From an optimization exercise on the open Yosys and OpenROAD flow, aimed at small area and a short achievable clock period; shortcuts taken in it are not production practice.
Where RTL was checked, it was by simulation tests only, not by an equivalence proof against the original.
Not every run is shown, and edits may drop behaviour that the tests do not exercise.
The RTL of runs 2 to 5, 9 to 12 and 14 to 16 was laid out without a check of its function. The clock port is modelled as an ideal driver; clocking choices that lean on that would not hold on a real chip.

run_1/worst_path.png
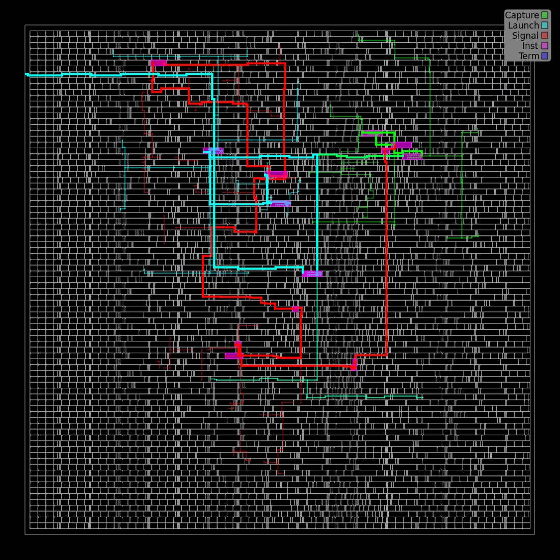
run_1/detail.png
Window x 152 to 202, y 34 to 84 um. Cells in grey, sequential cells in the stronger grey; small squares are vias.
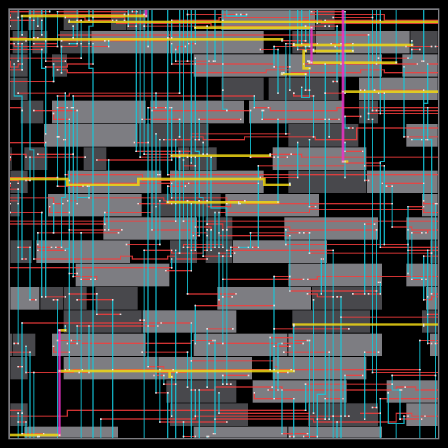
run_1/metal_density.png
24 x 24 tiles, from black (low) to pale yellow (high), scaled to the fullest tile. Values are wire area over tile area, all layers added.
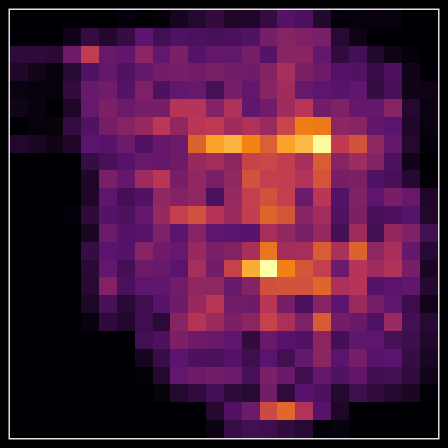
[flow/run.sh]
#!/bin/bash
# synth_recipe.tcl (not shown) runs the flow's synth.tcl, then flattens the netlist and writes it again
# the make line also repeats each setting of config.mk as NAME=value (left out here)
make -C /OpenROAD-flow-scripts/flow DESIGN_CONFIG=/design/flow/config.mk WORK_HOME=/design/flow/orfs CLKGATE_MAP_FILE= SYNTH_SCRIPT=/design/flow/synth_recipe.tcl finish
[flow/config.mk]
export PLATFORM = sky130hd
export DESIGN_NAME = fifo
export DESIGN_NICKNAME = fifo
export VERILOG_FILES = /design/flow/design.v
export SDC_FILE = /design/flow/constraint.sdc
export NUM_CORES = 4
export LEC_CHECK = 0
export CAP_MARGIN = 20
export CORE_MARGIN = 2
export CORE_UTILIZATION = 40
export SLEW_MARGIN = 20
[flow/constraint.sdc]
create_clock -name core_clock -period 4.0 [get_ports {clk}]
set_input_delay 0.8000 -clock core_clock [delete_from_list [all_inputs] [get_ports {clk}]]
set_output_delay 0.8000 -clock core_clock [all_outputs]
set_load 0.01 [all_outputs]
[flow/design.v]
module fifo(
  input clk,
  input rst,
  input [7:0] buf_in,
  input wr_en,
  input rd_en,
  output reg [7:0] buf_out,
  output reg buf_empty,
  output reg buf_full,
  output reg [7:0] fifo_counter
);
  reg [7:0] fifo_counter_next;
  reg [7:0] wr_ptr;
  reg [7:0] rd_ptr;
  reg [7:0] buf_mem [63:0];
  always @(*) begin
    fifo_counter_next = fifo_counter;
    if ((!buf_full && wr_en) && !(!buf_empty && rd_en)) begin
      fifo_counter_next = fifo_counter + 1;
    end else if ((!buf_empty && rd_en) && !(!buf_full && wr_en)) begin
      fifo_counter_next = fifo_counter - 1;
    end
  end
  always @(posedge clk or posedge rst) begin
    if (rst) begin
      fifo_counter <= 0;
      wr_ptr <= 0;
      rd_ptr <= 0;
      buf_out <= 0;
      buf_empty <= 1;
      buf_full <= 0;
    end else begin
      if (wr_en && !buf_full) begin
        wr_ptr <= (wr_ptr == 63) ? 0 : wr_ptr + 1;
      end
      if (rd_en && !buf_empty) begin
        buf_out <= buf_mem[rd_ptr];
        rd_ptr <= (rd_ptr == 63) ? 0 : rd_ptr + 1;
      end
      buf_empty <= (fifo_counter_next == 0);
      buf_full <= (fifo_counter_next == 64);
      fifo_counter <= fifo_counter_next;
    end
  end
  always @(posedge clk) begin
    if (wr_en && !buf_full) begin
      buf_mem[wr_ptr[5:0]] <= buf_in;
    end
  end
endmodule
==> flow_summary.ini, run 1 <==
[yosys]
async_reset_ff_share_pct = 6.227
muxShareOfSynthArea_pct = 14.56
syn_avg_cell_area_um2 = 19.55
synth_top_family_by_area = multiplexers
syn-num-nets = 1123
synth_area_leaders = edfxtp_1 (71%), mux4_2 (11%), dfrtp_1 (3.8%)
synth_top_area_share_pct = 71.03

[place]
pre_cts_ws_ns = 0.8105
port_buffers = 29

[critical_path]
crit_end = buf_out[2]
r2r_cells = 7
path_cells = buf_12 -> buf_4 -> buf_4 -> mux4_2 -> a22oi_1 -> o21ai_0 -> o32a_1
cp_num_cells = 7
critical_path_buf_inv_count = 3
cp_top_family = compound AO/OA/AOI/OAI gates

[cells_and_area]
seqCellArea_mm2 = 0.01624
final_common_cell = edfxtp_1
final_layout_size_suffix_gt1_share_pct = 24.37
fill_cells = 4449

[sta]
setup_viol = 0
finalCritPeriodShare_pct = 79.88
finalClockSkew_ns = 0.02356

[grt]
grtUsageTotal_pct = 18.33
grt_pass1_wl_um = 75340
use_met3_pct = 3.521

[route]
routed.top_layer = met5
vias = 11161
drtPass1Iterations = 8
route.detailed.drc = 0

[worst_hold_path]
hold_class = in -> async

[clocking]
cts_hold_repair.buffers = 0
path_clk_slew_ns = 0.07
clkLatencyLatePin_ns = 0.60

[status]
status = finished clean

[floorplanning]
start_util_pct = 40.30
-- worst_path.png (at the start) --
Finished Layout Cells: 1,968
post-route setup slack: 0.8050 ns
fin util: 46.37%

-- detail.png (at the start) --
- cyan: metal 2
- red: metal 1
- magenta: metal 4
- yellow: metal 3
- most frequent: edfxtp_1 (35), buf_4 (9), mux4_2 (7)
- netlist names of flops here include: buf_mem (35), buf_out (1)
- sequential cells in the window: 36
- cells with their middle in the window: 78

-- metal_density.png (at the start) --
- fullest tile: 0.65
- nearly empty tiles: 23%
- emptiest ninth of the die: south-west
WL final: 50,870 um
routed length per placed instance: 25.85 um

[run 1: metrics by stage]
| step | area (um2) | hold slack, ns |
|---|---|---|
| 2_1_floorplan | 21650 | 0.4680 |
| 4_1_cts | 24900 | 0.3268 |
| 6_report | 24900 | 0.3594 |
| 3_3_place_gp | 23220 | 0.4954 |
| 3_5_place_dp | 23220 | 0.5014 |
| 5_1_grt | 24900 | 0.3677 |
[run 1: registers in the layout, indices dropped and copies added (netlist names)]
signal	cells
buf_out	8
buf_empty	1
buf_full	1
fifo_counter	8
wr_ptr	8
rd_ptr	8
buf_mem	512
[run 1: final cells by class]
class                      count  share of cell area (%)
sequential                   546                   65.20
multi-input combinational    488                   20.17
clock buffer                  73                   5.748
timing repair buffer         128                   4.190
tap                          696                   3.497
clock inverter                26                   1.030
inverter                      11                  0.1658
==> run 2: changes to the inputs <==
==> flow/design.v (replaced) <==
module fifo(
  input clk,
  input rst,
  input [7:0] buf_in,
  input wr_en,
  input rd_en,
  output reg [7:0] buf_out,
  output reg buf_empty,
  output reg buf_full,
  output [7:0] fifo_counter
);
  reg [5:0] wr_ptr;
  reg [5:0] rd_ptr;
  reg [6:0] count;
  reg [7:0] mem [0:63];
  assign fifo_counter = {1'b0, count};
  wire wa = wr_en & ~buf_full;
  wire ra = rd_en & ~buf_empty;
  wire [7:0] wlo_n = ~(8'b1 << wr_ptr[2:0]);
  wire [7:0] whi_n = ~({8{wa}} & (8'b1 << wr_ptr[5:3]));
  wire [63:0] we;
  wire [7:0] rlo_n = ~(8'b1 << rd_ptr[2:0]);
  wire [7:0] rhi_n = ~(8'b1 << rd_ptr[5:3]);
  wire [63:0] rs;
  genvar g, b;
  generate
    for (g = 0; g < 64; g = g + 1) begin : gdec
      fifo_nor2 u_we (.a(wlo_n[g % 8]), .b(whi_n[g / 8]), .y(we[g]));
      fifo_nor2 u_rs (.a(rlo_n[g % 8]), .b(rhi_n[g / 8]), .y(rs[g]));
    end
  endgenerate
  wire [7:0] rdata;
  generate
    for (b = 0; b < 8; b = b + 1) begin : gbit
      wire [63:0] col;
      for (g = 0; g < 64; g = g + 1) begin : gcol
        assign col[g] = mem[g][b];
      end
      fifo_sel64 u_sel (.s(rs), .d(col), .y(rdata[b]));
    end
  endgenerate
  generate
    for (g = 0; g < 64; g = g + 1) begin : gmem
      always @(posedge clk)
        if (we[g])
          mem[g] <= buf_in;
    end
  endgenerate
  always @(posedge clk or posedge rst) begin
    if (rst) begin
      wr_ptr <= 6'd0;
      rd_ptr <= 6'd0;
      count <= 7'd0;
      buf_out <= 8'd0;
      buf_empty <= 1'b1;
      buf_full <= 1'b0;
    end else begin
      if (wa) wr_ptr <= wr_ptr + 6'd1;
      if (ra) begin
        rd_ptr <= rd_ptr + 6'd1;
        buf_out <= rdata;
      end
      if (wa & ~ra) count <= count + 7'd1;
      else if (ra & ~wa) count <= count - 7'd1;
      buf_empty <= ~wa & (ra ? (count == 7'd1) : buf_empty);
      buf_full <= ~ra & (wa ? (count == 7'd63) : buf_full);
    end
  end
endmodule
module fifo_sel64(
  input [63:0] s,
  input [63:0] d,
  output y
);
  wire [21:0] p_n;    
  genvar i;
  generate
    for (i = 0; i < 21; i = i + 1) begin : gaoi
      fifo_aoi222 u (.a1(s[3*i]), .a2(d[3*i]), .b1(s[3*i+1]), .b2(d[3*i+1]),
                     .c1(s[3*i+2]), .c2(d[3*i+2]), .y(p_n[i]));
    end
  endgenerate
  fifo_nand2 u21 (.a(s[63]), .b(d[63]), .y(p_n[21]));
  wire [5:0] q;
  fifo_nand4 n0 (.a(p_n[0]),  .b(p_n[1]),  .c(p_n[2]),  .d(p_n[3]),  .y(q[0]));
  fifo_nand4 n1 (.a(p_n[4]),  .b(p_n[5]),  .c(p_n[6]),  .d(p_n[7]),  .y(q[1]));
  fifo_nand4 n2 (.a(p_n[8]),  .b(p_n[9]),  .c(p_n[10]), .d(p_n[11]), .y(q[2]));
  fifo_nand4 n3 (.a(p_n[12]), .b(p_n[13]), .c(p_n[14]), .d(p_n[15]), .y(q[3]));
  fifo_nand4 n4 (.a(p_n[16]), .b(p_n[17]), .c(p_n[18]), .d(p_n[19]), .y(q[4]));
  fifo_nand2 n5 (.a(p_n[20]), .b(p_n[21]), .y(q[5]));
  wire [2:0] r_n;
  fifo_nor2 o0 (.a(q[0]), .b(q[1]), .y(r_n[0]));
  fifo_nor2 o1 (.a(q[2]), .b(q[3]), .y(r_n[1]));
  fifo_nor2 o2 (.a(q[4]), .b(q[5]), .y(r_n[2]));
  fifo_nand3 o3 (.a(r_n[0]), .b(r_n[1]), .c(r_n[2]), .y(y));
endmodule
module fifo_aoi222(input a1, input a2, input b1, input b2, input c1, input c2, output y);
  assign y = ~((a1 & a2) | (b1 & b2) | (c1 & c2));
endmodule
module fifo_nand4(input a, input b, input c, input d, output y);
  assign y = ~(a & b & c & d);
endmodule
module fifo_nand2(input a, input b, output y);
  assign y = ~(a & b);
endmodule
module fifo_nand3(input a, input b, input c, output y);
  assign y = ~(a & b & c);
endmodule
module fifo_nor2(input a, input b, output y);
  assign y = ~(a | b);
endmodule
--- a/flow/config.mk
+++ b/flow/config.mk
@@ -9,3 +9,5 @@
 export CORE_MARGIN = 2
 export CORE_UTILIZATION = 40
 export SLEW_MARGIN = 20
+export SYNTH_HIERARCHICAL = 1
+export SYNTH_MINIMUM_KEEP_SIZE = 0
run_2/wires.png
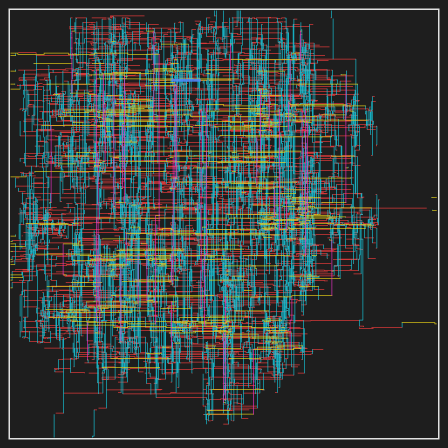
- cyan: metal 2 (wire length 24.0 mm)
- yellow: metal 3 (wire length 4,960 um)
- blue: metal 5 (wire length 13.8 um)
- magenta: metal 4 (wire length 1,970 um)
- red: metal 1 (wire length 19,600 um)
routed length per placed instance: 27.04 um
vias: 11,249
WL final: 50,540 um
total global routing track utilization: 19.91%

run_2/metal_density.png
23 x 23 tiles, from black (low) to pale yellow (high), scaled to the fullest tile. Values are wire area over tile area, all layers added.
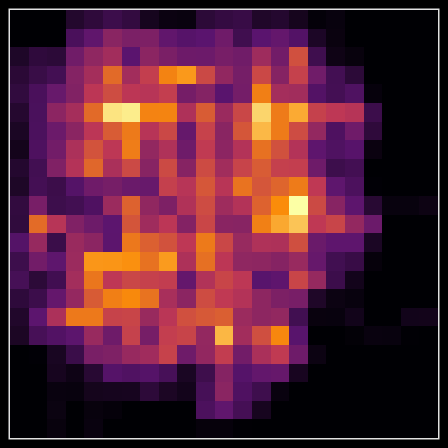
- emptiest ninth of the die: south-east
- nearly empty tiles: 26%
- fullest tile: 0.63
- densest ninth of the die: centre
- mean over tiles: 0.17
- tiles over half the peak: 20%

==> flow_summary.ini, run 2 <==
[status]
status = finished clean

[grt]
grt_pass1_wl_um = 72770
use_met3_pct = 4.176

[cells_and_area]
seqCellArea_mm2 = 0.01610
multi_input_cells = 514
clock_buffers = 63
fill_cells = 4086
design.seq.count = 541
inverters = 16
multi_input_area_share_pct = 15.29
final-clk-cell-share_pct = 7.582
seq-cell-share_pct = 71.59
dominant_cells = registers
final_common_cell = edfxtp_1
buffers = 40
final_layout_size_suffix_gt1_share_pct = 8.631
largest_reg_flops = 512
reg_top3 = mem: 512 flops, buf_out: 8 flops, count: 7 flops

[sta]
whs_ns = 0.4806
finalCritPeriodShare_pct = 79.75
setup_viol = 0
finalClockSkew_ns = 0.01726

[yosys]
synth_top_area_share_pct = 78.21
syn-num-nets = 1112
async_reset_ff_share_pct = 5.360
synth_area_leaders = edfxtp_1 (78%), a222oi_1 (8.6%), dfrtp_1 (3.6%)
syn_avg_cell_area_um2 = 18.14

[clocking]
clkLatencyLatePin_ns = 0.60
path_clk_slew_ns = 0.06
cts_hold_repair.buffers = 0

[route]
drtPass1Iterations = 8
routed.top_layer = met5

[place]
pre_cts_ws_ns = 0.5870
port_buffers = 28

[floorplanning]
taps = 664
start_util_pct = 40.33

[worst_hold_path]
hold_class = reg -> reg

[critical_path]
crit_end = buf_out[2]
r2r_cells = 10
cp_num_cells = 10
run_2/detail.png
Window x 144 to 194, y 31 to 81 um. Cells in grey, sequential cells in the stronger grey; small squares are vias.
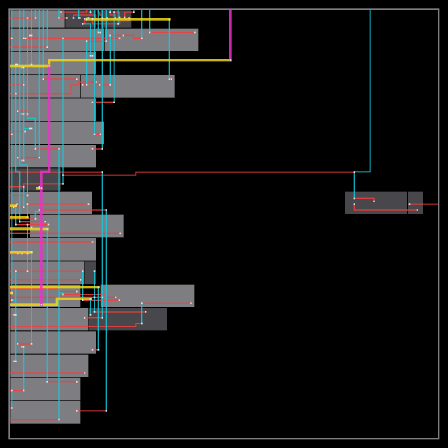
- cyan: metal 2
- magenta: metal 4
- red: metal 1
- yellow: metal 3
- cells with their middle in the window: 27
- netlist names of flops here include: mem (20)
- most frequent: edfxtp_1 (20), a222oi_1 (2), clkbuf_16 (2)
- sequential cells in the window: 20

-- run 2: changes by cell type after synthesis, moves of 15 or more --
cell,before,now
mux2i_1,46,1
buf_2,22,1
nor2_1,89,158
a222oi_1,0,168
nand2_1,26,64
o22ai_1,17,0
nand4_1,7,48
nor3_1,16,1
mux4_2,108,0
-- run 2: per-stage QoR --
stage	area (um2)	cells	util, %
detailed placement	20790	1775	42.64
CTS	22490	1869	46.14
floorplan	19660	1084	-
global route	22490	1869	46.14
finish	22490	1869	46.14
global placement	20790	1775	42.64
-- run 2: cells by family (layout without fill, tap and decap cells) --
logic type                 after synthesis  in the layout  synth area share, %
adders and majority gates               16             16                1.018
other                                    1              1              0.01908
and+or+nand+nor                        302            302                6.804
AOI/OAI and AO/OA                      179            179                8.936
buffers and inverters                   29            150               0.5982
xor gates and xnor gates                15             15               0.6682
DFF                                    541            541                81.91
muxes                                    1              1              0.05092
-- run 2: modules after synthesis, one instance, submodules excluded, excerpt --
module       times used  cells
fifo_aoi222         168      1
fifo                  1    700
fifo_nor2           152      1
fifo_nand3            8      1
fifo_nand2           16      1
fifo_nand4           40      1
==> run 3: changes to the inputs <==
--- a/flow/config.mk
+++ b/flow/config.mk
@@ -7,7 +7,8 @@
 export LEC_CHECK = 0
 export CAP_MARGIN = 20
 export CORE_MARGIN = 2
-export CORE_UTILIZATION = 40
+export CORE_UTILIZATION = 60
+export SETUP_SLACK_MARGIN = 2.0
 export SLEW_MARGIN = 20
 export SYNTH_HIERARCHICAL = 1
 export SYNTH_MINIMUM_KEEP_SIZE = 0
run_3/detail.png
Window x 114 to 164, y 21 to 71 um. Cells in grey, sequential cells in the stronger grey; small squares are vias.
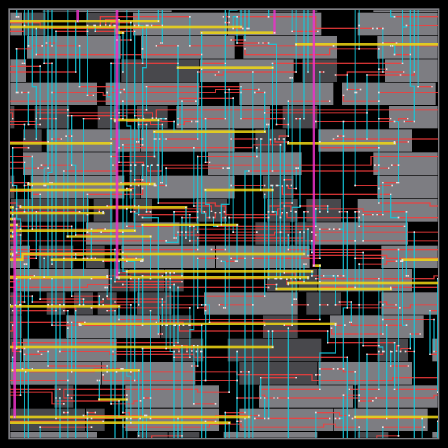

run_3/layer_met3.png
Bar = 50 um. Cells faint in the background.
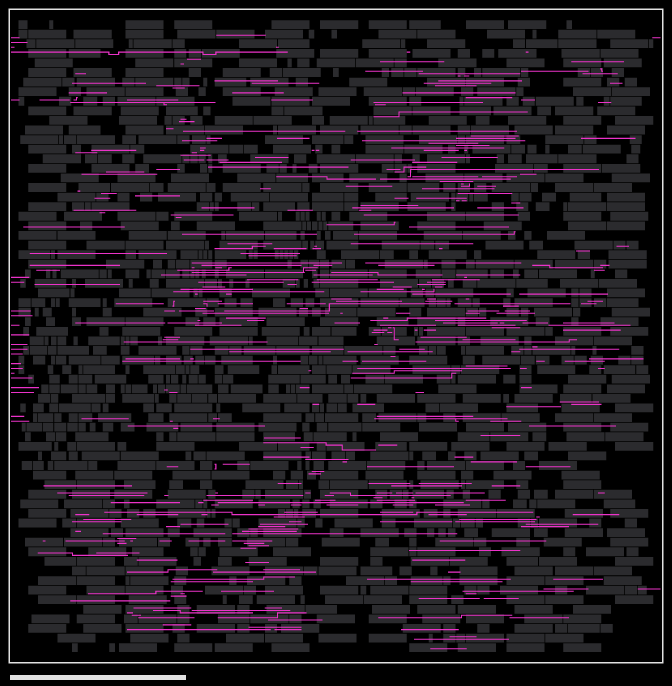
- share of all routed wire: 11%
- main direction: horizontal
- wire length on this layer: 5,680 um
- longest straight run: 69.5 um
WL final: 51,440 um
vias: 11,890
GR Util met3: 4.719%

==> flow_summary.ini, run 3 <==
[clocking]
h-tree-depth = 2
clkLatencyLatePin_ns = 0.56
path_clk_slew_ns = 0.06
clockRootBuffer = clkbuf_16

[critical_path]
r2r_cells = 11
critPathLaunch = rd_ptr[0]
critical_path_buf_inv_count = 2
path_cells = ha_4 -> ha_4 -> clkinvlp_4 -> buf_12 -> nor2_4 -> a222oi_1 -> nand4_1 -> nor2_4 -> nand3_2 -> nand2_2 -> nand2_1
crit_end = buf_out[6]
critPathMaxStageDelay_ns = 0.53
cp_num_cells = 11
critPathKind = reg -> reg
r2r_slack_ns = 1.44

[grt]
grt_pass1_wl_um = 74510
grtUsageMet2_pct = 46.02
gr-max-usage-layer = met1
grt_remaining_overflow = 0
grt_pass1_vias = 11329

[route]
routed.top_layer = met4
met1_length_um = 20760
drt-initial-drc-count = 2283
drtPass1Iterations = 10
vias_per_cell = 6.978

[cells_and_area]
fin_cells = 1704
fin_util_pct = 72.64
reg_top3 = mem: 512 flops, buf_out: 8 flops, count: 7 flops
area_delta_synth_final_pct = 19.61
largest_reg_flops = 512
final_design_area_no_fill_mm2 = 0.02351
final_common_cell = edfxtp_1
final_layout_size_suffix_gt1_share_pct = 26.62

[yosys]
synth_area_leaders = edfxtp_1 (78%), a222oi_1 (8.6%), dfrtp_1 (3.6%)
async_reset_ff_share_pct = 5.360
syn-num-nets = 1112
syn_avg_cell_area_um2 = 18.14
synth_top_area_share_pct = 78.21

[sta]
finalClockSkew_ns = 0.01581
whs_ns = 0.4894
finalCritPeriodShare_pct = 64.12
layout_min_cycle_time_ns = 2.565
setup_viol = 0

[floorplanning]
die-area_mm2 = 0.03423
start_util_pct = 60.73

[place]
placedCellCount = 1561
dpl-instance-area_mm2 = 0.02084
pre_cts_ws_ns = 0.8367
port_buffers = 28

[status]
status = finished clean

[worst_hold_path]
hold_class = reg -> reg
run_3/metal_density.png
37 x 37 tiles, from black (low) to pale yellow (high), scaled to the fullest tile. Values are wire area over tile area, all layers added.
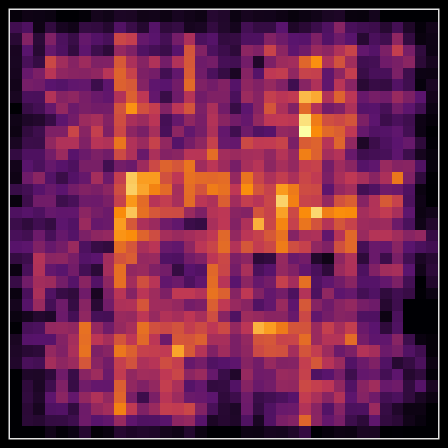
- mean over tiles: 0.25
- fullest tile: 0.78
- densest ninth of the die: centre
- tiles over half the peak: 19%
- emptiest ninth of the die: south-east
routed length per placed instance: 30.19 um
total global routing track utilization: 30.53%

run 3: cell count changes in the layout (fill, tap and decap cells not counted), moves of 8 or more:
cell             change
buf_2               +15
dfrtp_2             +11
nand2_1             -18
nand2_2              +8
buf_4               +44
clkdlybuf4s50_1     -19
clkbuf_1             +8
dfrtp_1             -11
nor2_2              +44
nor2_1             -115
nor2_4              +71
run 3: layout make-up:
type | instances | area [um2]
Sequential cell | 541 | 16120
Fill cell | 2072 | 8857
Multi-Input combinational cell | 514 | 4352
Clock buffer | 70 | 1400
Timing Repair Buffer | 97 | 814.5
Tap cell | 442 | 553.0
Clock inverter | 24 | 186.4
Inverter | 16 | 92.59
run 3: what timing repair did:
item                       in CTS  in global routing
setup endpoints to repair     514                123
pin swaps                      78                 39
hold buffers                    0                  0
buffers inserted               41                  8
gates resized for setup       211                 47
run 3: cell families after synthesis:
kind of cell | after synthesis | share of synthesized area [%]
compound gates | 179 | 8.936
simple gates | 302 | 6.804
flops | 541 | 81.91
mux | 1 | 0.05092
buf+inv | 29 | 0.5982
other cells | 1 | 0.01908
xor+xnor | 15 | 0.6682
fa+ha+maj | 16 | 1.018
==> run 4: changes to the inputs <==
--- a/flow/design.v
+++ b/flow/design.v
@@ -5,22 +5,23 @@
   input wr_en,
   input rd_en,
   output reg [7:0] buf_out,
-  output reg buf_empty,
+  output buf_empty,
   output reg buf_full,
   output [7:0] fifo_counter
 );
   reg [5:0] wr_ptr;
-  reg [5:0] rd_ptr;
+  reg [7:0] rlo_n;
+  reg [7:0] rhi_n;
   reg [6:0] count;
+  reg not_empty;
   reg [7:0] mem [0:63];
   assign fifo_counter = {1'b0, count};
+  assign buf_empty = ~not_empty;
   wire wa = wr_en & ~buf_full;
-  wire ra = rd_en & ~buf_empty;
+  wire ra = rd_en & not_empty;
   wire [7:0] wlo_n = ~(8'b1 << wr_ptr[2:0]);
   wire [7:0] whi_n = ~({8{wa}} & (8'b1 << wr_ptr[5:3]));
   wire [63:0] we;
-  wire [7:0] rlo_n = ~(8'b1 << rd_ptr[2:0]);
-  wire [7:0] rhi_n = ~(8'b1 << rd_ptr[5:3]);
   wire [63:0] rs;
   genvar g, b;
   generate
@@ -49,20 +50,22 @@
   always @(posedge clk or posedge rst) begin
     if (rst) begin
       wr_ptr <= 6'd0;
-      rd_ptr <= 6'd0;
+      rlo_n <= 8'b11111110;
+      rhi_n <= 8'b11111110;
       count <= 7'd0;
       buf_out <= 8'd0;
-      buf_empty <= 1'b1;
+      not_empty <= 1'b0;
       buf_full <= 1'b0;
     end else begin
       if (wa) wr_ptr <= wr_ptr + 6'd1;
       if (ra) begin
-        rd_ptr <= rd_ptr + 6'd1;
+        rlo_n <= {rlo_n[6:0], rlo_n[7]};
+        if (!rlo_n[7]) rhi_n <= {rhi_n[6:0], rhi_n[7]};
         buf_out <= rdata;
       end
       if (wa & ~ra) count <= count + 7'd1;
       else if (ra & ~wa) count <= count - 7'd1;
-      buf_empty <= ~wa & (ra ? (count == 7'd1) : buf_empty);
+      not_empty <= wa | (ra ? (count != 7'd1) : not_empty);
       buf_full <= ~ra & (wa ? (count == 7'd63) : buf_full);
     end
   end
@@ -100,11 +103,11 @@
 module fifo_nand4(input a, input b, input c, input d, output y);
   assign y = ~(a & b & c & d);
 endmodule
+module fifo_nand3(input a, input b, input c, output y);
+  assign y = ~(a & b & c);
+endmodule
 module fifo_nand2(input a, input b, output y);
   assign y = ~(a & b);
-endmodule
-module fifo_nand3(input a, input b, input c, output y);
-  assign y = ~(a & b & c);
 endmodule
 module fifo_nor2(input a, input b, output y);
   assign y = ~(a | b);
--- a/flow/config.mk
+++ b/flow/config.mk
@@ -8,6 +8,8 @@
 export CAP_MARGIN = 20
 export CORE_MARGIN = 2
 export CORE_UTILIZATION = 60
+export CTS_CLUSTER_DIAMETER = 80
+export CTS_CLUSTER_SIZE = 30
 export SETUP_SLACK_MARGIN = 2.0
 export SLEW_MARGIN = 20
 export SYNTH_HIERARCHICAL = 1
run_4/detail.png
Window x 114 to 164, y 21 to 71 um. Cells in grey, sequential cells in the stronger grey; small squares are vias.
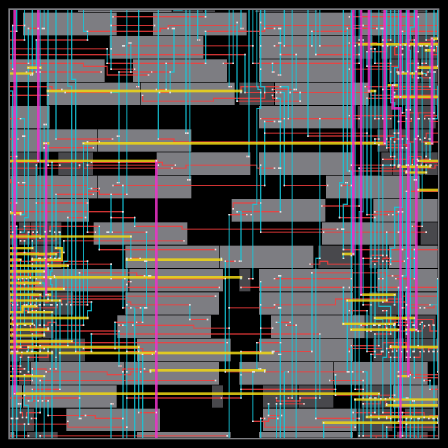
- cyan: metal 2
- red: metal 1
- yellow: metal 3
- magenta: metal 4
- sequential cells in the window: 45
- most frequent: edfxtp_1 (45), a222oi_1 (21), nor2_4 (9)
- netlist names of flops here include: mem (45)
- cells with their middle in the window: 87

run_4/layer_met3.png
Bar = 50 um. Cells faint in the background.
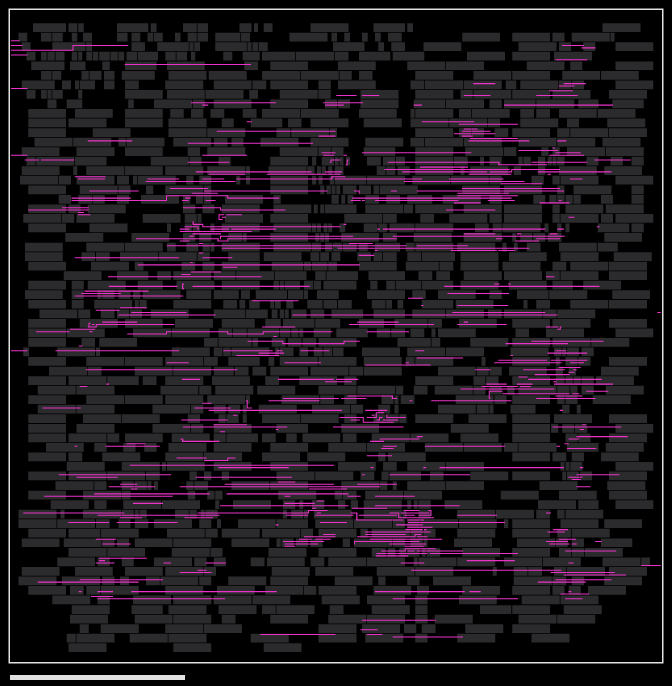
- main direction: horizontal
- share of all routed wire: 10%
- wire length on this layer: 5,170 um
- nets with wire on the layer: 249
GR Util met3: 4.931%
WL final: 51,140 um
vias: 11,315

==> flow_summary.ini, run 4 <==
[critical_path]
critPathMaxStageDelay_ns = 0.70
path_cells = buf_4 -> buf_12 -> nor2_2 -> a222oi_1 -> nand4_1 -> nor2_2 -> nand3_2 -> mux2_2
critPathLaunch = rlo_n[2]
r2r_slack_ns = 1.38
critPathKind = reg -> reg
r2r_cells = 8
crit_end = buf_out[5]

[sta]
finalClockSkew_ns = 0.02645
setup_viol = 0
finalCritPeriodShare_pct = 65.49
whs_ns = 0.5116

[route]
met1_length_um = 19800
routed.top_layer = met4
vias_per_cell = 7.002
drt-initial-drc-count = 2031

[cells_and_area]
dominant_cells = registers
seqCellArea_mm2 = 0.01641
area_delta_synth_final_pct = 14.49
largest_reg_flops = 512
seq-cell-share_pct = 72.19
fill_cells = 2146
final_design_area_no_fill_mm2 = 0.02273
final_layout_size_suffix_gt1_share_pct = 23.51

[floorplanning]
die-area_mm2 = 0.03456

[yosys]
synth-compound-area-share_pct = 8.811
yosys.area_share.simple_pct = 5.811
syn-num-nets = 1076
synth_top_area_share_pct = 77.45
synthXorXnorAreaFrac_pct = 0.4853
async_reset_ff_share_pct = 7.078
synth_fa_ha_area_share_pct = 0.6303
muxShareOfSynthArea_pct = 1.361

[clocking]
h-tree-depth = 1

[status]
status = finished clean

[worst_hold_path]
hold_class = reg -> reg

[place]
dpl-instance-area_mm2 = 0.02078
run_4/worst_path.png
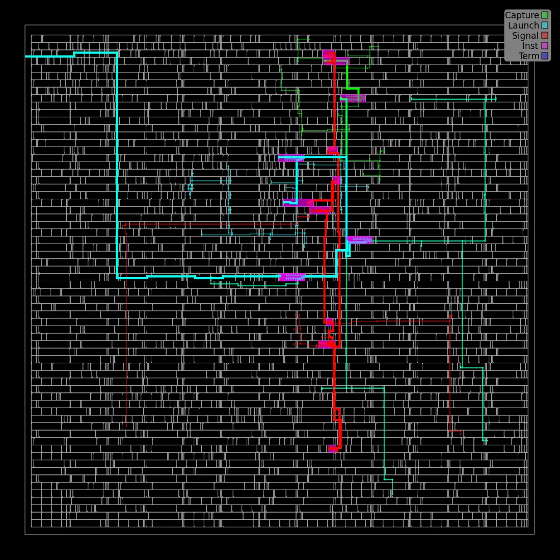
fin util: 69.85%
Final Critical Period: 2.620 ns
post-route setup slack: 1.380 ns
TNS Setup: 0 ns
Finished Layout Cells: 1,616

==> run 4: cell types whose count changed after synthesis, sizes merged, moves of 3 or more <==
| cell | previous run | this run |
|---|---|---|
| xor2 | 5 | 8 |
| dfrtp | 28 | 25 |
| nand2 | 64 | 31 |
| buf | 3 | 6 |
| xnor2 | 10 | 3 |
| nand3b | 5 | 1 |
| ha | 16 | 10 |
| mux2 | 0 | 24 |
| dfstp | 1 | 14 |
| nand4 | 48 | 44 |
| clkbuf | 10 | 3 |
| inv | 16 | 10 |
==> run 4: cell families after synthesis <==
logic type / Yosys count
AO/OA/AOI/OAI: 178
XOR/XNOR: 11
buffers and inverters: 19
other: 1
multiplexers: 24
adder cells (fa/ha/maj): 10
flip-flops: 551
AND/OR/NAND/NOR: 260
==> run 4: worst reg2reg max path, stage by stage, from the launching register on <==
cell and delay [ns]:
dfstp_4 0.70, buf_4 0.14, buf_12 0.12, nor2_2 0.08
a222oi_1 0.58, nand4_1 0.26, nor2_2 0.26, nand3_2 0.10
mux2_2 0.27
==> run 5: changes to the inputs <==
--- a/flow/config.mk
+++ b/flow/config.mk
@@ -8,8 +8,6 @@
 export CAP_MARGIN = 20
 export CORE_MARGIN = 2
 export CORE_UTILIZATION = 60
-export CTS_CLUSTER_DIAMETER = 80
-export CTS_CLUSTER_SIZE = 30
 export SETUP_SLACK_MARGIN = 2.0
 export SLEW_MARGIN = 20
 export SYNTH_HIERARCHICAL = 1
run_5/detail.png
Window x 114 to 164, y 21 to 71 um. Cells in grey, sequential cells in the stronger grey; small squares are vias.
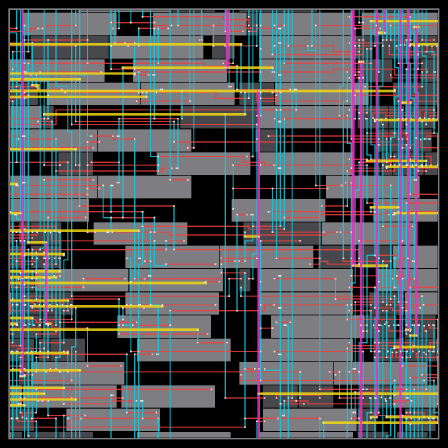

run_5/layer_met3.png
Bar = 50 um. Cells faint in the background.
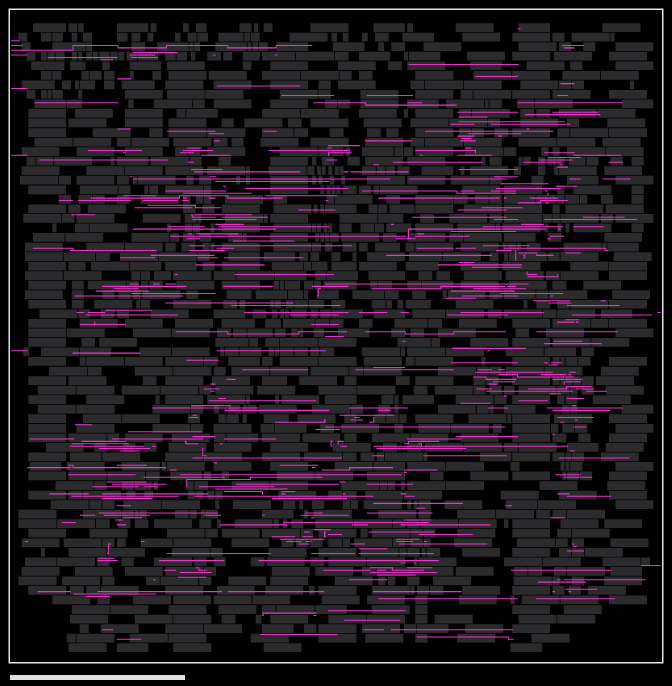
- nets with wire on the layer: 244
- share of all routed wire: 11%
- longest straight run: 73.1 um
GR Util met3: 5.654%
vias: 11,504

==> flow_summary.ini, run 5 <==
[grt]
grt_pass1_vias = 11018

[critical_path]
r2r_cells = 7
r2r_slack_ns = 1.50
critPathLaunch = rlo_n[2]
critPathKind = reg -> reg
crit_end = buf_out[5]

[yosys]
yosys.area_share.simple_pct = 5.811
synth-main-ff-cell = edfxtp_1
synth-compound-area-share_pct = 8.811
muxShareOfSynthArea_pct = 1.361
synth_fa_ha_area_share_pct = 0.6303
synthXorXnorAreaFrac_pct = 0.4853
syn-num-nets = 1076

[sta]
setup_viol = 0
tns_ns = 0
finalClockSkew_ns = 0.02714
layout_min_cycle_time_ns = 2.505
finalCritPeriodShare_pct = 62.62
whs_ns = 0.5062

[cells_and_area]
largest_reg_flops = 512
area_delta_synth_final_pct = 18.93
final_design_area_no_fill_mm2 = 0.02361
fin_util_pct = 72.57
final_layout_size_suffix_gt1_share_pct = 25.55
fin_cells = 1663

[job]
max_cap_viol_count = 0

[worst_hold_path]
hold_class = reg -> reg
whs_path_depth = 1

[place]
dpl-instance-area_mm2 = 0.02078

[status]
status = finished clean

[route]
drt-initial-drc-count = 2009
vias_per_cell = 6.918

[floorplanning]
die-area_mm2 = 0.03456
die_h_um = 185.9

[clocking]
h-tree-depth = 2
run_5/wires.png
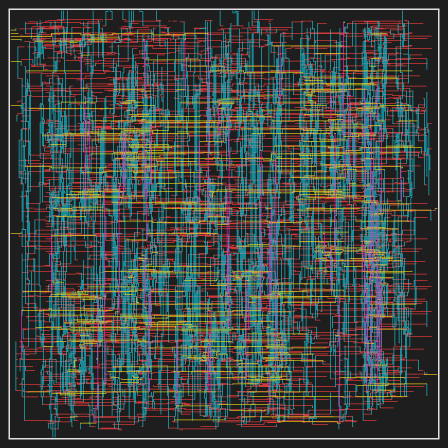
- magenta: metal 4 (wire length 2,100 um)
- cyan: metal 2 (wire length 24.5 mm)
- red: metal 1 (wire length 19,900 um)
- yellow: metal 3 (wire length 5,620 um)
total global routing track utilization: 31.02%
WL final: 52,140 um

run 5: cell counts after synthesis:
No cell type changed its count.
run 5: layout make-up:
class                           count  area (um2)
Clock buffer                       70        1450
Tap cell                          442       553.0
Clock inverter                     23       265.3
Sequential cell                   551       16410
Timing Repair Buffer               83       728.2
Inverter                           10       52.55
Fill cell                        2044        8926
Multi-Input combinational cell    484        4154
run 5: metal layers:
metal / track usage [%] / vias up / part of all wire (%)
li1: - / 4836 / -
met3: 5.654 / 138 / 11
met1: 44.10 / 5682 / 38
met4: 12.00 / 0 / 4.0
met2: 48.52 / 848 / 47
met5: 0 / - / 0
run 5: cells by family (layout without fill, tap and decap cells):
logic type,count (synthesis),in the layout
simple gates,260,260
other cells,1,1
compound gates,178,178
fa+ha+maj,10,10
xor+xnor,11,11
mux,24,24
flops,551,551
buf+inv,19,186
==> run 6: changes to the inputs <==
==> flow/design.v (replaced) <==
module fifo(
  input clk,
  input rst,
  input [7:0] buf_in,
  input wr_en,
  input rd_en,
  output reg [7:0] buf_out,
  output buf_empty,
  output reg buf_full,
  output [7:0] fifo_counter
);
  reg [5:0] wr_ptr;
  reg [7:0] rlo;
  reg [7:0] rhi;
  reg [6:0] count;
  reg not_empty;
  reg [7:0] mem_n [0:63];
  assign fifo_counter = {1'b0, count};
  assign buf_empty = ~not_empty;
  wire wa = wr_en & ~buf_full;
  wire ra = rd_en & not_empty;
  wire [7:0] wlo_n = ~(8'b1 << wr_ptr[2:0]);
  wire [7:0] whi = 8'b1 << wr_ptr[5:3];
  wire [7:0] whi_n;
  wire [63:0] we;
  wire [63:0] rs_n;
  genvar g, b;
  generate
    for (g = 0; g < 8; g = g + 1) begin : gwhi
      fifo_nand3b u (.a_n(buf_full), .b(wr_en), .c(whi[g]), .y(whi_n[g]));
    end
    for (g = 0; g < 64; g = g + 1) begin : gdec
      fifo_nor2 u_we (.a(wlo_n[g % 8]), .b(whi_n[g / 8]), .y(we[g]));
      fifo_nand2 u_rs (.a(rlo[g % 8]), .b(rhi[g / 8]), .y(rs_n[g]));
    end
  endgenerate
  wire [7:0] rdata;
  generate
    for (b = 0; b < 8; b = b + 1) begin : gbit
      wire [63:0] col_n;
      for (g = 0; g < 64; g = g + 1) begin : gcol
        assign col_n[g] = mem_n[g][b];
      end
      fifo_sel64 u_sel (.s_n(rs_n), .d_n(col_n), .y(rdata[b]));
    end
  endgenerate
  wire [7:0] buf_in_n = ~buf_in;
  generate
    for (g = 0; g < 64; g = g + 1) begin : gmem
      always @(posedge clk)
        if (we[g])
          mem_n[g] <= buf_in_n;
    end
  endgenerate
  always @(posedge clk or posedge rst) begin
    if (rst) begin
      wr_ptr <= 6'd0;
      rlo <= 8'b00000001;
      rhi <= 8'b00000001;
      count <= 7'd0;
      buf_out <= 8'd0;
      not_empty <= 1'b0;
      buf_full <= 1'b0;
    end else begin
      if (wa) wr_ptr <= wr_ptr + 6'd1;
      if (ra) begin
        rlo <= {rlo[6:0], rlo[7]};
        if (rlo[7]) rhi <= {rhi[6:0], rhi[7]};
        buf_out <= rdata;
      end
      if (wa & ~ra) count <= count + 7'd1;
      else if (ra & ~wa) count <= count - 7'd1;
      not_empty <= wr_en | (not_empty & (~rd_en | (count != 7'd1)));
      buf_full <= ~rd_en & (buf_full | (wr_en & (count == 7'd63)));
    end
  end
endmodule
module fifo_sel64(
  input [63:0] s_n,
  input [63:0] d_n,
  output y
);
  wire [31:0] p;      
  wire [15:0] q_n;
  wire [3:0] r;
  wire [1:0] t_n;
  genvar i;
  generate
    for (i = 0; i < 32; i = i + 1) begin : gp
      fifo_oai22 u (.a1(s_n[2*i]), .a2(d_n[2*i]), .b1(s_n[2*i+1]), .b2(d_n[2*i+1]), .y(p[i]));
    end
    for (i = 0; i < 16; i = i + 1) begin : gq
      fifo_nor2 u (.a(p[2*i]), .b(p[2*i+1]), .y(q_n[i]));
    end
    for (i = 0; i < 4; i = i + 1) begin : gr
      fifo_nand4 u (.a(q_n[4*i]), .b(q_n[4*i+1]), .c(q_n[4*i+2]), .d(q_n[4*i+3]), .y(r[i]));
    end
  endgenerate
  fifo_nor2 t0 (.a(r[0]), .b(r[1]), .y(t_n[0]));
  fifo_nor2 t1 (.a(r[2]), .b(r[3]), .y(t_n[1]));
  fifo_nand2 t2 (.a(t_n[0]), .b(t_n[1]), .y(y));
endmodule
module fifo_oai22(input a1, input a2, input b1, input b2, output y);
  assign y = ~((a1 | a2) & (b1 | b2));
endmodule
module fifo_nand4(input a, input b, input c, input d, output y);
  assign y = ~(a & b & c & d);
endmodule
module fifo_nand3b(input a_n, input b, input c, output y);
  assign y = ~(~a_n & b & c);
endmodule
module fifo_nand2(input a, input b, output y);
  assign y = ~(a & b);
endmodule
module fifo_nor2(input a, input b, output y);
  assign y = ~(a | b);
endmodule
--- a/flow/config.mk
+++ b/flow/config.mk
@@ -8,7 +8,9 @@
 export CAP_MARGIN = 20
 export CORE_MARGIN = 2
 export CORE_UTILIZATION = 60
-export SETUP_SLACK_MARGIN = 2.0
+export CTS_CLUSTER_DIAMETER = 80
+export CTS_CLUSTER_SIZE = 30
+export SETUP_SLACK_MARGIN = 2.2
 export SLEW_MARGIN = 20
 export SYNTH_HIERARCHICAL = 1
 export SYNTH_MINIMUM_KEEP_SIZE = 0
run_6/layer_met3.png
Bar = 50 um. Cells faint in the background.
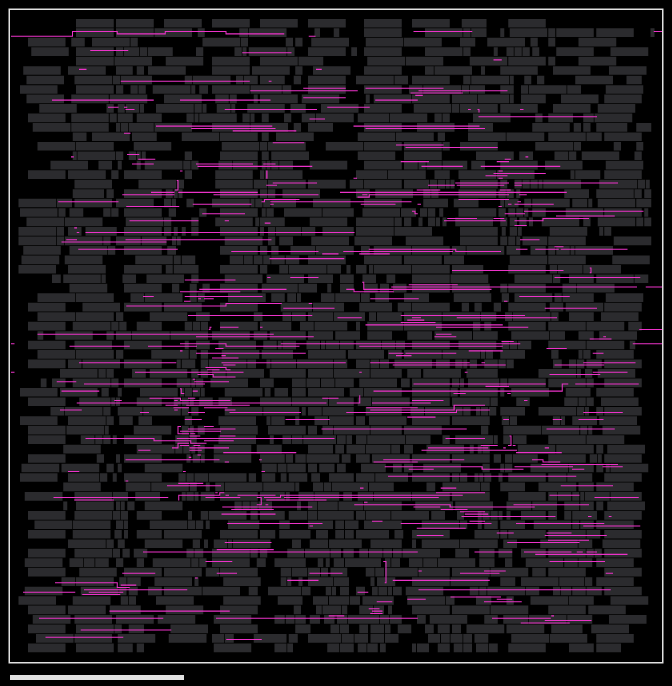
- main direction: horizontal
- longest straight run: 78.7 um
- nets with wire on the layer: 225
GR Util met3: 6.135%
vias: 12,238

run_6/detail.png
Window x 116 to 166, y 22 to 72 um. Cells in grey, sequential cells in the stronger grey; small squares are vias.
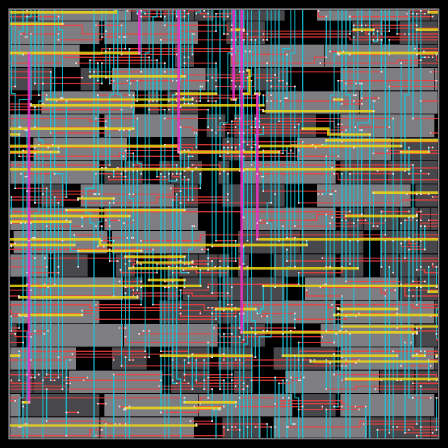
- yellow: metal 3
- magenta: metal 4
- cyan: metal 2
- red: metal 1
- sequential cells in the window: 42
- netlist names of flops here include: mem_n (42)
- most frequent: edfxtp_1 (42), o22ai_1 (17)
- cells with their middle in the window: 120

==> flow_summary.ini, run 6 <==
[route]
routed.top_layer = met4
route.met2.wl_um = 26800
met1_length_um = 21950
drt-initial-drc-count = 1239
wl_met3_um = 5315
vias_per_cell = 6.544
ant_nets = 0

[cells_and_area]
seqCellArea_mm2 = 0.01643
fill_cells = 1978
final_design_area_no_fill_mm2 = 0.02509
multi_input_area_mm2 = 0.005749
largest_reg_flops = 512
area_delta_synth_final_pct = 24.33
final_layout_size_suffix_gt1_share_pct = 32.35
fin_cells = 1870
fin_util_pct = 75.21

[worst_hold_path]
whs_path_depth = 2
min_to = count[5]
hold_class = reg -> reg

[sta]
setup_viol = 0
layout_min_cycle_time_ns = 2.061
whs_ns = 0.5601
finalCritPeriodShare_pct = 51.52
finalClockSkew_ns = 0.02323
tns_ns = 0

[grt]
gr-max-usage-layer = met2
grt_pass1_vias = 11789
grt_start_max_net_pins = 65
met1_usage_pct = 44.88
grtUsageMet2_pct = 51.20

[status]
status = finished clean

[critical_path]
r2r_cells = 8
critPathMaxStageDelay_ns = 0.45
critPathKind = reg -> out
r2r_slack_ns = 1.99
path_cells = clkdlybuf4s15_1
critPathLaunch = buf_full
crit_end = buf_full

[yosys]
synth-main-ff-cell = edfxtp_1
yosysSeqAreaShare_pct = 81.03
synth-seq-cells = 551
syn-num-nets = 1272

[job]
max_cap_viol_count = 0

[clocking]
clkLatencyLatePin_ns = 0.58
h-tree-depth = 1
clk_path_buf_depth = 3

[floorplanning]
die_h_um = 187.4
die-area_mm2 = 0.03512

[place]
dpl-instance-area_mm2 = 0.02116
port_buffers = 28
run_6/metal_density.png
37 x 37 tiles, from black (low) to pale yellow (high), scaled to the fullest tile. Values are wire area over tile area, all layers added.
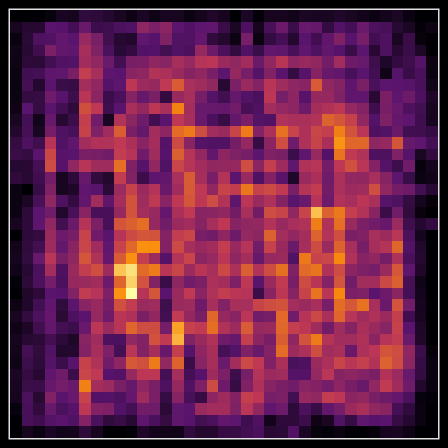
- mean over tiles: 0.27
- nearly empty tiles: 3.0%
- tiles over half the peak: 14%
routed length per placed instance: 29.97 um
total global routing track utilization: 31.90%
WL final: 56,050 um

run 6: changes by cell type in the layout (fill, tap and decap cells not counted), moves of 10 or more:
cell        before  now
buf_12          10   27
nor2_1          64  103
nand2_4          5   16
nand2_8          1   54
dfrtp_4          1   15
o22ai_2          0   32
clkbuf_16       53   24
a222oi_1       168    0
clkinvlp_4       3   15
buf_6            3   27
nor2_2          18   36
o22ai_1          0  214
o22ai_4          0   10
run 6: modules after synthesis, one instance, submodules excluded, excerpt:
module	flops+latches	times used
fifo_nand3b	0	8
fifo_nand4	0	32
fifo	551	1
fifo_nor2	0	208
fifo_nand2	0	72
fifo_oai22	0	256
run 6: cell type report:
class / count / area share (%)
inverter: 17 / 0.4538
tap: 448 / 2.234
timing repair buffer: 135 / 5.944
multi-input combinational: 673 / 22.91
clock buffer: 35 / 2.598
sequential: 551 / 65.48
clock inverter: 7 / 0.2593
timing repair inverter: 4 / 0.1197
run 6: cell families after synthesis:
family,Yosys count,synth area share (%)
fa+ha+maj,10,0.6200
other cells,1,0.01858
buf+inv,26,0.5579
mux,24,1.333
xor+xnor,11,0.4774
flops,551,81.03
compound gates,265,8.270
simple gates,362,7.694
==> run 7: changes to the inputs <==
--- a/flow/config.mk
+++ b/flow/config.mk
@@ -10,7 +10,7 @@
 export CORE_UTILIZATION = 60
 export CTS_CLUSTER_DIAMETER = 80
 export CTS_CLUSTER_SIZE = 30
-export SETUP_SLACK_MARGIN = 2.2
+export SETUP_SLACK_MARGIN = 1.7
 export SLEW_MARGIN = 20
 export SYNTH_HIERARCHICAL = 1
 export SYNTH_MINIMUM_KEEP_SIZE = 0
run_7/metal_density.png
37 x 37 tiles, from black (low) to pale yellow (high), scaled to the fullest tile. Values are wire area over tile area, all layers added.
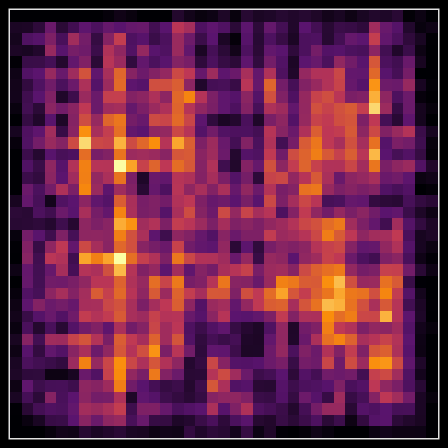
- fullest tile: 0.74
- mean over tiles: 0.23
- nearly empty tiles: 4.8%
- tiles over half the peak: 18%
routed length per placed instance: 28.01 um
vias: 11,444
WL final: 50,270 um
total global routing track utilization: 28.67%

run_7/detail.png
Window x 116 to 166, y 22 to 72 um. Cells in grey, sequential cells in the stronger grey; small squares are vias.
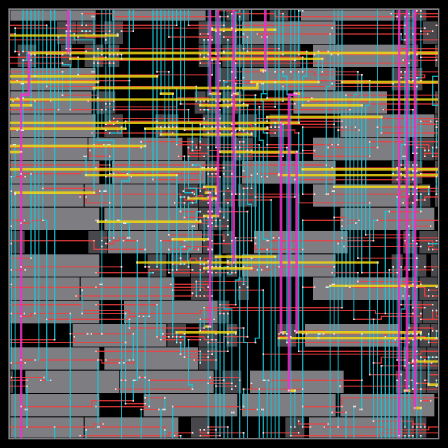
- yellow: metal 3
- cyan: metal 2
- magenta: metal 4
- red: metal 1
- sequential cells in the window: 43
- netlist names of flops here include: mem_n (43)
- cells with their middle in the window: 125
- most frequent: edfxtp_1 (43), nor2_1 (27), o22ai_1 (25)

==> flow_summary.ini, run 7 <==
[yosys]
synth-main-ff-cell = edfxtp_1
syn-num-nets = 1272
synth-seq-cells = 551
yosysSeqAreaShare_pct = 81.03

[cells_and_area]
buffers = 63
largest_reg_flops = 512
multi_input_area_share_pct = 17.73
dominant_cells = registers
clock_buffers = 34
fill_cells = 2398
design.seq.count = 551
area_delta_synth_final_pct = 10.20
inverters = 17
multi_input_cells = 673
seq-cell-share_pct = 73.60
final_layout_size_suffix_gt1_share_pct = 13.88
final-clk-cell-share_pct = 3.398

[critical_path]
path_cells = inv_1 -> ha_1 -> nand2_1 -> nor2_2
critPathKind = reg -> reg
r2r_slack_ns = 1.58
critPathLaunch = wr_ptr[0]
r2r_cells = 4

[sta]
tns_ns = 0
setup_viol = 0
layout_min_cycle_time_ns = 2.423

[floorplanning]
taps = 448
die_h_um = 187.4
die-area_mm2 = 0.03512

[clocking]
h-tree-depth = 1
clkLatencyLatePin_ns = 0.58
clk_path_buf_depth = 3

[route]
vias_per_cell = 6.375
ant_nets = 0
drt-initial-drc-count = 1568

[grt]
grt_pass1_vias = 11075
grt_start_max_net_pins = 65

[worst_hold_path]
whs_path_depth = 1
min_to = buf_out[0]

[status]
status = finished clean

[job]
max_cap_viol_count = 0
run_7/wires.png
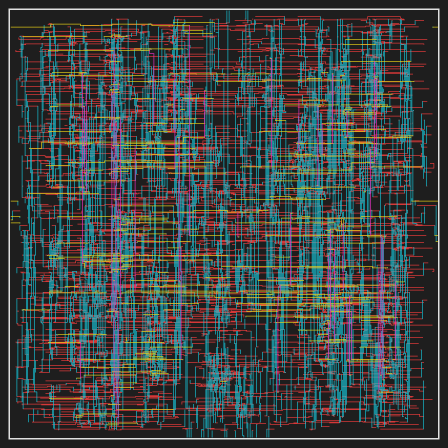

-- run 7: cell counts after synthesis --
No cell type changed its count.
-- run 7: timing repair --
action	4_1_cts	5_1_grt
endpoints found under the setup margin	538	356
pin swaps	4	4
gates resized for setup	84	26
cloned	0	0
buffers inserted	18	8
-- run 7: per-layer routing --
metal  GRT usage, %  part of all wire [%]
met1          42.29                    41
met3          3.096                   7.7
met2          45.85                    47
met4          9.297                   3.6
met5              0                     0
-- run 7: kinds of logic (layout without fill, tap and decap cells) --
family,count (synthesis),in the layout,synth area share (%)
compound gates,265,265,8.270
simple gates,362,362,7.694
xor+xnor,11,11,0.4774
fa+ha+maj,10,10,0.6200
mux,24,24,1.333
other cells,1,1,0.01858
flops,551,551,81.03
buf+inv,26,123,0.5579
-- run 7: metrics by stage --
stage	utilization [%]	instances	cell area [um2]
6_report	66.66	1795	22240
5_1_grt	66.66	1795	22240
4_1_cts	66.23	1787	22100
3_5_place_dp	63.10	1726	21050
3_3_place_gp	63.10	1726	21050
2_1_floorplan	-	1250	20190
-- run 7: worst register-to-register path, stage by stage (launching register included) --
cell and delay (ns):
dfrtp_1 0.42, inv_1 0.16, ha_1 0.19, nand2_1 0.65, nor2_2 0.65
==> run 8: changes to the inputs <==
--- a/flow/config.mk
+++ b/flow/config.mk
@@ -10,7 +10,7 @@
 export CORE_UTILIZATION = 60
 export CTS_CLUSTER_DIAMETER = 80
 export CTS_CLUSTER_SIZE = 30
-export SETUP_SLACK_MARGIN = 1.7
+export SETUP_SLACK_MARGIN = 1.9
 export SLEW_MARGIN = 20
 export SYNTH_HIERARCHICAL = 1
 export SYNTH_MINIMUM_KEEP_SIZE = 0
run_8/wires.png
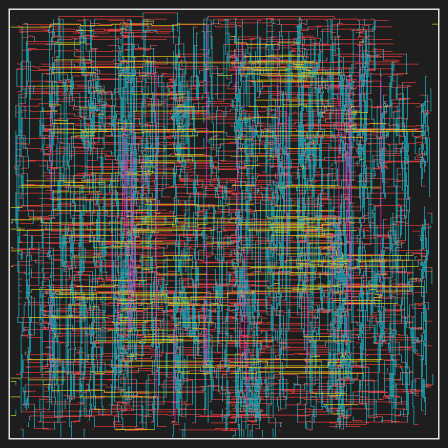
vias: 11,740
WL final: 50,900 um
total global routing track utilization: 28.98%
routed length per placed instance: 28.31 um

run_8/detail.png
Window x 116 to 166, y 22 to 72 um. Cells in grey, sequential cells in the stronger grey; small squares are vias.
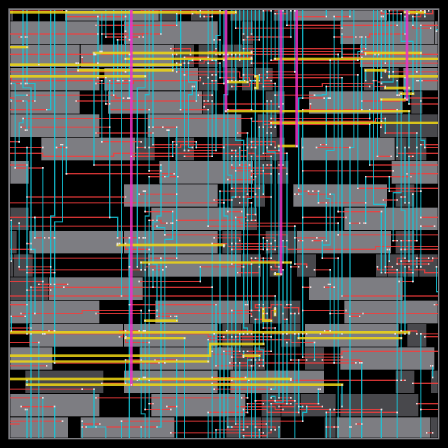
- yellow: metal 3
- magenta: metal 4
- red: metal 1
- cyan: metal 2
- cells with their middle in the window: 105
- most frequent: edfxtp_1 (40), o22ai_1 (19), nor2_1 (17)
- netlist names of flops here include: mem_n (40), count (2)
- sequential cells in the window: 42

==> flow_summary.ini, run 8 <==
[cells_and_area]
fill_cells = 2354
fin_cells = 1798
largest_reg_flops = 512
fin_util_pct = 67.55
area_delta_synth_final_pct = 11.67

[route]
routed.top_layer = met4
route.met2.wl_um = 24040

[yosys]
synth-compound-area-share_pct = 8.270
synth-main-ff-cell = edfxtp_1
syn-num-nets = 1272
synth-seq-cells = 551
muxShareOfSynthArea_pct = 1.333

[critical_path]
critPathKind = reg -> reg
path_cells = buf_4 -> nand2_2 -> o22ai_1 -> nor2_1 -> nand4_1 -> nor2_2 -> nand2_1 -> mux2_2

[grt]
grt_pass1_vias = 11570
use_met3_pct = 4.240
grtUsageMet2_pct = 45.81
gr-max-usage-layer = met2

[place]
dpl-instance-area_mm2 = 0.02115

[clocking]
cts_resized = 138
clk_path_buf_depth = 3
h-tree-depth = 1

[status]
status = finished clean

[floorplanning]
die-area_mm2 = 0.03512

[job]
max_cap_viol_count = 0

[sta]
layout_min_cycle_time_ns = 2.107
run_8/metal_density.png
37 x 37 tiles, from black (low) to pale yellow (high), scaled to the fullest tile. Values are wire area over tile area, all layers added.
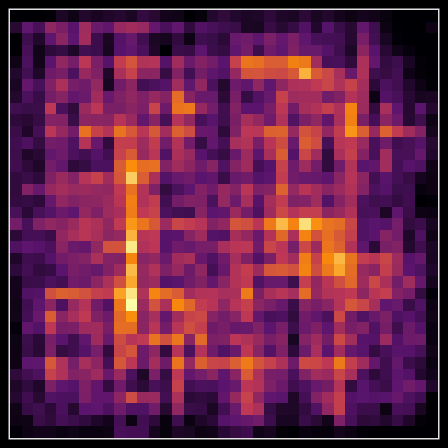

run 8: cell count changes in the layout (fill, tap and decap cells not counted), sizes merged:
cell | previous run | this run
dlygate4sd2 | 14 | 2
clkinv | 12 | 2
clkdlybuf4s15 | 0 | 8
clkbuf | 35 | 42
buf | 35 | 39
inv | 14 | 18
clkinvlp | 0 | 3
bufinv | 0 | 1
clkdlybuf4s50 | 11 | 10
dlymetal6s2s | 2 | 1
run 8: final timing paths:
check                          start         end  slack [ns]  depth (start not counted)
min in group asynchronous        rst  buf_out[1]        0.65                          3
max in group asynchronous        rst      rlo[2]        2.95                          3
min                        not_empty   not_empty        0.57                          2
min reg2reg                not_empty   not_empty        0.57                          2
max reg2reg                   rlo[1]  buf_out[7]        1.89                          8
max                           rlo[1]  buf_out[7]        1.89                          8
run 8: cell type report:
class / count / area share, %
Clock buffer: 34 / 2.737
Clock inverter: 7 / 0.3720
Inverter: 17 / 0.2998
Multi-Input combinational cell: 673 / 18.60
Sequential cell: 551 / 72.72
Tap cell: 448 / 2.487
Timing Repair Buffer: 68 / 2.787
==> run 9: changes to the inputs <==
--- a/flow/design.v
+++ b/flow/design.v
@@ -19,8 +19,10 @@
   assign buf_empty = ~not_empty;
   wire wa = wr_en & ~buf_full;
   wire ra = rd_en & not_empty;
-  wire [7:0] wlo_n = ~(8'b1 << wr_ptr[2:0]);
-  wire [7:0] whi = 8'b1 << wr_ptr[5:3];
+  wire [7:0] wlo_n;
+  wire [7:0] whi;
+  fifo_dec3n u_wlo (.a(wr_ptr[2:0]), .y_n(wlo_n));
+  fifo_dec3 u_whi (.a(wr_ptr[5:3]), .y(whi));
   wire [7:0] whi_n;
   wire [63:0] we;
   wire [63:0] rs_n;
@@ -52,6 +54,17 @@
           mem_n[g] <= buf_in_n;
     end
   endgenerate
+  wire up = wa & ~ra;
+  wire dn = ra & ~wa;
+  wire [6:0] cnt_inc = count + 7'd1;
+  wire [6:0] cnt_dec = count - 7'd1;
+  wire [6:0] count_next;
+  generate
+    for (g = 0; g < 7; g = g + 1) begin : gcnt
+      fifo_mux4 u (.a(count[g]), .b(cnt_dec[g]), .c(cnt_inc[g]), .d(cnt_inc[g]),
+                   .s0(dn), .s1(up), .y(count_next[g]));
+    end
+  endgenerate
   always @(posedge clk or posedge rst) begin
     if (rst) begin
       wr_ptr <= 6'd0;
@@ -68,8 +81,7 @@
         if (rlo[7]) rhi <= {rhi[6:0], rhi[7]};
         buf_out <= rdata;
       end
-      if (wa & ~ra) count <= count + 7'd1;
-      else if (ra & ~wa) count <= count - 7'd1;
+      count <= count_next;
       not_empty <= wr_en | (not_empty & (~rd_en | (count != 7'd1)));
       buf_full <= ~rd_en & (buf_full | (wr_en & (count == 7'd63)));
     end
@@ -115,3 +127,12 @@
 module fifo_nor2(input a, input b, output y);
   assign y = ~(a | b);
 endmodule
+module fifo_dec3n(input [2:0] a, output [7:0] y_n);
+  assign y_n = ~(8'b1 << a);
+endmodule
+module fifo_dec3(input [2:0] a, output [7:0] y);
+  assign y = 8'b1 << a;
+endmodule
+module fifo_mux4(input a, input b, input c, input d, input s0, input s1, output y);
+  assign y = s1 ? (s0 ? d : c) : (s0 ? b : a);
+endmodule
run_9/metal_density.png
38 x 38 tiles, from black (low) to pale yellow (high), scaled to the fullest tile. Values are wire area over tile area, all layers added.
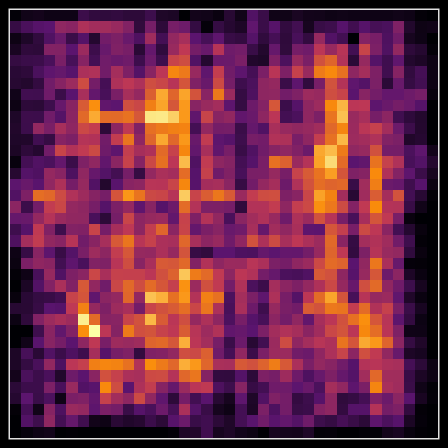
- densest ninth of the die: centre
- fullest tile: 0.71
- mean over tiles: 0.24
- nearly empty tiles: 4.5%
- tiles over half the peak: 21%
WL final: 50,920 um
routed length per placed instance: 28.40 um
vias: 11,673
total global routing track utilization: 29.18%

run_9/wires.png
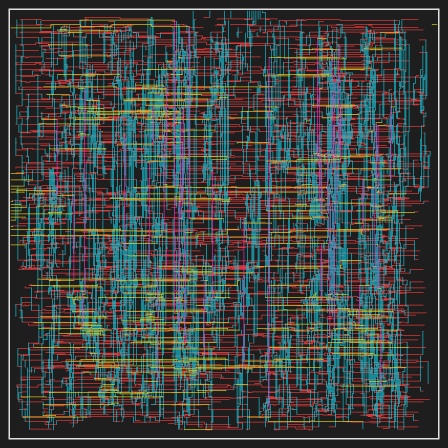
- yellow: metal 3 (wire length 4,700 um)
- magenta: metal 4 (wire length 1,780 um)
- red: metal 1 (wire length 21.0 mm)
- cyan: metal 2 (wire length 23.5 mm)

==> flow_summary.ini, run 9 <==
[status]
status = finished clean

[critical_path]
path_cells = nand2_2 -> o22ai_1 -> nor2_1 -> nand4_1 -> nor2_2 -> nand2_1 -> mux2_2
critPathKind = reg -> reg
worstReg2RegStart = rlo[4]
critPathLaunch = rlo[4]

[floorplanning]
die-area_mm2 = 0.03523
taps = 448

[cells_and_area]
buffers = 65
seq-cell-share_pct = 72.77
fin_util_pct = 67.49
design.seq.count = 551
final_layout_size_suffix_gt1_share_pct = 19.41
dominant_cells = registers
largest_reg_flops = 512
area_delta_synth_final_pct = 11.23
clock_buffers = 34
fill_cells = 2359
multi_input_area_share_pct = 18.49
final-clk-cell-share_pct = 3.401
inverters = 13

[route]
met1_length_um = 20970
route.detailed.drc = 0
routed.top_layer = met4
route.met2.wl_um = 23480

[job]
max_cap_viol_count = 0

[worst_hold_path]
hold_class = in -> async

[grt]
grt_pass1_vias = 11287
gr-max-usage-layer = met2
use_met3_pct = 4.473
grtUsageMet2_pct = 45.43

[yosys]
synth-main-ff-cell = edfxtp_1
syn-num-nets = 1256
synth-seq-cells = 551

[clocking]
h-tree-depth = 1

[sta]
hold_violations = 0
layout_min_cycle_time_ns = 2.099

[place]
pre_cts_ws_ns = 0.7003
run_9/detail.png
Window x 116 to 166, y 22 to 72 um. Cells in grey, sequential cells in the stronger grey; small squares are vias.
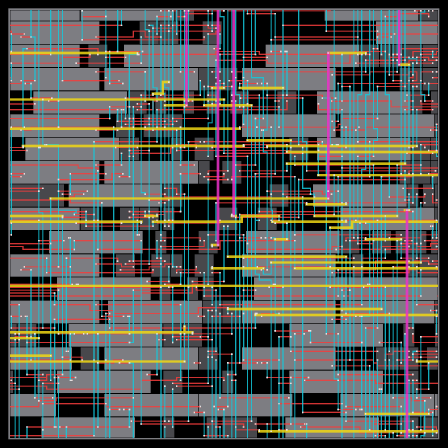

run 9: what timing repair did:
action	in CTS	in global routing
pin swaps	10	0
setup endpoints to repair	545	153
hold buffers	0	0
resized for setup	141	50
buffers inserted	25	2
run 9: through the flow:
step                      cell area, um2  cells
after floorplan                    20250   1240
after global placement             21160   1722
final                              22520   1793
after CTS                          22410   1791
after detailed placement           21160   1722
after global routing               22520   1793
run 9: logic make-up after synthesis:
| family | share of synthesized area, % |
|---|---|
| adder cells (fa/ha/maj) | 0.2472 |
| flip-flops | 80.78 |
| other | 0.01852 |
| AND/OR/NAND/NOR | 7.849 |
| XOR/XNOR | 0.6056 |
| AO/OA/AOI/OAI | 8.010 |
| multiplexers | 2.114 |
| buffers and inverters | 0.3770 |
run 9: path summary, 6_finish.rpt:
kind / end / slack, ns / cells past startpoint
min in group core_clock: buf_out[4] / 0.53 / 1
worst max register to register: buf_out[7] / 1.90 / 7
max in group asynchronous: rlo[0] / 2.79 / 3
worst min-delay path: wr_ptr[1] / 0.47 / 2
worst min register to register: buf_out[4] / 0.53 / 1
worst max-delay path: buf_out[7] / 1.90 / 7
==> run 10: changes to the inputs <==
==> flow/flow/run.sh (new file) <==
#!/bin/bash
# Standard ORFS layout with three changes to how it is made:
#  - ports are buffered with buf_2 cells instead of the slow delay-cell default
#  - CTS clusters 30 sinks within 80 um and inserts no dummy loads
# Every tool's output goes to a log file of its own in this folder.
set -euo pipefail
export BUFFER_PORTS_ARGS="-buffer_cell sky130_fd_sc_hd__buf_2"
export CTS_ARGS="-sink_clustering_enable -repair_clock_nets -sink_clustering_size 30 -sink_clustering_max_diameter 80 -dont_use_dummy_load"
bash standard.sh > standard.log 2>&1
==> flow/standard.sh (new file) <==
#!/bin/bash
# synth_recipe.tcl (not shown) runs the flow's synth.tcl, then flattens the netlist and writes it again
# the make line also repeats each setting of config.mk as NAME=value (left out here)
make -C /OpenROAD-flow-scripts/flow DESIGN_CONFIG=/design/flow/config.mk WORK_HOME=/design/flow/orfs CLKGATE_MAP_FILE= SYNTH_SCRIPT=/design/flow/synth_recipe.tcl "${@:-finish}"
removed: flow/run.sh
run_10/worst_path.png
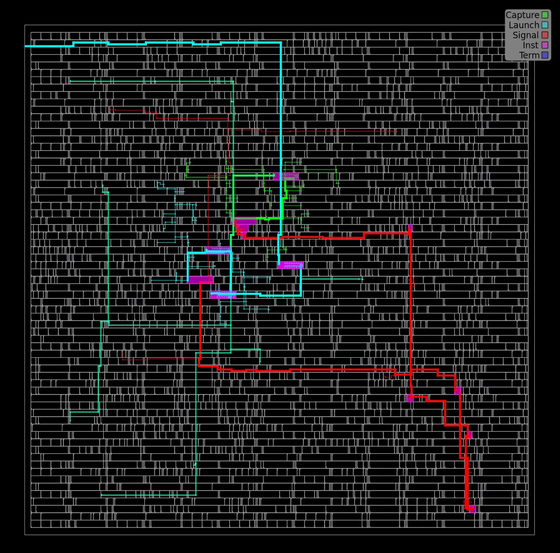
fin util: 66.68%
post-route setup slack: 1.880 ns
Finished Layout Cells: 1,770
Final Critical Period: 2.120 ns

run_10/metal_density.png
38 x 38 tiles, from black (low) to pale yellow (high), scaled to the fullest tile. Values are wire area over tile area, all layers added.
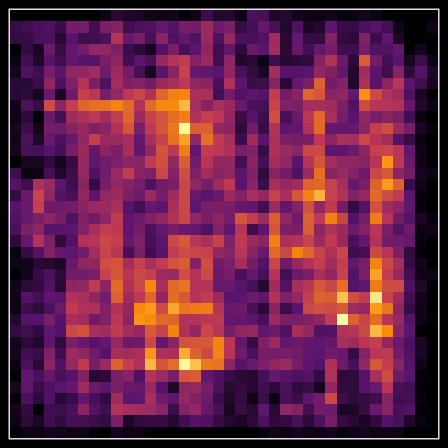
vias: 11,574
total global routing track utilization: 28.94%
routed length per placed instance: 28.44 um

==> flow_summary.ini, run 10 <==
[yosys]
syn-num-nets = 1256
synth-compound-area-share_pct = 8.010
synth-seq-cells = 551
synthXorXnorAreaFrac_pct = 0.6057
yosys.area_share.simple_pct = 7.849
synth_fa_ha_area_share_pct = 0.2472

[cells_and_area]
final_design_area_no_fill_mm2 = 0.02225
dominant_cells = registers
largest_reg_flops = 512
seq-cell-share_pct = 73.66
area_delta_synth_final_pct = 9.901
buffers = 63
design.seq.count = 551
inverters = 13
multi_input_area_share_pct = 18.96
clock_buffers = 23

[grt]
grt_pass1_vias = 11282
grtUsageMet2_pct = 44.12
use_met3_pct = 4.922

[place]
placedCellCount = 1724
dpl-instance-area_mm2 = 0.02102

[critical_path]
critPathKind = reg -> reg
r2r_slack_ns = 1.88
path_cells = nand2_2 -> o22ai_1 -> nor2_1 -> nand4_1 -> nor2_1 -> nand2_1 -> mux2_2
r2r-end = buf_out[5]

[clocking]
h-tree-depth = 1
cts_hold_repair.buffers = 0
cts_resized = 112
post_cts_buffers = 14

[route]
route.detailed.drc = 0

[floorplanning]
die-area_mm2 = 0.03523
taps = 448

[sta]
hold_violations = 0

[worst_hold_path]
hold_class = in -> async

[job]
max_cap_viol_count = 0

[status]
status = finished clean
run_10/wires.png
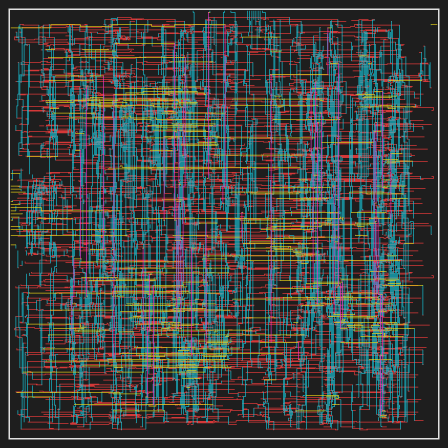
- cyan: metal 2 (wire length 22.8 mm)
- red: metal 1 (wire length 20.9 mm)
- magenta: metal 4 (wire length 2,070 um)
- yellow: metal 3 (wire length 4,560 um)
WL final: 50,340 um

==> run 10: per-stage QoR <==
stage               hold slack [ns]  worst slack, ns
finish                       0.3197            1.880
global route                 0.3640            1.875
CTS                          0.3260            1.769
detailed placement           0.4880            1.411
floorplan                    0.4903            1.969
global placement             0.4857            1.455
==> run 10: how the worst max path moves through the flow <==
stage                    from            to  slack [ns]  cells past startpoint
detailed placement      wr_en  mem_n[60][4]        1.41                      3
global route           rlo[7]    buf_out[0]        1.88                      7
global placement        wr_en      count[5]        1.45                      4
CTS                 wr_ptr[4]  mem_n[22][0]        1.77                      3
finish                 rlo[1]    buf_out[5]        1.88                      7
floorplan               rd_en      count[0]        1.97                      4
==> run 10: per-layer routing <==
layer / up-vias / share of wire, % / routed length, um
met2: 593 / 45 / 22780
met5: - / 0 / 0
li1: 5097 / - / -
met4: 0 / 4.1 / 2074
met1: 5776 / 42 / 20920
met3: 108 / 9.1 / 4563
==> run 11: changes to the inputs <==
--- a/flow/config.mk
+++ b/flow/config.mk
@@ -7,10 +7,10 @@
 export LEC_CHECK = 0
 export CAP_MARGIN = 20
 export CORE_MARGIN = 2
-export CORE_UTILIZATION = 60
+export CORE_UTILIZATION = 70
 export CTS_CLUSTER_DIAMETER = 80
 export CTS_CLUSTER_SIZE = 30
-export SETUP_SLACK_MARGIN = 1.9
+export SETUP_SLACK_MARGIN = 2.1
 export SLEW_MARGIN = 20
 export SYNTH_HIERARCHICAL = 1
 export SYNTH_MINIMUM_KEEP_SIZE = 0
run_11/wires.png
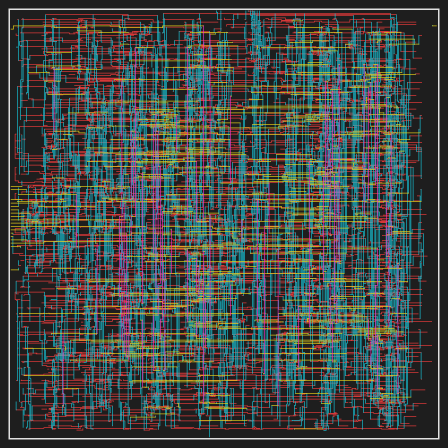
- red: metal 1 (wire length 19,900 um)
- cyan: metal 2 (wire length 24.3 mm)
- yellow: metal 3 (wire length 6,000 um)
- magenta: metal 4 (wire length 2,610 um)
routed length per placed instance: 30.07 um
vias: 12,431
total global routing track utilization: 34.88%
WL final: 52,770 um

run_11/worst_path.png
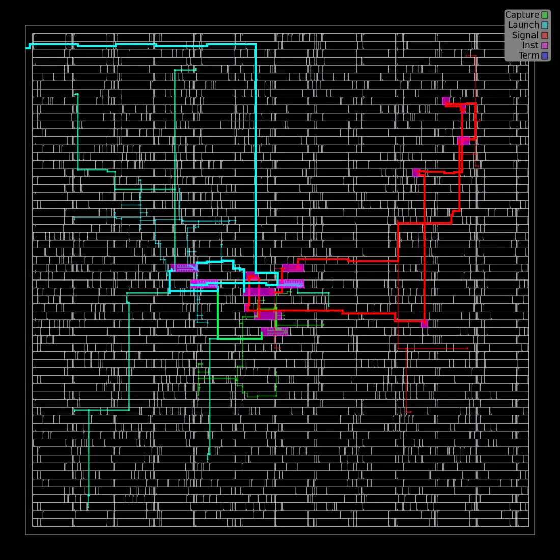
fin util: 82.48%
post-route setup slack: 1.977 ns

==> flow_summary.ini, run 11 <==
[yosys]
synthXorXnorAreaFrac_pct = 0.6057
synth-seq-cells = 551
yosys.area_share.simple_pct = 7.849
synth_fa_ha_area_share_pct = 0.2472

[job]
max_cap_viol_count = 0

[cells_and_area]
area_delta_synth_final_pct = 16.62
final_design_area_no_fill_mm2 = 0.02361
largest_reg_flops = 512

[sta]
hold_violations = 0
layout_min_cycle_time_ns = 2.023
whs_ns = 0.3486

[place]
pre_cts_ws_ns = 1.399
dpl-instance-area_mm2 = 0.02096

[critical_path]
critPathLaunch = rlo[2]

[route]
met1_length_um = 19870
wl_met3_um = 5995
route.met2.wl_um = 24290

[clocking]
h-tree-depth = 1

[worst_hold_path]
hold_class = in -> async

[status]
status = finished clean

[grt]
use_met3_pct = 6.977
grt_pass1_vias = 11800

[floorplanning]
die-area_mm2 = 0.03030
run_11/detail.png
Window x 106 to 156, y 19 to 69 um. Cells in grey, sequential cells in the stronger grey; small squares are vias.
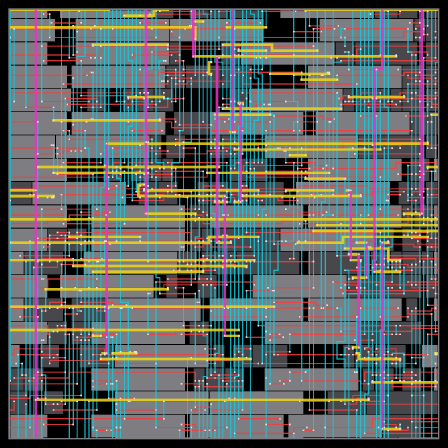
- yellow: metal 3
- red: metal 1
- magenta: metal 4
- cyan: metal 2
- cells with their middle in the window: 141
- sequential cells in the window: 42
- most frequent: edfxtp_1 (42), o22ai_1 (34), nor2_1 (30)
- netlist names of flops here include: mem_n (42)

run 11: area by class of cell:
type,instances,area [um2]
Sequential cell,551,16420
Timing Repair Buffer,113,1084
Clock buffer,22,550.5
Tap cell,384,480.5
Fill cell,1320,5016
Inverter,13,48.80
Multi-Input combinational cell,672,5024
run 11: per-module statistics from Yosys (local to each module, per instance), excerpt:
module	cells inside	cell area (um2)	flops+latches
fifo	641	17050	551
fifo_dec3	8	65.06	0
fifo_dec3n	8	60.06	0
fifo_mux4	1	22.52	0
fifo_nand2	1	3.754	0
fifo_nand3b	1	7.507	0
fifo_nand4	1	6.256	0
fifo_nor2	1	3.754	0
fifo_oai22	1	6.256	0
run 11: what timing repair did:
action                                  CTS  global route
buffers inserted                         59            11
endpoints found under the setup margin  551           398
resized for setup                       303            79
pin swaps                                46            30
==> run 12: changes to the inputs <==
--- a/flow/design.v
+++ b/flow/design.v
@@ -9,7 +9,8 @@
   output reg buf_full,
   output [7:0] fifo_counter
 );
-  reg [5:0] wr_ptr;
+  reg [7:0] wlo_n;
+  reg [7:0] whi;
   reg [7:0] rlo;
   reg [7:0] rhi;
   reg [6:0] count;
@@ -19,10 +20,6 @@
   assign buf_empty = ~not_empty;
   wire wa = wr_en & ~buf_full;
   wire ra = rd_en & not_empty;
-  wire [7:0] wlo_n;
-  wire [7:0] whi;
-  fifo_dec3n u_wlo (.a(wr_ptr[2:0]), .y_n(wlo_n));
-  fifo_dec3 u_whi (.a(wr_ptr[5:3]), .y(whi));
   wire [7:0] whi_n;
   wire [63:0] we;
   wire [63:0] rs_n;
@@ -67,7 +64,8 @@
   endgenerate
   always @(posedge clk or posedge rst) begin
     if (rst) begin
-      wr_ptr <= 6'd0;
+      wlo_n <= 8'b11111110;
+      whi <= 8'b00000001;
       rlo <= 8'b00000001;
       rhi <= 8'b00000001;
       count <= 7'd0;
@@ -75,7 +73,10 @@
       not_empty <= 1'b0;
       buf_full <= 1'b0;
     end else begin
-      if (wa) wr_ptr <= wr_ptr + 6'd1;
+      if (wa) begin
+        wlo_n <= {wlo_n[6:0], wlo_n[7]};
+        if (!wlo_n[7]) whi <= {whi[6:0], whi[7]};
+      end
       if (ra) begin
         rlo <= {rlo[6:0], rlo[7]};
         if (rlo[7]) rhi <= {rhi[6:0], rhi[7]};
@@ -127,12 +128,6 @@
 module fifo_nor2(input a, input b, output y);
   assign y = ~(a | b);
 endmodule
-module fifo_dec3n(input [2:0] a, output [7:0] y_n);
-  assign y_n = ~(8'b1 << a);
-endmodule
-module fifo_dec3(input [2:0] a, output [7:0] y);
-  assign y = 8'b1 << a;
-endmodule
 module fifo_mux4(input a, input b, input c, input d, input s0, input s1, output y);
   assign y = s1 ? (s0 ? d : c) : (s0 ? b : a);
 endmodule
run_12/detail.png
Window x 106 to 156, y 19 to 69 um. Cells in grey, sequential cells in the stronger grey; small squares are vias.
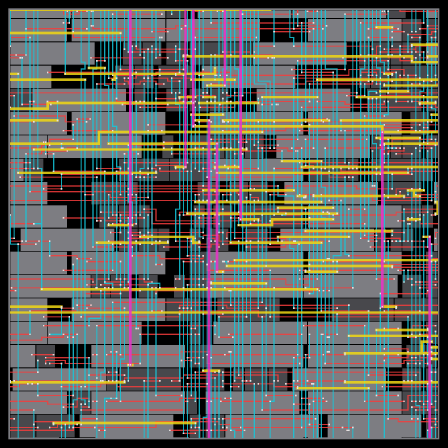
- red: metal 1
- cyan: metal 2
- yellow: metal 3
- magenta: metal 4
- cells with their middle in the window: 142
- netlist names of flops here include: mem_n (44)
- most frequent: edfxtp_1 (44), o22ai_1 (35), nor2_1 (27)
- sequential cells in the window: 44

run_12/metal_density.png
35 x 35 tiles, from black (low) to pale yellow (high), scaled to the fullest tile. Values are wire area over tile area, all layers added.
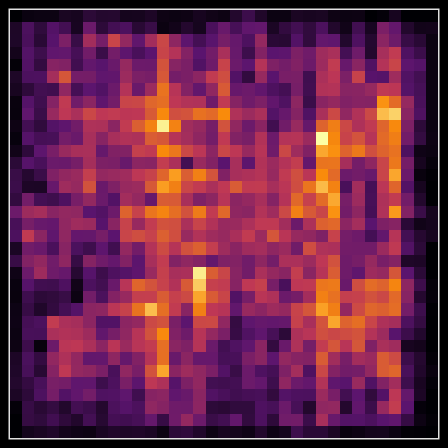
- nearly empty tiles: 2.6%
- fullest tile: 0.88
- densest ninth of the die: centre
total global routing track utilization: 34.04%
WL final: 51,900 um
routed length per placed instance: 29.46 um
vias: 12,286

==> flow_summary.ini, run 12 <==
[sta]
finalClockSkew_ns = 0.01997
grt_setup_unrepaired = true
max-slew-margin-rel_pct = 30.68
layout_min_cycle_time_ns = 2.076
setup_viol = 0
whs_ns = 0.1991
worst_slack_ns = 1.924
finalCritPeriodShare_pct = 51.90
hold_violations = 0

[cells_and_area]
fill_cells = 1380
largest_reg_flops = 512
multi_input_area_mm2 = 0.004796
seqCellArea_mm2 = 0.01668
final_design_area_no_fill_mm2 = 0.02368
area_delta_synth_final_pct = 15.69

[critical_path]
path_cells = buf_12 -> buf_2
worstReg2RegStart = rlo[7]
crit_path_start_kind = register
critPathLaunch = buf_full
critical_path_buf_inv_count = 2
cp_slowest_cell = dfrtp_2
crit_fanout = 6

[worst_hold_path]
hold_class = in -> async

[status]
status = finished clean

[yosys]
synth-seq-cells = 561
synthXorXnorAreaFrac_pct = 0.3851
yosysTopAreaCell = edfxtp_1
synth_area_leaders = edfxtp_1 (75%), o22ai_1 (7.8%), dfrtp_1 (4.8%)
synth.yosys.warnings = 8
yosys.area_share.simple_pct = 7.042
synth_fa_ha_area_share_pct = 0.1834
yosysSeqAreaShare_pct = 81.17

[job]
max_cap_viol_count = 0

[floorplanning]
die-area_mm2 = 0.03062
start_util_pct = 71.12

[clocking]
post_cts_buffers = 42
clkSinkCount = 561
cts_resized = 230
h-tree-depth = 1

[place]
pre_cts_ws_ns = 1.407
dpl-instance-area_mm2 = 0.02119
place_congestion = 0.9505

[grt]
grt_pass1_wl_um = 74950
grt_pass1_vias = 11515

[route]
route.detailed.drc = 0
vias_per_cell = 6.973
run_12/layer_met3.png
Bar = 50 um. Cells faint in the background.
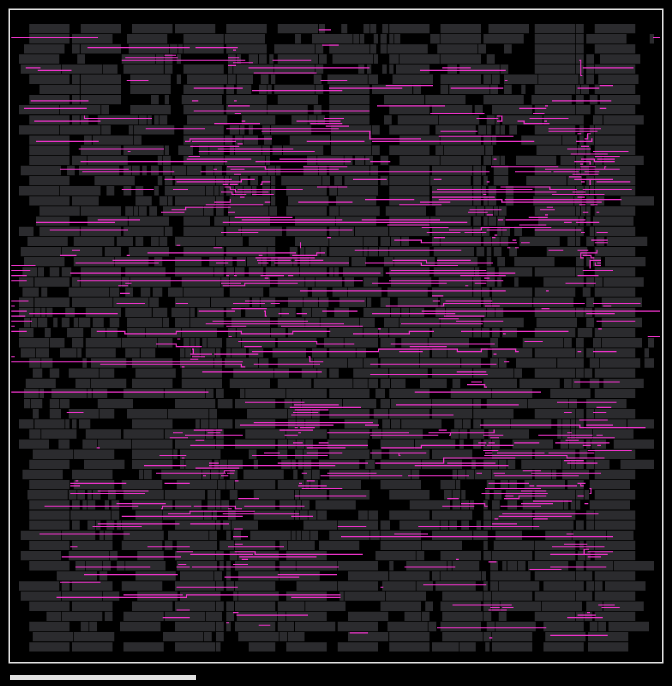
- share of all routed wire: 12%
- longest straight run: 83.0 um
- main direction: horizontal
GR Util met3: 5.548%

## run 12: cell count changes after synthesis, sizes merged, moves of 2 or more
cell	before	now
mux2	24	37
a21oi	1	3
nor3b	3	0
nand3b	11	8
xnor2	10	6
dfrtp	37	39
and3b	3	0
or3b	3	0
and3	3	1
nand4	35	32
dfstp	2	10
## run 12: area by class of cell
type	instances	share of cell area (%)
Sequential cell	561	70.44
Multi-Input combinational cell	662	20.25
Timing Repair Buffer	119	4.713
Clock buffer	22	2.325
Tap cell	384	2.029
Inverter	14	0.2378
## run 12: logic make-up after synthesis
logic type      Yosys count
buf+inv                  18
flops                   561
fa+ha+maj                 3
xor+xnor                  9
compound gates          262
simple gates            343
other cells               1
mux                      44
## run 12: per-layer routing
| metal | share of wire [%] | vias up | global-route usage (%) |
|---|---|---|---|
| met5 | 0 | - | 0 |
| met2 | 47 | 991 | 51.89 |
| met4 | 4.1 | 0 | 11.46 |
| li1 | - | 5195 | - |
| met1 | 37 | 5939 | 51.74 |
| met3 | 12 | 161 | 5.548 |
## run 12: through the flow
stage	utilization, %	cells
global placement	73.62	1663
floorplan	-	1241
global route	82.28	1762
finish	82.28	1762
detailed placement	73.62	1663
CTS	79.39	1727
==> run 13: changes to the inputs <==
--- a/flow/design.v
+++ b/flow/design.v
@@ -9,8 +9,7 @@
   output reg buf_full,
   output [7:0] fifo_counter
 );
-  reg [7:0] wlo_n;
-  reg [7:0] whi;
+  reg [5:0] wr_ptr;
   reg [7:0] rlo;
   reg [7:0] rhi;
   reg [6:0] count;
@@ -20,6 +19,8 @@
   assign buf_empty = ~not_empty;
   wire wa = wr_en & ~buf_full;
   wire ra = rd_en & not_empty;
+  wire [7:0] wlo_n = ~(8'b1 << wr_ptr[2:0]);
+  wire [7:0] whi = 8'b1 << wr_ptr[5:3];
   wire [7:0] whi_n;
   wire [63:0] we;
   wire [63:0] rs_n;
@@ -51,21 +52,9 @@
           mem_n[g] <= buf_in_n;
     end
   endgenerate
-  wire up = wa & ~ra;
-  wire dn = ra & ~wa;
-  wire [6:0] cnt_inc = count + 7'd1;
-  wire [6:0] cnt_dec = count - 7'd1;
-  wire [6:0] count_next;
-  generate
-    for (g = 0; g < 7; g = g + 1) begin : gcnt
-      fifo_mux4 u (.a(count[g]), .b(cnt_dec[g]), .c(cnt_inc[g]), .d(cnt_inc[g]),
-                   .s0(dn), .s1(up), .y(count_next[g]));
-    end
-  endgenerate
   always @(posedge clk or posedge rst) begin
     if (rst) begin
-      wlo_n <= 8'b11111110;
-      whi <= 8'b00000001;
+      wr_ptr <= 6'd0;
       rlo <= 8'b00000001;
       rhi <= 8'b00000001;
       count <= 7'd0;
@@ -73,16 +62,14 @@
       not_empty <= 1'b0;
       buf_full <= 1'b0;
     end else begin
-      if (wa) begin
-        wlo_n <= {wlo_n[6:0], wlo_n[7]};
-        if (!wlo_n[7]) whi <= {whi[6:0], whi[7]};
-      end
+      if (wa) wr_ptr <= wr_ptr + 6'd1;
       if (ra) begin
         rlo <= {rlo[6:0], rlo[7]};
         if (rlo[7]) rhi <= {rhi[6:0], rhi[7]};
         buf_out <= rdata;
       end
-      count <= count_next;
+      if (wa & ~ra) count <= count + 7'd1;
+      else if (ra & ~wa) count <= count - 7'd1;
       not_empty <= wr_en | (not_empty & (~rd_en | (count != 7'd1)));
       buf_full <= ~rd_en & (buf_full | (wr_en & (count == 7'd63)));
     end
@@ -128,6 +115,3 @@
 module fifo_nor2(input a, input b, output y);
   assign y = ~(a | b);
 endmodule
-module fifo_mux4(input a, input b, input c, input d, input s0, input s1, output y);
-  assign y = s1 ? (s0 ? d : c) : (s0 ? b : a);
-endmodule
--- a/flow/config.mk
+++ b/flow/config.mk
@@ -7,10 +7,10 @@
 export LEC_CHECK = 0
 export CAP_MARGIN = 20
 export CORE_MARGIN = 2
-export CORE_UTILIZATION = 70
+export CORE_UTILIZATION = 60
 export CTS_CLUSTER_DIAMETER = 80
 export CTS_CLUSTER_SIZE = 30
-export SETUP_SLACK_MARGIN = 2.1
+export SETUP_SLACK_MARGIN = 1.9
 export SLEW_MARGIN = 20
 export SYNTH_HIERARCHICAL = 1
 export SYNTH_MINIMUM_KEEP_SIZE = 0
run_13/layer_met3.png
Bar = 50 um. Cells faint in the background.
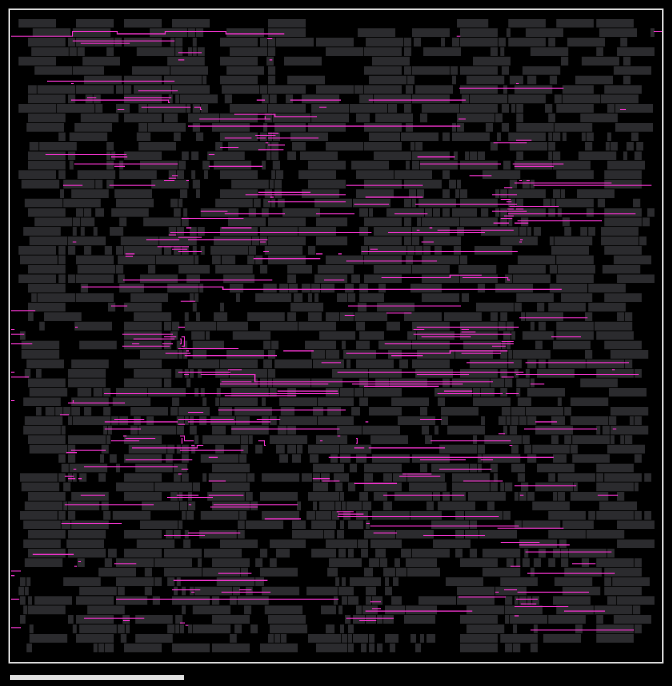
vias: 11,696
GR Util met3: 2.908%
WL final: 50,290 um

run_13/metal_density.png
37 x 37 tiles, from black (low) to pale yellow (high), scaled to the fullest tile. Values are wire area over tile area, all layers added.
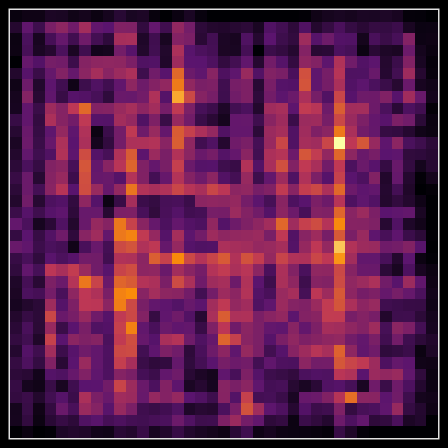
total global routing track utilization: 28.50%
routed length per placed instance: 27.97 um

==> flow_summary.ini, run 13 <==
[cells_and_area]
final_design_area_no_fill_mm2 = 0.02249
fill_cells = 2408
fin_cells = 1798
area_delta_synth_final_pct = 11.45
seqCellArea_mm2 = 0.01639
multi_input_area_mm2 = 0.004207
largest_reg_flops = 512

[critical_path]
crit_fanout = 10
critPathLaunch = wr_ptr[3]
critical_path_buf_inv_count = 0
crit_path_start_kind = register

[clocking]
post_cts_buffers = 0
cts_resized = 110
clkSinkCount = 551
h-tree-depth = 1

[floorplanning]
die-area_mm2 = 0.03512
start_util_pct = 60.49

[place]
dpl-instance-area_mm2 = 0.02097
placedCellCount = 1732
pre_cts_ws_ns = 1.355

[grt]
grt_pass1_wl_um = 72220
met1_usage_pct = 41.95
grt_start_max_net_pins = 65
gr-max-usage-layer = met2

[sta]
whs_ns = 0.3343
finalClockSkew_ns = 0.03843
finalCritPeriodShare_pct = 56.38
hold_violations = 0
setup_viol = 0
max-slew-margin-rel_pct = 34.28

[job]
max_cap_viol_count = 0

[route]
vias_per_cell = 6.505
route.detailed.drc = 0

[yosys]
synth-seq-cells = 551
yosysTopAreaCell = edfxtp_1
synth_area_leaders = edfxtp_1 (76%), o22ai_1 (7.9%), dfrtp_1 (4.6%)
synth.yosys.warnings = 8
yosysSeqAreaShare_pct = 81.03

[status]
status = finished clean

[worst_hold_path]
hold_class = in -> async
run_13/wires.png
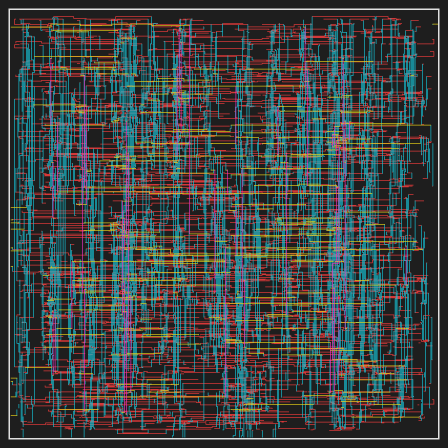

-- run 13: changes by cell type in the layout (fill, tap and decap cells not counted), sizes merged, moves of 3 or more --
cell	before	now
mux4	7	0
dfstp	10	2
nand4	32	35
nor3	0	3
mux2	37	23
nand2	79	86
buf	118	85
xor2	3	6
nor3b	0	3
ha	3	10
-- run 13: layout make-up --
cell class              count  area share, %
flip-flops and latches    551          72.89
multi-input cells         673          18.70
repair buffers             86          3.059
clock buffers              23          2.559
well taps                 448          2.492
inverters                  17         0.3004
-- run 13: logic make-up (layout without fill, tap and decap cells) --
| logic type | after synthesis | after routing | share of synthesized area, % |
|---|---|---|---|
| AO/OA/AOI/OAI | 265 | 265 | 8.270 |
| XOR/XNOR | 11 | 11 | 0.4774 |
| adder cells (fa/ha/maj) | 10 | 10 | 0.6200 |
| buffers and inverters | 26 | 126 | 0.5579 |
| flip-flops | 551 | 551 | 81.03 |
| multiplexers | 24 | 24 | 1.333 |
| other | 1 | 1 | 0.01858 |
| AND/OR/NAND/NOR | 362 | 362 | 7.694 |
-- run 13: routing by layer --
layer | share of wire, % | routed length (um)
met1 | 42 | 20940
met2 | 47 | 23830
met3 | 7.5 | 3756
met4 | 3.5 | 1761
met5 | 0 | 0
==> run 14: changes to the inputs <==
--- a/flow/design.v
+++ b/flow/design.v
@@ -9,25 +9,27 @@
   output reg buf_full,
   output [7:0] fifo_counter
 );
-  reg [5:0] wr_ptr;
+  reg [7:0] wlo_n;
+  reg [7:0] whi;
   reg [7:0] rlo;
   reg [7:0] rhi;
   reg [6:0] count;
+  reg full;
   reg not_empty;
+  reg [6:0] count_o;
+  reg not_empty_o;
   reg [7:0] mem_n [0:63];
-  assign fifo_counter = {1'b0, count};
-  assign buf_empty = ~not_empty;
-  wire wa = wr_en & ~buf_full;
+  assign fifo_counter = {1'b0, count_o};
+  assign buf_empty = ~not_empty_o;
+  wire wa = wr_en & ~full;
   wire ra = rd_en & not_empty;
-  wire [7:0] wlo_n = ~(8'b1 << wr_ptr[2:0]);
-  wire [7:0] whi = 8'b1 << wr_ptr[5:3];
   wire [7:0] whi_n;
   wire [63:0] we;
   wire [63:0] rs_n;
   genvar g, b;
   generate
     for (g = 0; g < 8; g = g + 1) begin : gwhi
-      fifo_nand3b u (.a_n(buf_full), .b(wr_en), .c(whi[g]), .y(whi_n[g]));
+      fifo_nand3b u (.a_n(full), .b(wr_en), .c(whi[g]), .y(whi_n[g]));
     end
     for (g = 0; g < 64; g = g + 1) begin : gdec
       fifo_nor2 u_we (.a(wlo_n[g % 8]), .b(whi_n[g / 8]), .y(we[g]));
@@ -52,26 +54,56 @@
           mem_n[g] <= buf_in_n;
     end
   endgenerate
+  wire up = wa & ~ra;
+  wire dn = ra & ~wa;
+  wire [6:0] cnt_inc = count + 7'd1;
+  wire [6:0] cnt_dec = count - 7'd1;
+  wire [6:0] count_next;
+  wire [6:0] count_o_next;
+  generate
+    for (g = 0; g < 7; g = g + 1) begin : gcnt
+      fifo_mux4 u (.a(count[g]), .b(cnt_dec[g]), .c(cnt_inc[g]), .d(cnt_inc[g]),
+                   .s0(dn), .s1(up), .y(count_next[g]));
+      fifo_mux4 u_o (.a(count[g]), .b(cnt_dec[g]), .c(cnt_inc[g]), .d(cnt_inc[g]),
+                     .s0(dn), .s1(up), .y(count_o_next[g]));
+    end
+  endgenerate
+  wire c63 = (count == 7'd63);
+  wire ne1 = (count != 7'd1);
+  wire full_next, ne_next, full_o_next, ne_o_next;
+  fifo_flags u_flags (.wr_en(wr_en), .rd_en(rd_en), .full(full), .ne(not_empty),
+                      .c63(c63), .ne1(ne1), .full_next(full_next), .ne_next(ne_next));
+  fifo_flags u_flags_o (.wr_en(wr_en), .rd_en(rd_en), .full(full), .ne(not_empty),
+                        .c63(c63), .ne1(ne1), .full_next(full_o_next), .ne_next(ne_o_next));
   always @(posedge clk or posedge rst) begin
     if (rst) begin
-      wr_ptr <= 6'd0;
+      wlo_n <= 8'b11111110;
+      whi <= 8'b00000001;
       rlo <= 8'b00000001;
       rhi <= 8'b00000001;
       count <= 7'd0;
+      count_o <= 7'd0;
       buf_out <= 8'd0;
       not_empty <= 1'b0;
+      not_empty_o <= 1'b0;
+      full <= 1'b0;
       buf_full <= 1'b0;
     end else begin
-      if (wa) wr_ptr <= wr_ptr + 6'd1;
+      if (wa) begin
+        wlo_n <= {wlo_n[6:0], wlo_n[7]};
+        if (!wlo_n[7]) whi <= {whi[6:0], whi[7]};
+      end
       if (ra) begin
         rlo <= {rlo[6:0], rlo[7]};
         if (rlo[7]) rhi <= {rhi[6:0], rhi[7]};
         buf_out <= rdata;
       end
-      if (wa & ~ra) count <= count + 7'd1;
-      else if (ra & ~wa) count <= count - 7'd1;
-      not_empty <= wr_en | (not_empty & (~rd_en | (count != 7'd1)));
-      buf_full <= ~rd_en & (buf_full | (wr_en & (count == 7'd63)));
+      count <= count_next;
+      count_o <= count_o_next;
+      not_empty <= ne_next;
+      not_empty_o <= ne_o_next;
+      full <= full_next;
+      buf_full <= full_o_next;
     end
   end
 endmodule
@@ -115,3 +147,11 @@
 module fifo_nor2(input a, input b, output y);
   assign y = ~(a | b);
 endmodule
+module fifo_mux4(input a, input b, input c, input d, input s0, input s1, output y);
+  assign y = s1 ? (s0 ? d : c) : (s0 ? b : a);
+endmodule
+module fifo_flags(input wr_en, input rd_en, input full, input ne, input c63, input ne1,
+                  output full_next, output ne_next);
+  assign full_next = ~rd_en & (full | (wr_en & c63));
+  assign ne_next = wr_en | (ne & (~rd_en | ne1));
+endmodule
--- a/flow/config.mk
+++ b/flow/config.mk
@@ -7,10 +7,10 @@
 export LEC_CHECK = 0
 export CAP_MARGIN = 20
 export CORE_MARGIN = 2
-export CORE_UTILIZATION = 60
+export CORE_UTILIZATION = 70
 export CTS_CLUSTER_DIAMETER = 80
 export CTS_CLUSTER_SIZE = 30
-export SETUP_SLACK_MARGIN = 1.9
+export SETUP_SLACK_MARGIN = 2.0
 export SLEW_MARGIN = 20
 export SYNTH_HIERARCHICAL = 1
 export SYNTH_MINIMUM_KEEP_SIZE = 0
run_14/layer_met3.png
Bar = 50 um. Cells faint in the background.
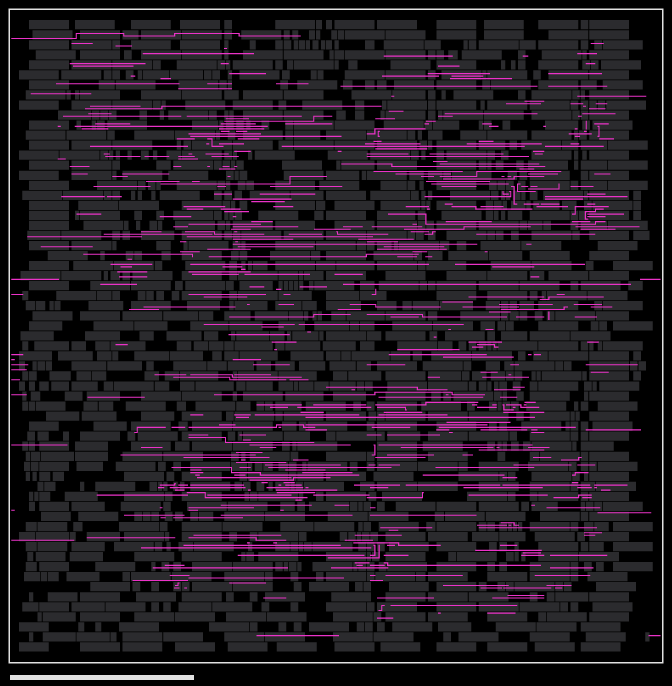
- share of all routed wire: 12%
- wire length on this layer: 6,190 um
- longest straight run: 77.7 um
- nets with wire on the layer: 292
vias: 12,527
WL final: 53,210 um
GR Util met3: 6.379%

run_14/worst_path.png
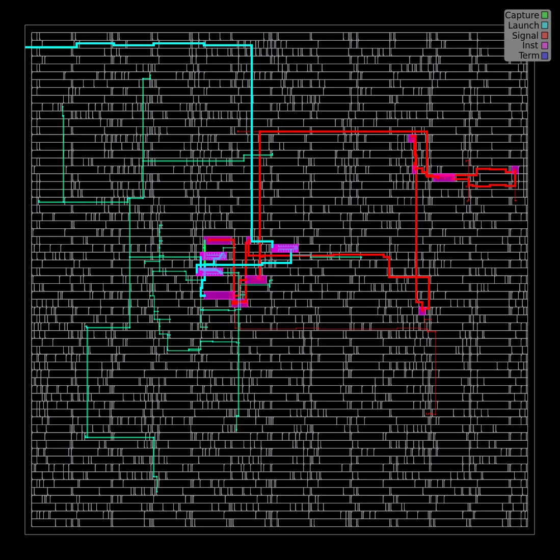
post-route setup slack: 1.913 ns
fin util: 79.88%
Final Critical Period: 2.087 ns
Finished Layout Cells: 1,753

==> flow_summary.ini, run 14 <==
[yosys]
muxShareOfSynthArea_pct = 3.613
synth.yosys.warnings = 8
synth-seq-cells = 570
synthXorXnorAreaFrac_pct = 0.3775
yosys.area_share.simple_pct = 6.903
yosysTopAreaCell = edfxtp_1
synth_top_family_by_area = compound AO/OA/AOI/OAI gates

[grt]
grt_start_max_net_pins = 59
grt_pass1_wl_um = 73270

[route]
route.detailed.drc = 0
met1_length_um = 19750

[cells_and_area]
final-clk-cell-share_pct = 2.444
design.seq.count = 570
bufAreaShareNonClock_pct = 3.193
largest_reg_flops = 512
fill_cells = 1563

[place]
dpl-instance-area_mm2 = 0.02163

[sta]
setup_viol = 0

[floorplanning]
taps = 390
die-area_mm2 = 0.03123

[clocking]
post_cts_buffers = 4
cts_resized = 80

[status]
status = finished clean

[job]
max_cap_viol_count = 0
run_14/metal_density.png
35 x 35 tiles, from black (low) to pale yellow (high), scaled to the fullest tile. Values are wire area over tile area, all layers added.
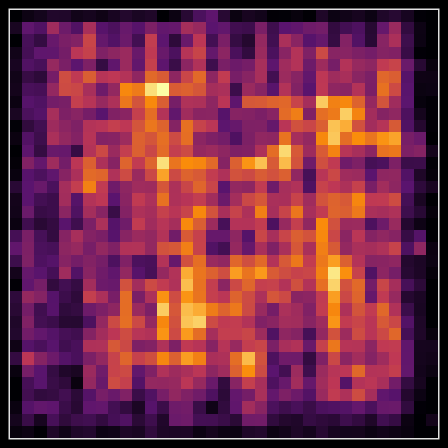
- tiles over half the peak: 26%
- densest ninth of the die: centre
- nearly empty tiles: 3.3%
- emptiest ninth of the die: south-west
- mean over tiles: 0.29
- fullest tile: 0.81
total global routing track utilization: 32.92%
routed length per placed instance: 30.35 um

==> run 14: cell types whose count changed after synthesis, sizes merged, moves of 4 or more <==
cell and change:
mux2 +16, mux4 +14, dfrtp +11, dfstp +8
nand2 -8, ha -7, clkbuf -4, inv -4
nor2 +4
==> run 14: final timing paths <==
kind                       slack (ns)          to    from  cells after the start
max                              1.91  buf_out[5]  rlo[3]                      8
min reg2reg                      0.56      whi[3]  whi[2]                      1
min in group core_clock          0.56      whi[3]  whi[2]                      1
max reg2reg                      1.91  buf_out[5]  rlo[3]                      8
min                              0.46  count_o[6]     rst                      3
max in group asynchronous        2.97      rlo[5]     rst                      3
==> run 14: Yosys stat by module, one instance, submodules excluded, a selection <==
module       times used  flops+latches  cells
fifo_mux4            14              0      1
fifo_oai22          256              0      1
fifo_nand4           32              0      1
fifo_flags            2              0      4
fifo                  1            570    664
fifo_nand2           72              0      1
fifo_nand3b           8              0      1
fifo_nor2           208              0      1
==> run 14: through the flow <==
step	setup slack, ns
detailed placement	1.350
global route	1.839
floorplan	1.871
CTS	1.912
global placement	1.408
finish	1.913
==> run 15: changes to the inputs <==
--- a/flow/config.mk
+++ b/flow/config.mk
@@ -10,7 +10,7 @@
 export CORE_UTILIZATION = 70
 export CTS_CLUSTER_DIAMETER = 80
 export CTS_CLUSTER_SIZE = 30
-export SETUP_SLACK_MARGIN = 2.0
+export SETUP_SLACK_MARGIN = 2.2
 export SLEW_MARGIN = 20
 export SYNTH_HIERARCHICAL = 1
 export SYNTH_MINIMUM_KEEP_SIZE = 0
run_15/worst_path.png
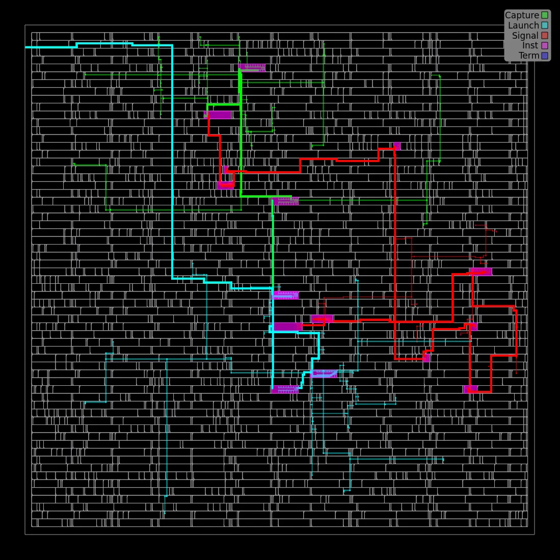
post-route setup slack: 1.923 ns
Finished Layout Cells: 1,804
fin util: 84.94%

run_15/detail.png
Window x 108 to 158, y 19 to 69 um. Cells in grey, sequential cells in the stronger grey; small squares are vias.
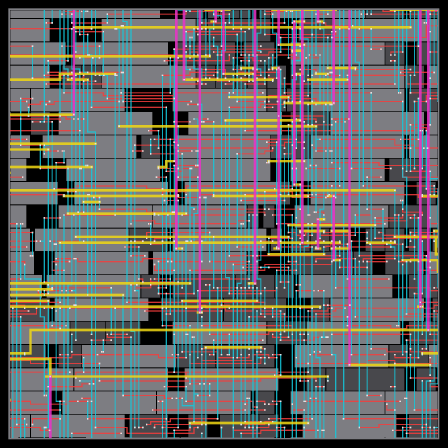

==> flow_summary.ini, run 15 <==
[yosys]
muxShareOfSynthArea_pct = 3.613
synthCells = 1262
synthXorXnorAreaFrac_pct = 0.3775
async_reset_ff_share_pct = 10.18
synth-seq-cells = 570
yosysMostFrequentCell = edfxtp_1
yosys.area_share.simple_pct = 6.903
yosysTopAreaCell = edfxtp_1
synth.yosys.warnings = 8
synth_top_family_by_area = compound AO/OA/AOI/OAI gates

[sta]
layout_min_cycle_time_ns = 2.077
setup_viol = 0
whs_ns = 0.4116

[clocking]
post_cts_buffers = 47
clockRootBuffer = clkbuf_16
cts_resized = 302

[place]
port_buffers = 28
dpl-instance-area_mm2 = 0.02161
pre_cts_ws_ns = 1.404

[floorplanning]
die_h_um = 176.7
rows = 63
die-area_mm2 = 0.03123

[route]
route.detailed.drc = 0
met1_length_um = 19000
wl_met3_um = 6298

[critical_path]
r2r_slack_ns = 1.92
cp_num_cells = 8
crit_end = buf_out[3]
critPathLaunch = rhi[7]
critPathMaxStageDelay_ns = 0.58
critical_path_buf_inv_count = 1
worstReg2RegStart = rhi[7]
r2r_cells = 8
cp_slowest_cell = dfrtp_4
arrival_ns = 2.54
r2r-end = buf_out[3]

[grt]
grt_pass1_vias = 12110
grt_pass1_wl_um = 75200
gr-max-usage-layer = met2
grt_start_max_net_pins = 65
use_met3_pct = 5.434

[job]
max_cap_viol_count = 0

[cells_and_area]
fill_cells = 1306
final_design_area_no_fill_mm2 = 0.02504
largest_reg_flops = 512

[status]
status = finished clean
run_15/wires.png
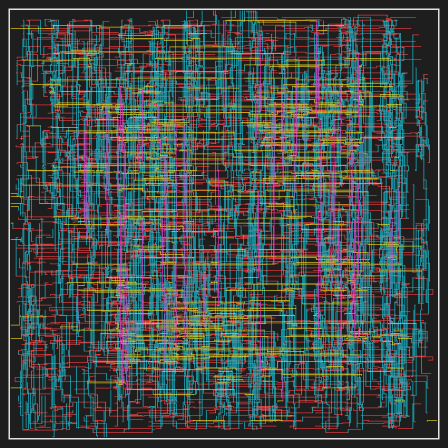
- yellow: metal 3 (wire length 6,300 um)
- red: metal 1 (wire length 19,000 um)
- magenta: metal 4 (wire length 3,310 um)
- cyan: metal 2 (wire length 26.4 mm)
vias: 12,876
total global routing track utilization: 33.65%
WL final: 54,990 um
routed length per placed instance: 30.48 um

[run 15: cell counts after synthesis]
Identical to the previous run, type by type.
[run 15: cell type report]
| cell class | instances | area share [%] |
|---|---|---|
| multi-input cells | 674 | 22.50 |
| repair buffers | 132 | 5.376 |
| clock buffers | 23 | 2.299 |
| repair inverters | 2 | 0.04997 |
| well taps | 390 | 1.949 |
| inverters | 13 | 0.3298 |
| flip-flops and latches | 570 | 67.50 |
[run 15: Yosys stat by module (local to each module, per instance), a selection]
module       copies in the design  cell area [um2]  cells
fifo_nand4                     32            6.256      1
fifo_nor2                     208            3.754      1
fifo_nand2                     72            3.754      1
fifo_flags                      2            22.52      4
fifo_oai22                    256            6.256      1
fifo                            1            17610    664
fifo_nand3b                     8            7.507      1
==> run 16: changes to the inputs <==
==> flow/run.sh (new file) <==
#!/bin/bash
# synth_recipe.tcl (not shown) runs the flow's synth.tcl, then flattens the netlist and writes it again
# the make line also repeats each setting of config.mk as NAME=value (left out here)
make -C /OpenROAD-flow-scripts/flow DESIGN_CONFIG=/design/flow/config.mk WORK_HOME=/design/flow/orfs CLKGATE_MAP_FILE= SYNTH_SCRIPT=/design/flow/synth_recipe.tcl finish
--- a/flow/config.mk
+++ b/flow/config.mk
@@ -7,10 +7,10 @@
 export LEC_CHECK = 0
 export CAP_MARGIN = 20
 export CORE_MARGIN = 2
-export CORE_UTILIZATION = 70
+export CORE_UTILIZATION = 60
 export CTS_CLUSTER_DIAMETER = 80
 export CTS_CLUSTER_SIZE = 30
-export SETUP_SLACK_MARGIN = 2.2
+export SETUP_SLACK_MARGIN = 1.9
 export SLEW_MARGIN = 20
 export SYNTH_HIERARCHICAL = 1
 export SYNTH_MINIMUM_KEEP_SIZE = 0
removed: flow/flow/run.sh
removed: flow/standard.sh
run_16/detail.png
Window x 118 to 168, y 23 to 73 um. Cells in grey, sequential cells in the stronger grey; small squares are vias.
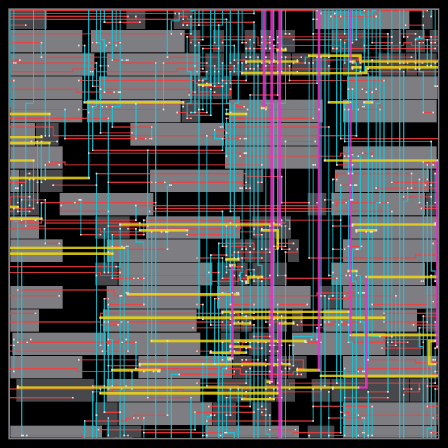
- red: metal 1
- yellow: metal 3
- magenta: metal 4
- cyan: metal 2
- most frequent: edfxtp_1 (46), o22ai_1 (19), nor2_1 (18)
- sequential cells in the window: 46
- netlist names of flops here include: mem_n (46)
- cells with their middle in the window: 115

run_16/layer_met3.png
Bar = 50 um. Cells faint in the background.
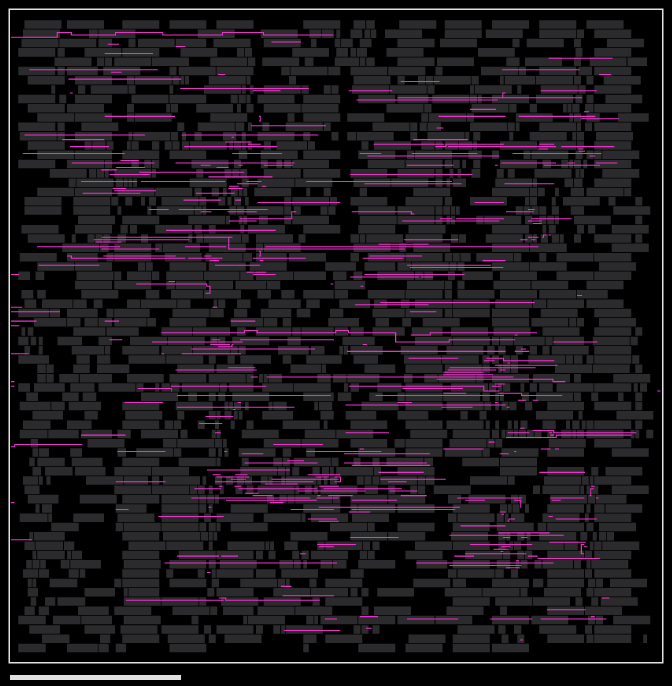
GR Util met3: 4.711%
WL final: 52,350 um

==> flow_summary.ini, run 16 <==
[cells_and_area]
inverters = 13
final_design_area_no_fill_mm2 = 0.02353
largest_reg_flops = 512
dominant_cells = registers
final-clk-cell-share_pct = 3.600
bufAreaShareNonClock_pct = 3.058
fin_cells = 1835
clock_buffers = 33
buffers = 77
fill_cells = 2349

[yosys]
yosysTopAreaCell = edfxtp_1
synthCells = 1262
async_reset_ff_share_pct = 10.18
yosysMostFrequentCell = edfxtp_1
synth.yosys.warnings = 8

[sta]
max-slew-margin-rel_pct = 30.07
layout_min_cycle_time_ns = 2.147
whs_ns = 0.5187
setup_viol = 0
worst_slack_ns = 1.853

[critical_path]
r2r_slack_ns = 1.85
critical_path_buf_inv_count = 0
r2r_cells = 7
cp_slowest_cell = dfrtp_2
worstReg2RegStart = rlo[5]
arrival_ns = 2.63
critPathMaxStageDelay_ns = 0.63

[place]
dpl-instance-area_mm2 = 0.02184
pre_cts_ws_ns = 0.9980
port_buffers = 28

[floorplanning]
die_h_um = 190.5
taps = 455

[route]
met1_length_um = 21140
wl_met3_um = 4552

[job]
max_cap_viol_count = 0

[status]
status = finished clean

[clocking]
cts_resized = 103
clockRootBuffer = clkbuf_16

[grt]
grt_pass1_vias = 11352
grt_start_max_net_pins = 65
run_16/wires.png
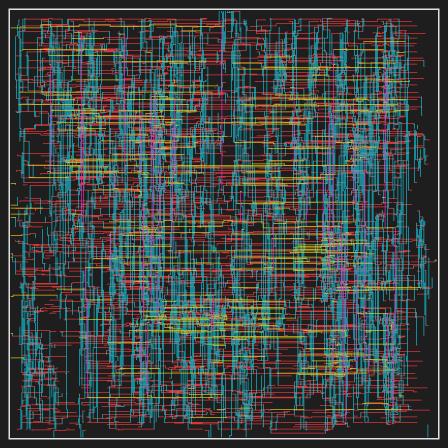
- magenta: metal 4 (wire length 1,680 um)
- red: metal 1 (wire length 21.1 mm)
- yellow: metal 3 (wire length 4,550 um)
- cyan: metal 2 (wire length 25.0 mm)
routed length per placed instance: 28.53 um
vias: 11,887
total global routing track utilization: 28.92%

## run 16: Yosys stat by module, one instance, submodules excluded, a selection
module / copies in the design / area [um2] / cells
fifo_nor2: 208 / 3.754 / 1
fifo: 1 / 17610 / 664
fifo_nand3b: 8 / 7.507 / 1
fifo_oai22: 256 / 6.256 / 1
fifo_nand4: 32 / 6.256 / 1
fifo_flags: 2 / 22.52 / 4
fifo_nand2: 72 / 3.754 / 1
## run 16: worst max path at each step
stage | to | depth (start not counted) | startpoint
2_1_floorplan | count[0] | 4 | wr_en
3_3_place_gp | count_o[4] | 4 | rd_en
3_5_place_dp | count[3] | 4 | rd_en
4_1_cts | mem_n[21][2] | 4 | wr_en
5_1_grt | buf_out[0] | 7 | rlo[5]
6_report | buf_out[7] | 7 | rlo[5]
## run 16: logic make-up after synthesis
kind of cell | synth area share (%)
compound gates | 7.838
simple gates | 6.903
mux | 3.613
xor+xnor | 0.3775
buf+inv | 0.4255
flops | 80.64
fa+ha+maj | 0.1798
other cells | 0.01796
## run 16: per-layer routing
layer / global-route usage, % / vias up
li1: - / 5234
met2: 46.11 / 634
met1: 41.93 / 5922
met5: 0 / -
met4: 8.527 / 0
met3: 4.711 / 97
==> run 17: changes to the inputs <==
--- a/flow/design.v
+++ b/flow/design.v
@@ -36,14 +36,17 @@
       fifo_nand2 u_rs (.a(rlo[g % 8]), .b(rhi[g / 8]), .y(rs_n[g]));
     end
   endgenerate
-  wire [7:0] rdata;
+  wire [7:0] buf_out_next;
+  wire ra_n = ~ra;
   generate
     for (b = 0; b < 8; b = b + 1) begin : gbit
       wire [63:0] col_n;
       for (g = 0; g < 64; g = g + 1) begin : gcol
         assign col_n[g] = mem_n[g][b];
       end
-      fifo_sel64 u_sel (.s_n(rs_n), .d_n(col_n), .y(rdata[b]));
+      wire [3:0] r;
+      fifo_sel64 u_sel (.s_n(rs_n), .d_n(col_n), .r(r));
+      fifo_outsel u_out (.r(r), .ra(ra), .ra_n(ra_n), .q(buf_out[b]), .y(buf_out_next[b]));
     end
   endgenerate
   wire [7:0] buf_in_n = ~buf_in;
@@ -96,8 +99,8 @@
       if (ra) begin
         rlo <= {rlo[6:0], rlo[7]};
         if (rlo[7]) rhi <= {rhi[6:0], rhi[7]};
-        buf_out <= rdata;
       end
+      buf_out <= buf_out_next;
       count <= count_next;
       count_o <= count_o_next;
       not_empty <= ne_next;
@@ -110,12 +113,10 @@
 module fifo_sel64(
   input [63:0] s_n,
   input [63:0] d_n,
-  output y
+  output [3:0] r
 );
   wire [31:0] p;      
   wire [15:0] q_n;
-  wire [3:0] r;
-  wire [1:0] t_n;
   genvar i;
   generate
     for (i = 0; i < 32; i = i + 1) begin : gp
@@ -128,9 +129,25 @@
       fifo_nand4 u (.a(q_n[4*i]), .b(q_n[4*i+1]), .c(q_n[4*i+2]), .d(q_n[4*i+3]), .y(r[i]));
     end
   endgenerate
-  fifo_nor2 t0 (.a(r[0]), .b(r[1]), .y(t_n[0]));
-  fifo_nor2 t1 (.a(r[2]), .b(r[3]), .y(t_n[1]));
-  fifo_nand2 t2 (.a(t_n[0]), .b(t_n[1]), .y(y));
+endmodule
+module fifo_outsel(
+  input [3:0] r,
+  input ra,
+  input ra_n,
+  input q,
+  output y
+);
+  wire t0_n, t1_n, t2_n;
+  fifo_oai21 u0 (.a1(r[0]), .a2(r[1]), .b1(ra), .y(t0_n));
+  fifo_oai21 u1 (.a1(r[2]), .a2(r[3]), .b1(ra), .y(t1_n));
+  fifo_nand2 u2 (.a(ra_n), .b(q), .y(t2_n));
+  fifo_nand3 u3 (.a(t0_n), .b(t1_n), .c(t2_n), .y(y));
+endmodule
+module fifo_oai21(input a1, input a2, input b1, output y);
+  assign y = ~((a1 | a2) & b1);
+endmodule
+module fifo_nand3(input a, input b, input c, output y);
+  assign y = ~(a & b & c);
 endmodule
 module fifo_oai22(input a1, input a2, input b1, input b2, output y);
   assign y = ~((a1 | a2) & (b1 | b2));
run_17/worst_path.png
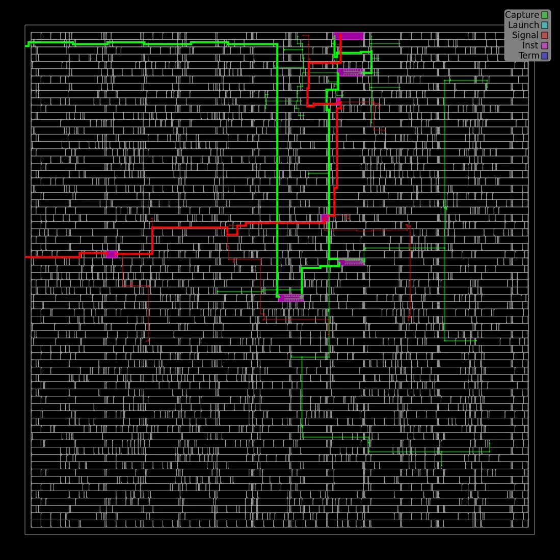
fin util: 66.68%
post-route setup slack: 1.904 ns
Final Critical Period: 2.096 ns
Finished Layout Cells: 1,816

run_17/detail.png
Window x 118 to 168, y 23 to 73 um. Cells in grey, sequential cells in the stronger grey; small squares are vias.
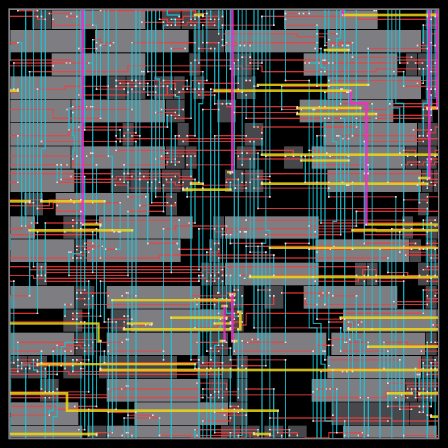
- magenta: metal 4
- cyan: metal 2
- red: metal 1
- yellow: metal 3
- cells with their middle in the window: 134
- netlist names of flops here include: mem_n (44)
- sequential cells in the window: 44
- most frequent: edfxtp_1 (44), o22ai_1 (32), nor2_1 (29)

==> flow_summary.ini, run 17 <==
[cells_and_area]
buffers = 55
inverters = 14
largest_reg_flops = 512
final_design_area_no_fill_mm2 = 0.02292
dominant_cells = registers
clock_buffers = 35
final-clk-cell-share_pct = 3.718

[critical_path]
critical_path_buf_inv_count = 1
cp_slowest_cell = nor2_1
worstReg2RegStart = rlo[5]
critPathMaxStageDelay_ns = 0.65
arrival_ns = 2.33

[floorplanning]
taps = 455
die_h_um = 190.4

[grt]
grt_pass1_vias = 11523

[place]
dpl-instance-area_mm2 = 0.02181
pre_cts_ws_ns = 0.6507
port_buffers = 28

[yosys]
synth.yosys.warnings = 8
synthCells = 1263

[clocking]
cts_resized = 100
clockRootBuffer = clkbuf_16

[job]
max_cap_viol_count = 0

[sta]
whs_ns = 0.5287

[status]
status = finished clean
run_17/metal_density.png
38 x 38 tiles, from black (low) to pale yellow (high), scaled to the fullest tile. Values are wire area over tile area, all layers added.
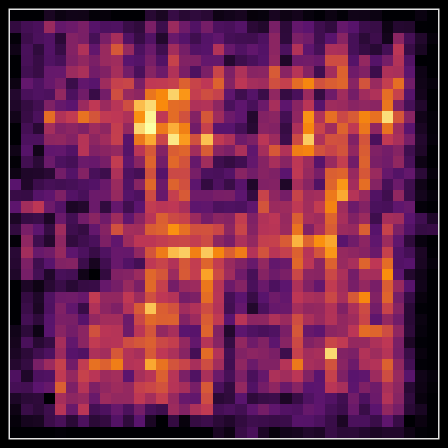
- fullest tile: 0.73
- mean over tiles: 0.24
- nearly empty tiles: 6.4%
WL final: 52,060 um
routed length per placed instance: 28.67 um

==> run 17: path summary, 6_finish.rpt <==
| path | depth (start not counted) | slack [ns] | endpoint |
|---|---|---|---|
| max in group asynchronous | 3 | 2.50 | buf_out[3] |
| max | 3 | 1.90 | mem_n[45][6] |
| min reg2reg | 1 | 0.55 | not_empty |
| min in group asynchronous | 2 | 0.76 | count_o[5] |
| max reg2reg | 6 | 1.94 | buf_out[6] |
| min | 2 | 0.53 | buf_full |
==> run 17: cells by family (layout without fill, tap and decap cells) <==
family / Yosys count / after routing / synth area share (%)
flip-flops: 570 / 570 / 80.75
AND/OR/NAND/NOR: 339 / 339 / 6.864
AO/OA/AOI/OAI: 278 / 278 / 8.244
multiplexers: 45 / 45 / 3.186
buffers and inverters: 19 / 117 / 0.4260
XOR/XNOR: 8 / 8 / 0.3360
adder cells (fa/ha/maj): 3 / 3 / 0.1800
other: 1 / 1 / 0.01798
==> run 17: per-layer routing <==
layer	routed length (um)	part of all wire, %	track usage (%)	vias up
met3	4587	8.8	4.564	113
met2	23680	45	44.81	649
li1	-	-	-	5201
met5	0	0	0	-
met1	21930	42	44.25	6053
met4	1861	3.6	9.362	0

-- port drivers added, routing unchanged --
No port has a modelled driver above. Below, the same layouts with a new extraction and two added sets of constraints.
Step 1 sets driving cells, clkbuf_16 on the clock port and buf_2 on the other inputs (assumed; they add their load-dependent delay and slew).
Step 2 times the ports against the registers' clock, not the clock port: input delays grow and output delays shrink by t, the midpoint of the rising clock arrivals with the driver on.
a / b / c = ideal ports / drivers / drivers and shift; a / b = the first two.
run	t, ns	slack for setup (ns)	worst data-port slew with drivers (ns)
run 1	0.653	0.805 / 0.805 / 0.805	0.06
run 2	0.641	0.810 / 0.810 / 0.601	0.04
run 3	0.601	1.435 / 1.435 / 1.435	0.03
run 4	0.621	1.380 / 1.380 / 1.380	0.03
run 5	0.629	1.495 / 1.495 / 1.495	0.03
run 6	0.620	1.939 / 1.886 / 1.647	0.04
run 7	0.627	1.577 / 1.577 / 1.232	0.04
run 8	0.611	1.893 / 1.878 / 1.442	0.03
run 9	0.623	1.901 / 1.879 / 1.393	0.03
run 10	0.605	1.880 / 1.880 / 1.454	0.03
run 11	0.591	1.977 / 1.976 / 1.613	0.04
run 12	0.608	1.924 / 1.870 / 1.498	0.03
run 13	0.607	1.745 / 1.745 / 1.382	0.03
run 14	0.604	1.913 / 1.913 / 1.352	0.04
run 15	0.611	1.923 / 1.923 / 1.610	0.04
run 16	0.638	1.853 / 1.853 / 1.365	0.04
run 17	0.635	1.904 / 1.888 / 1.273	0.05
After both steps setup and hold are still met in every run listed. For run 17, which loses most, drivers alone change the setup slack by -0.016 ns; drivers and shift together by -0.631 ns.
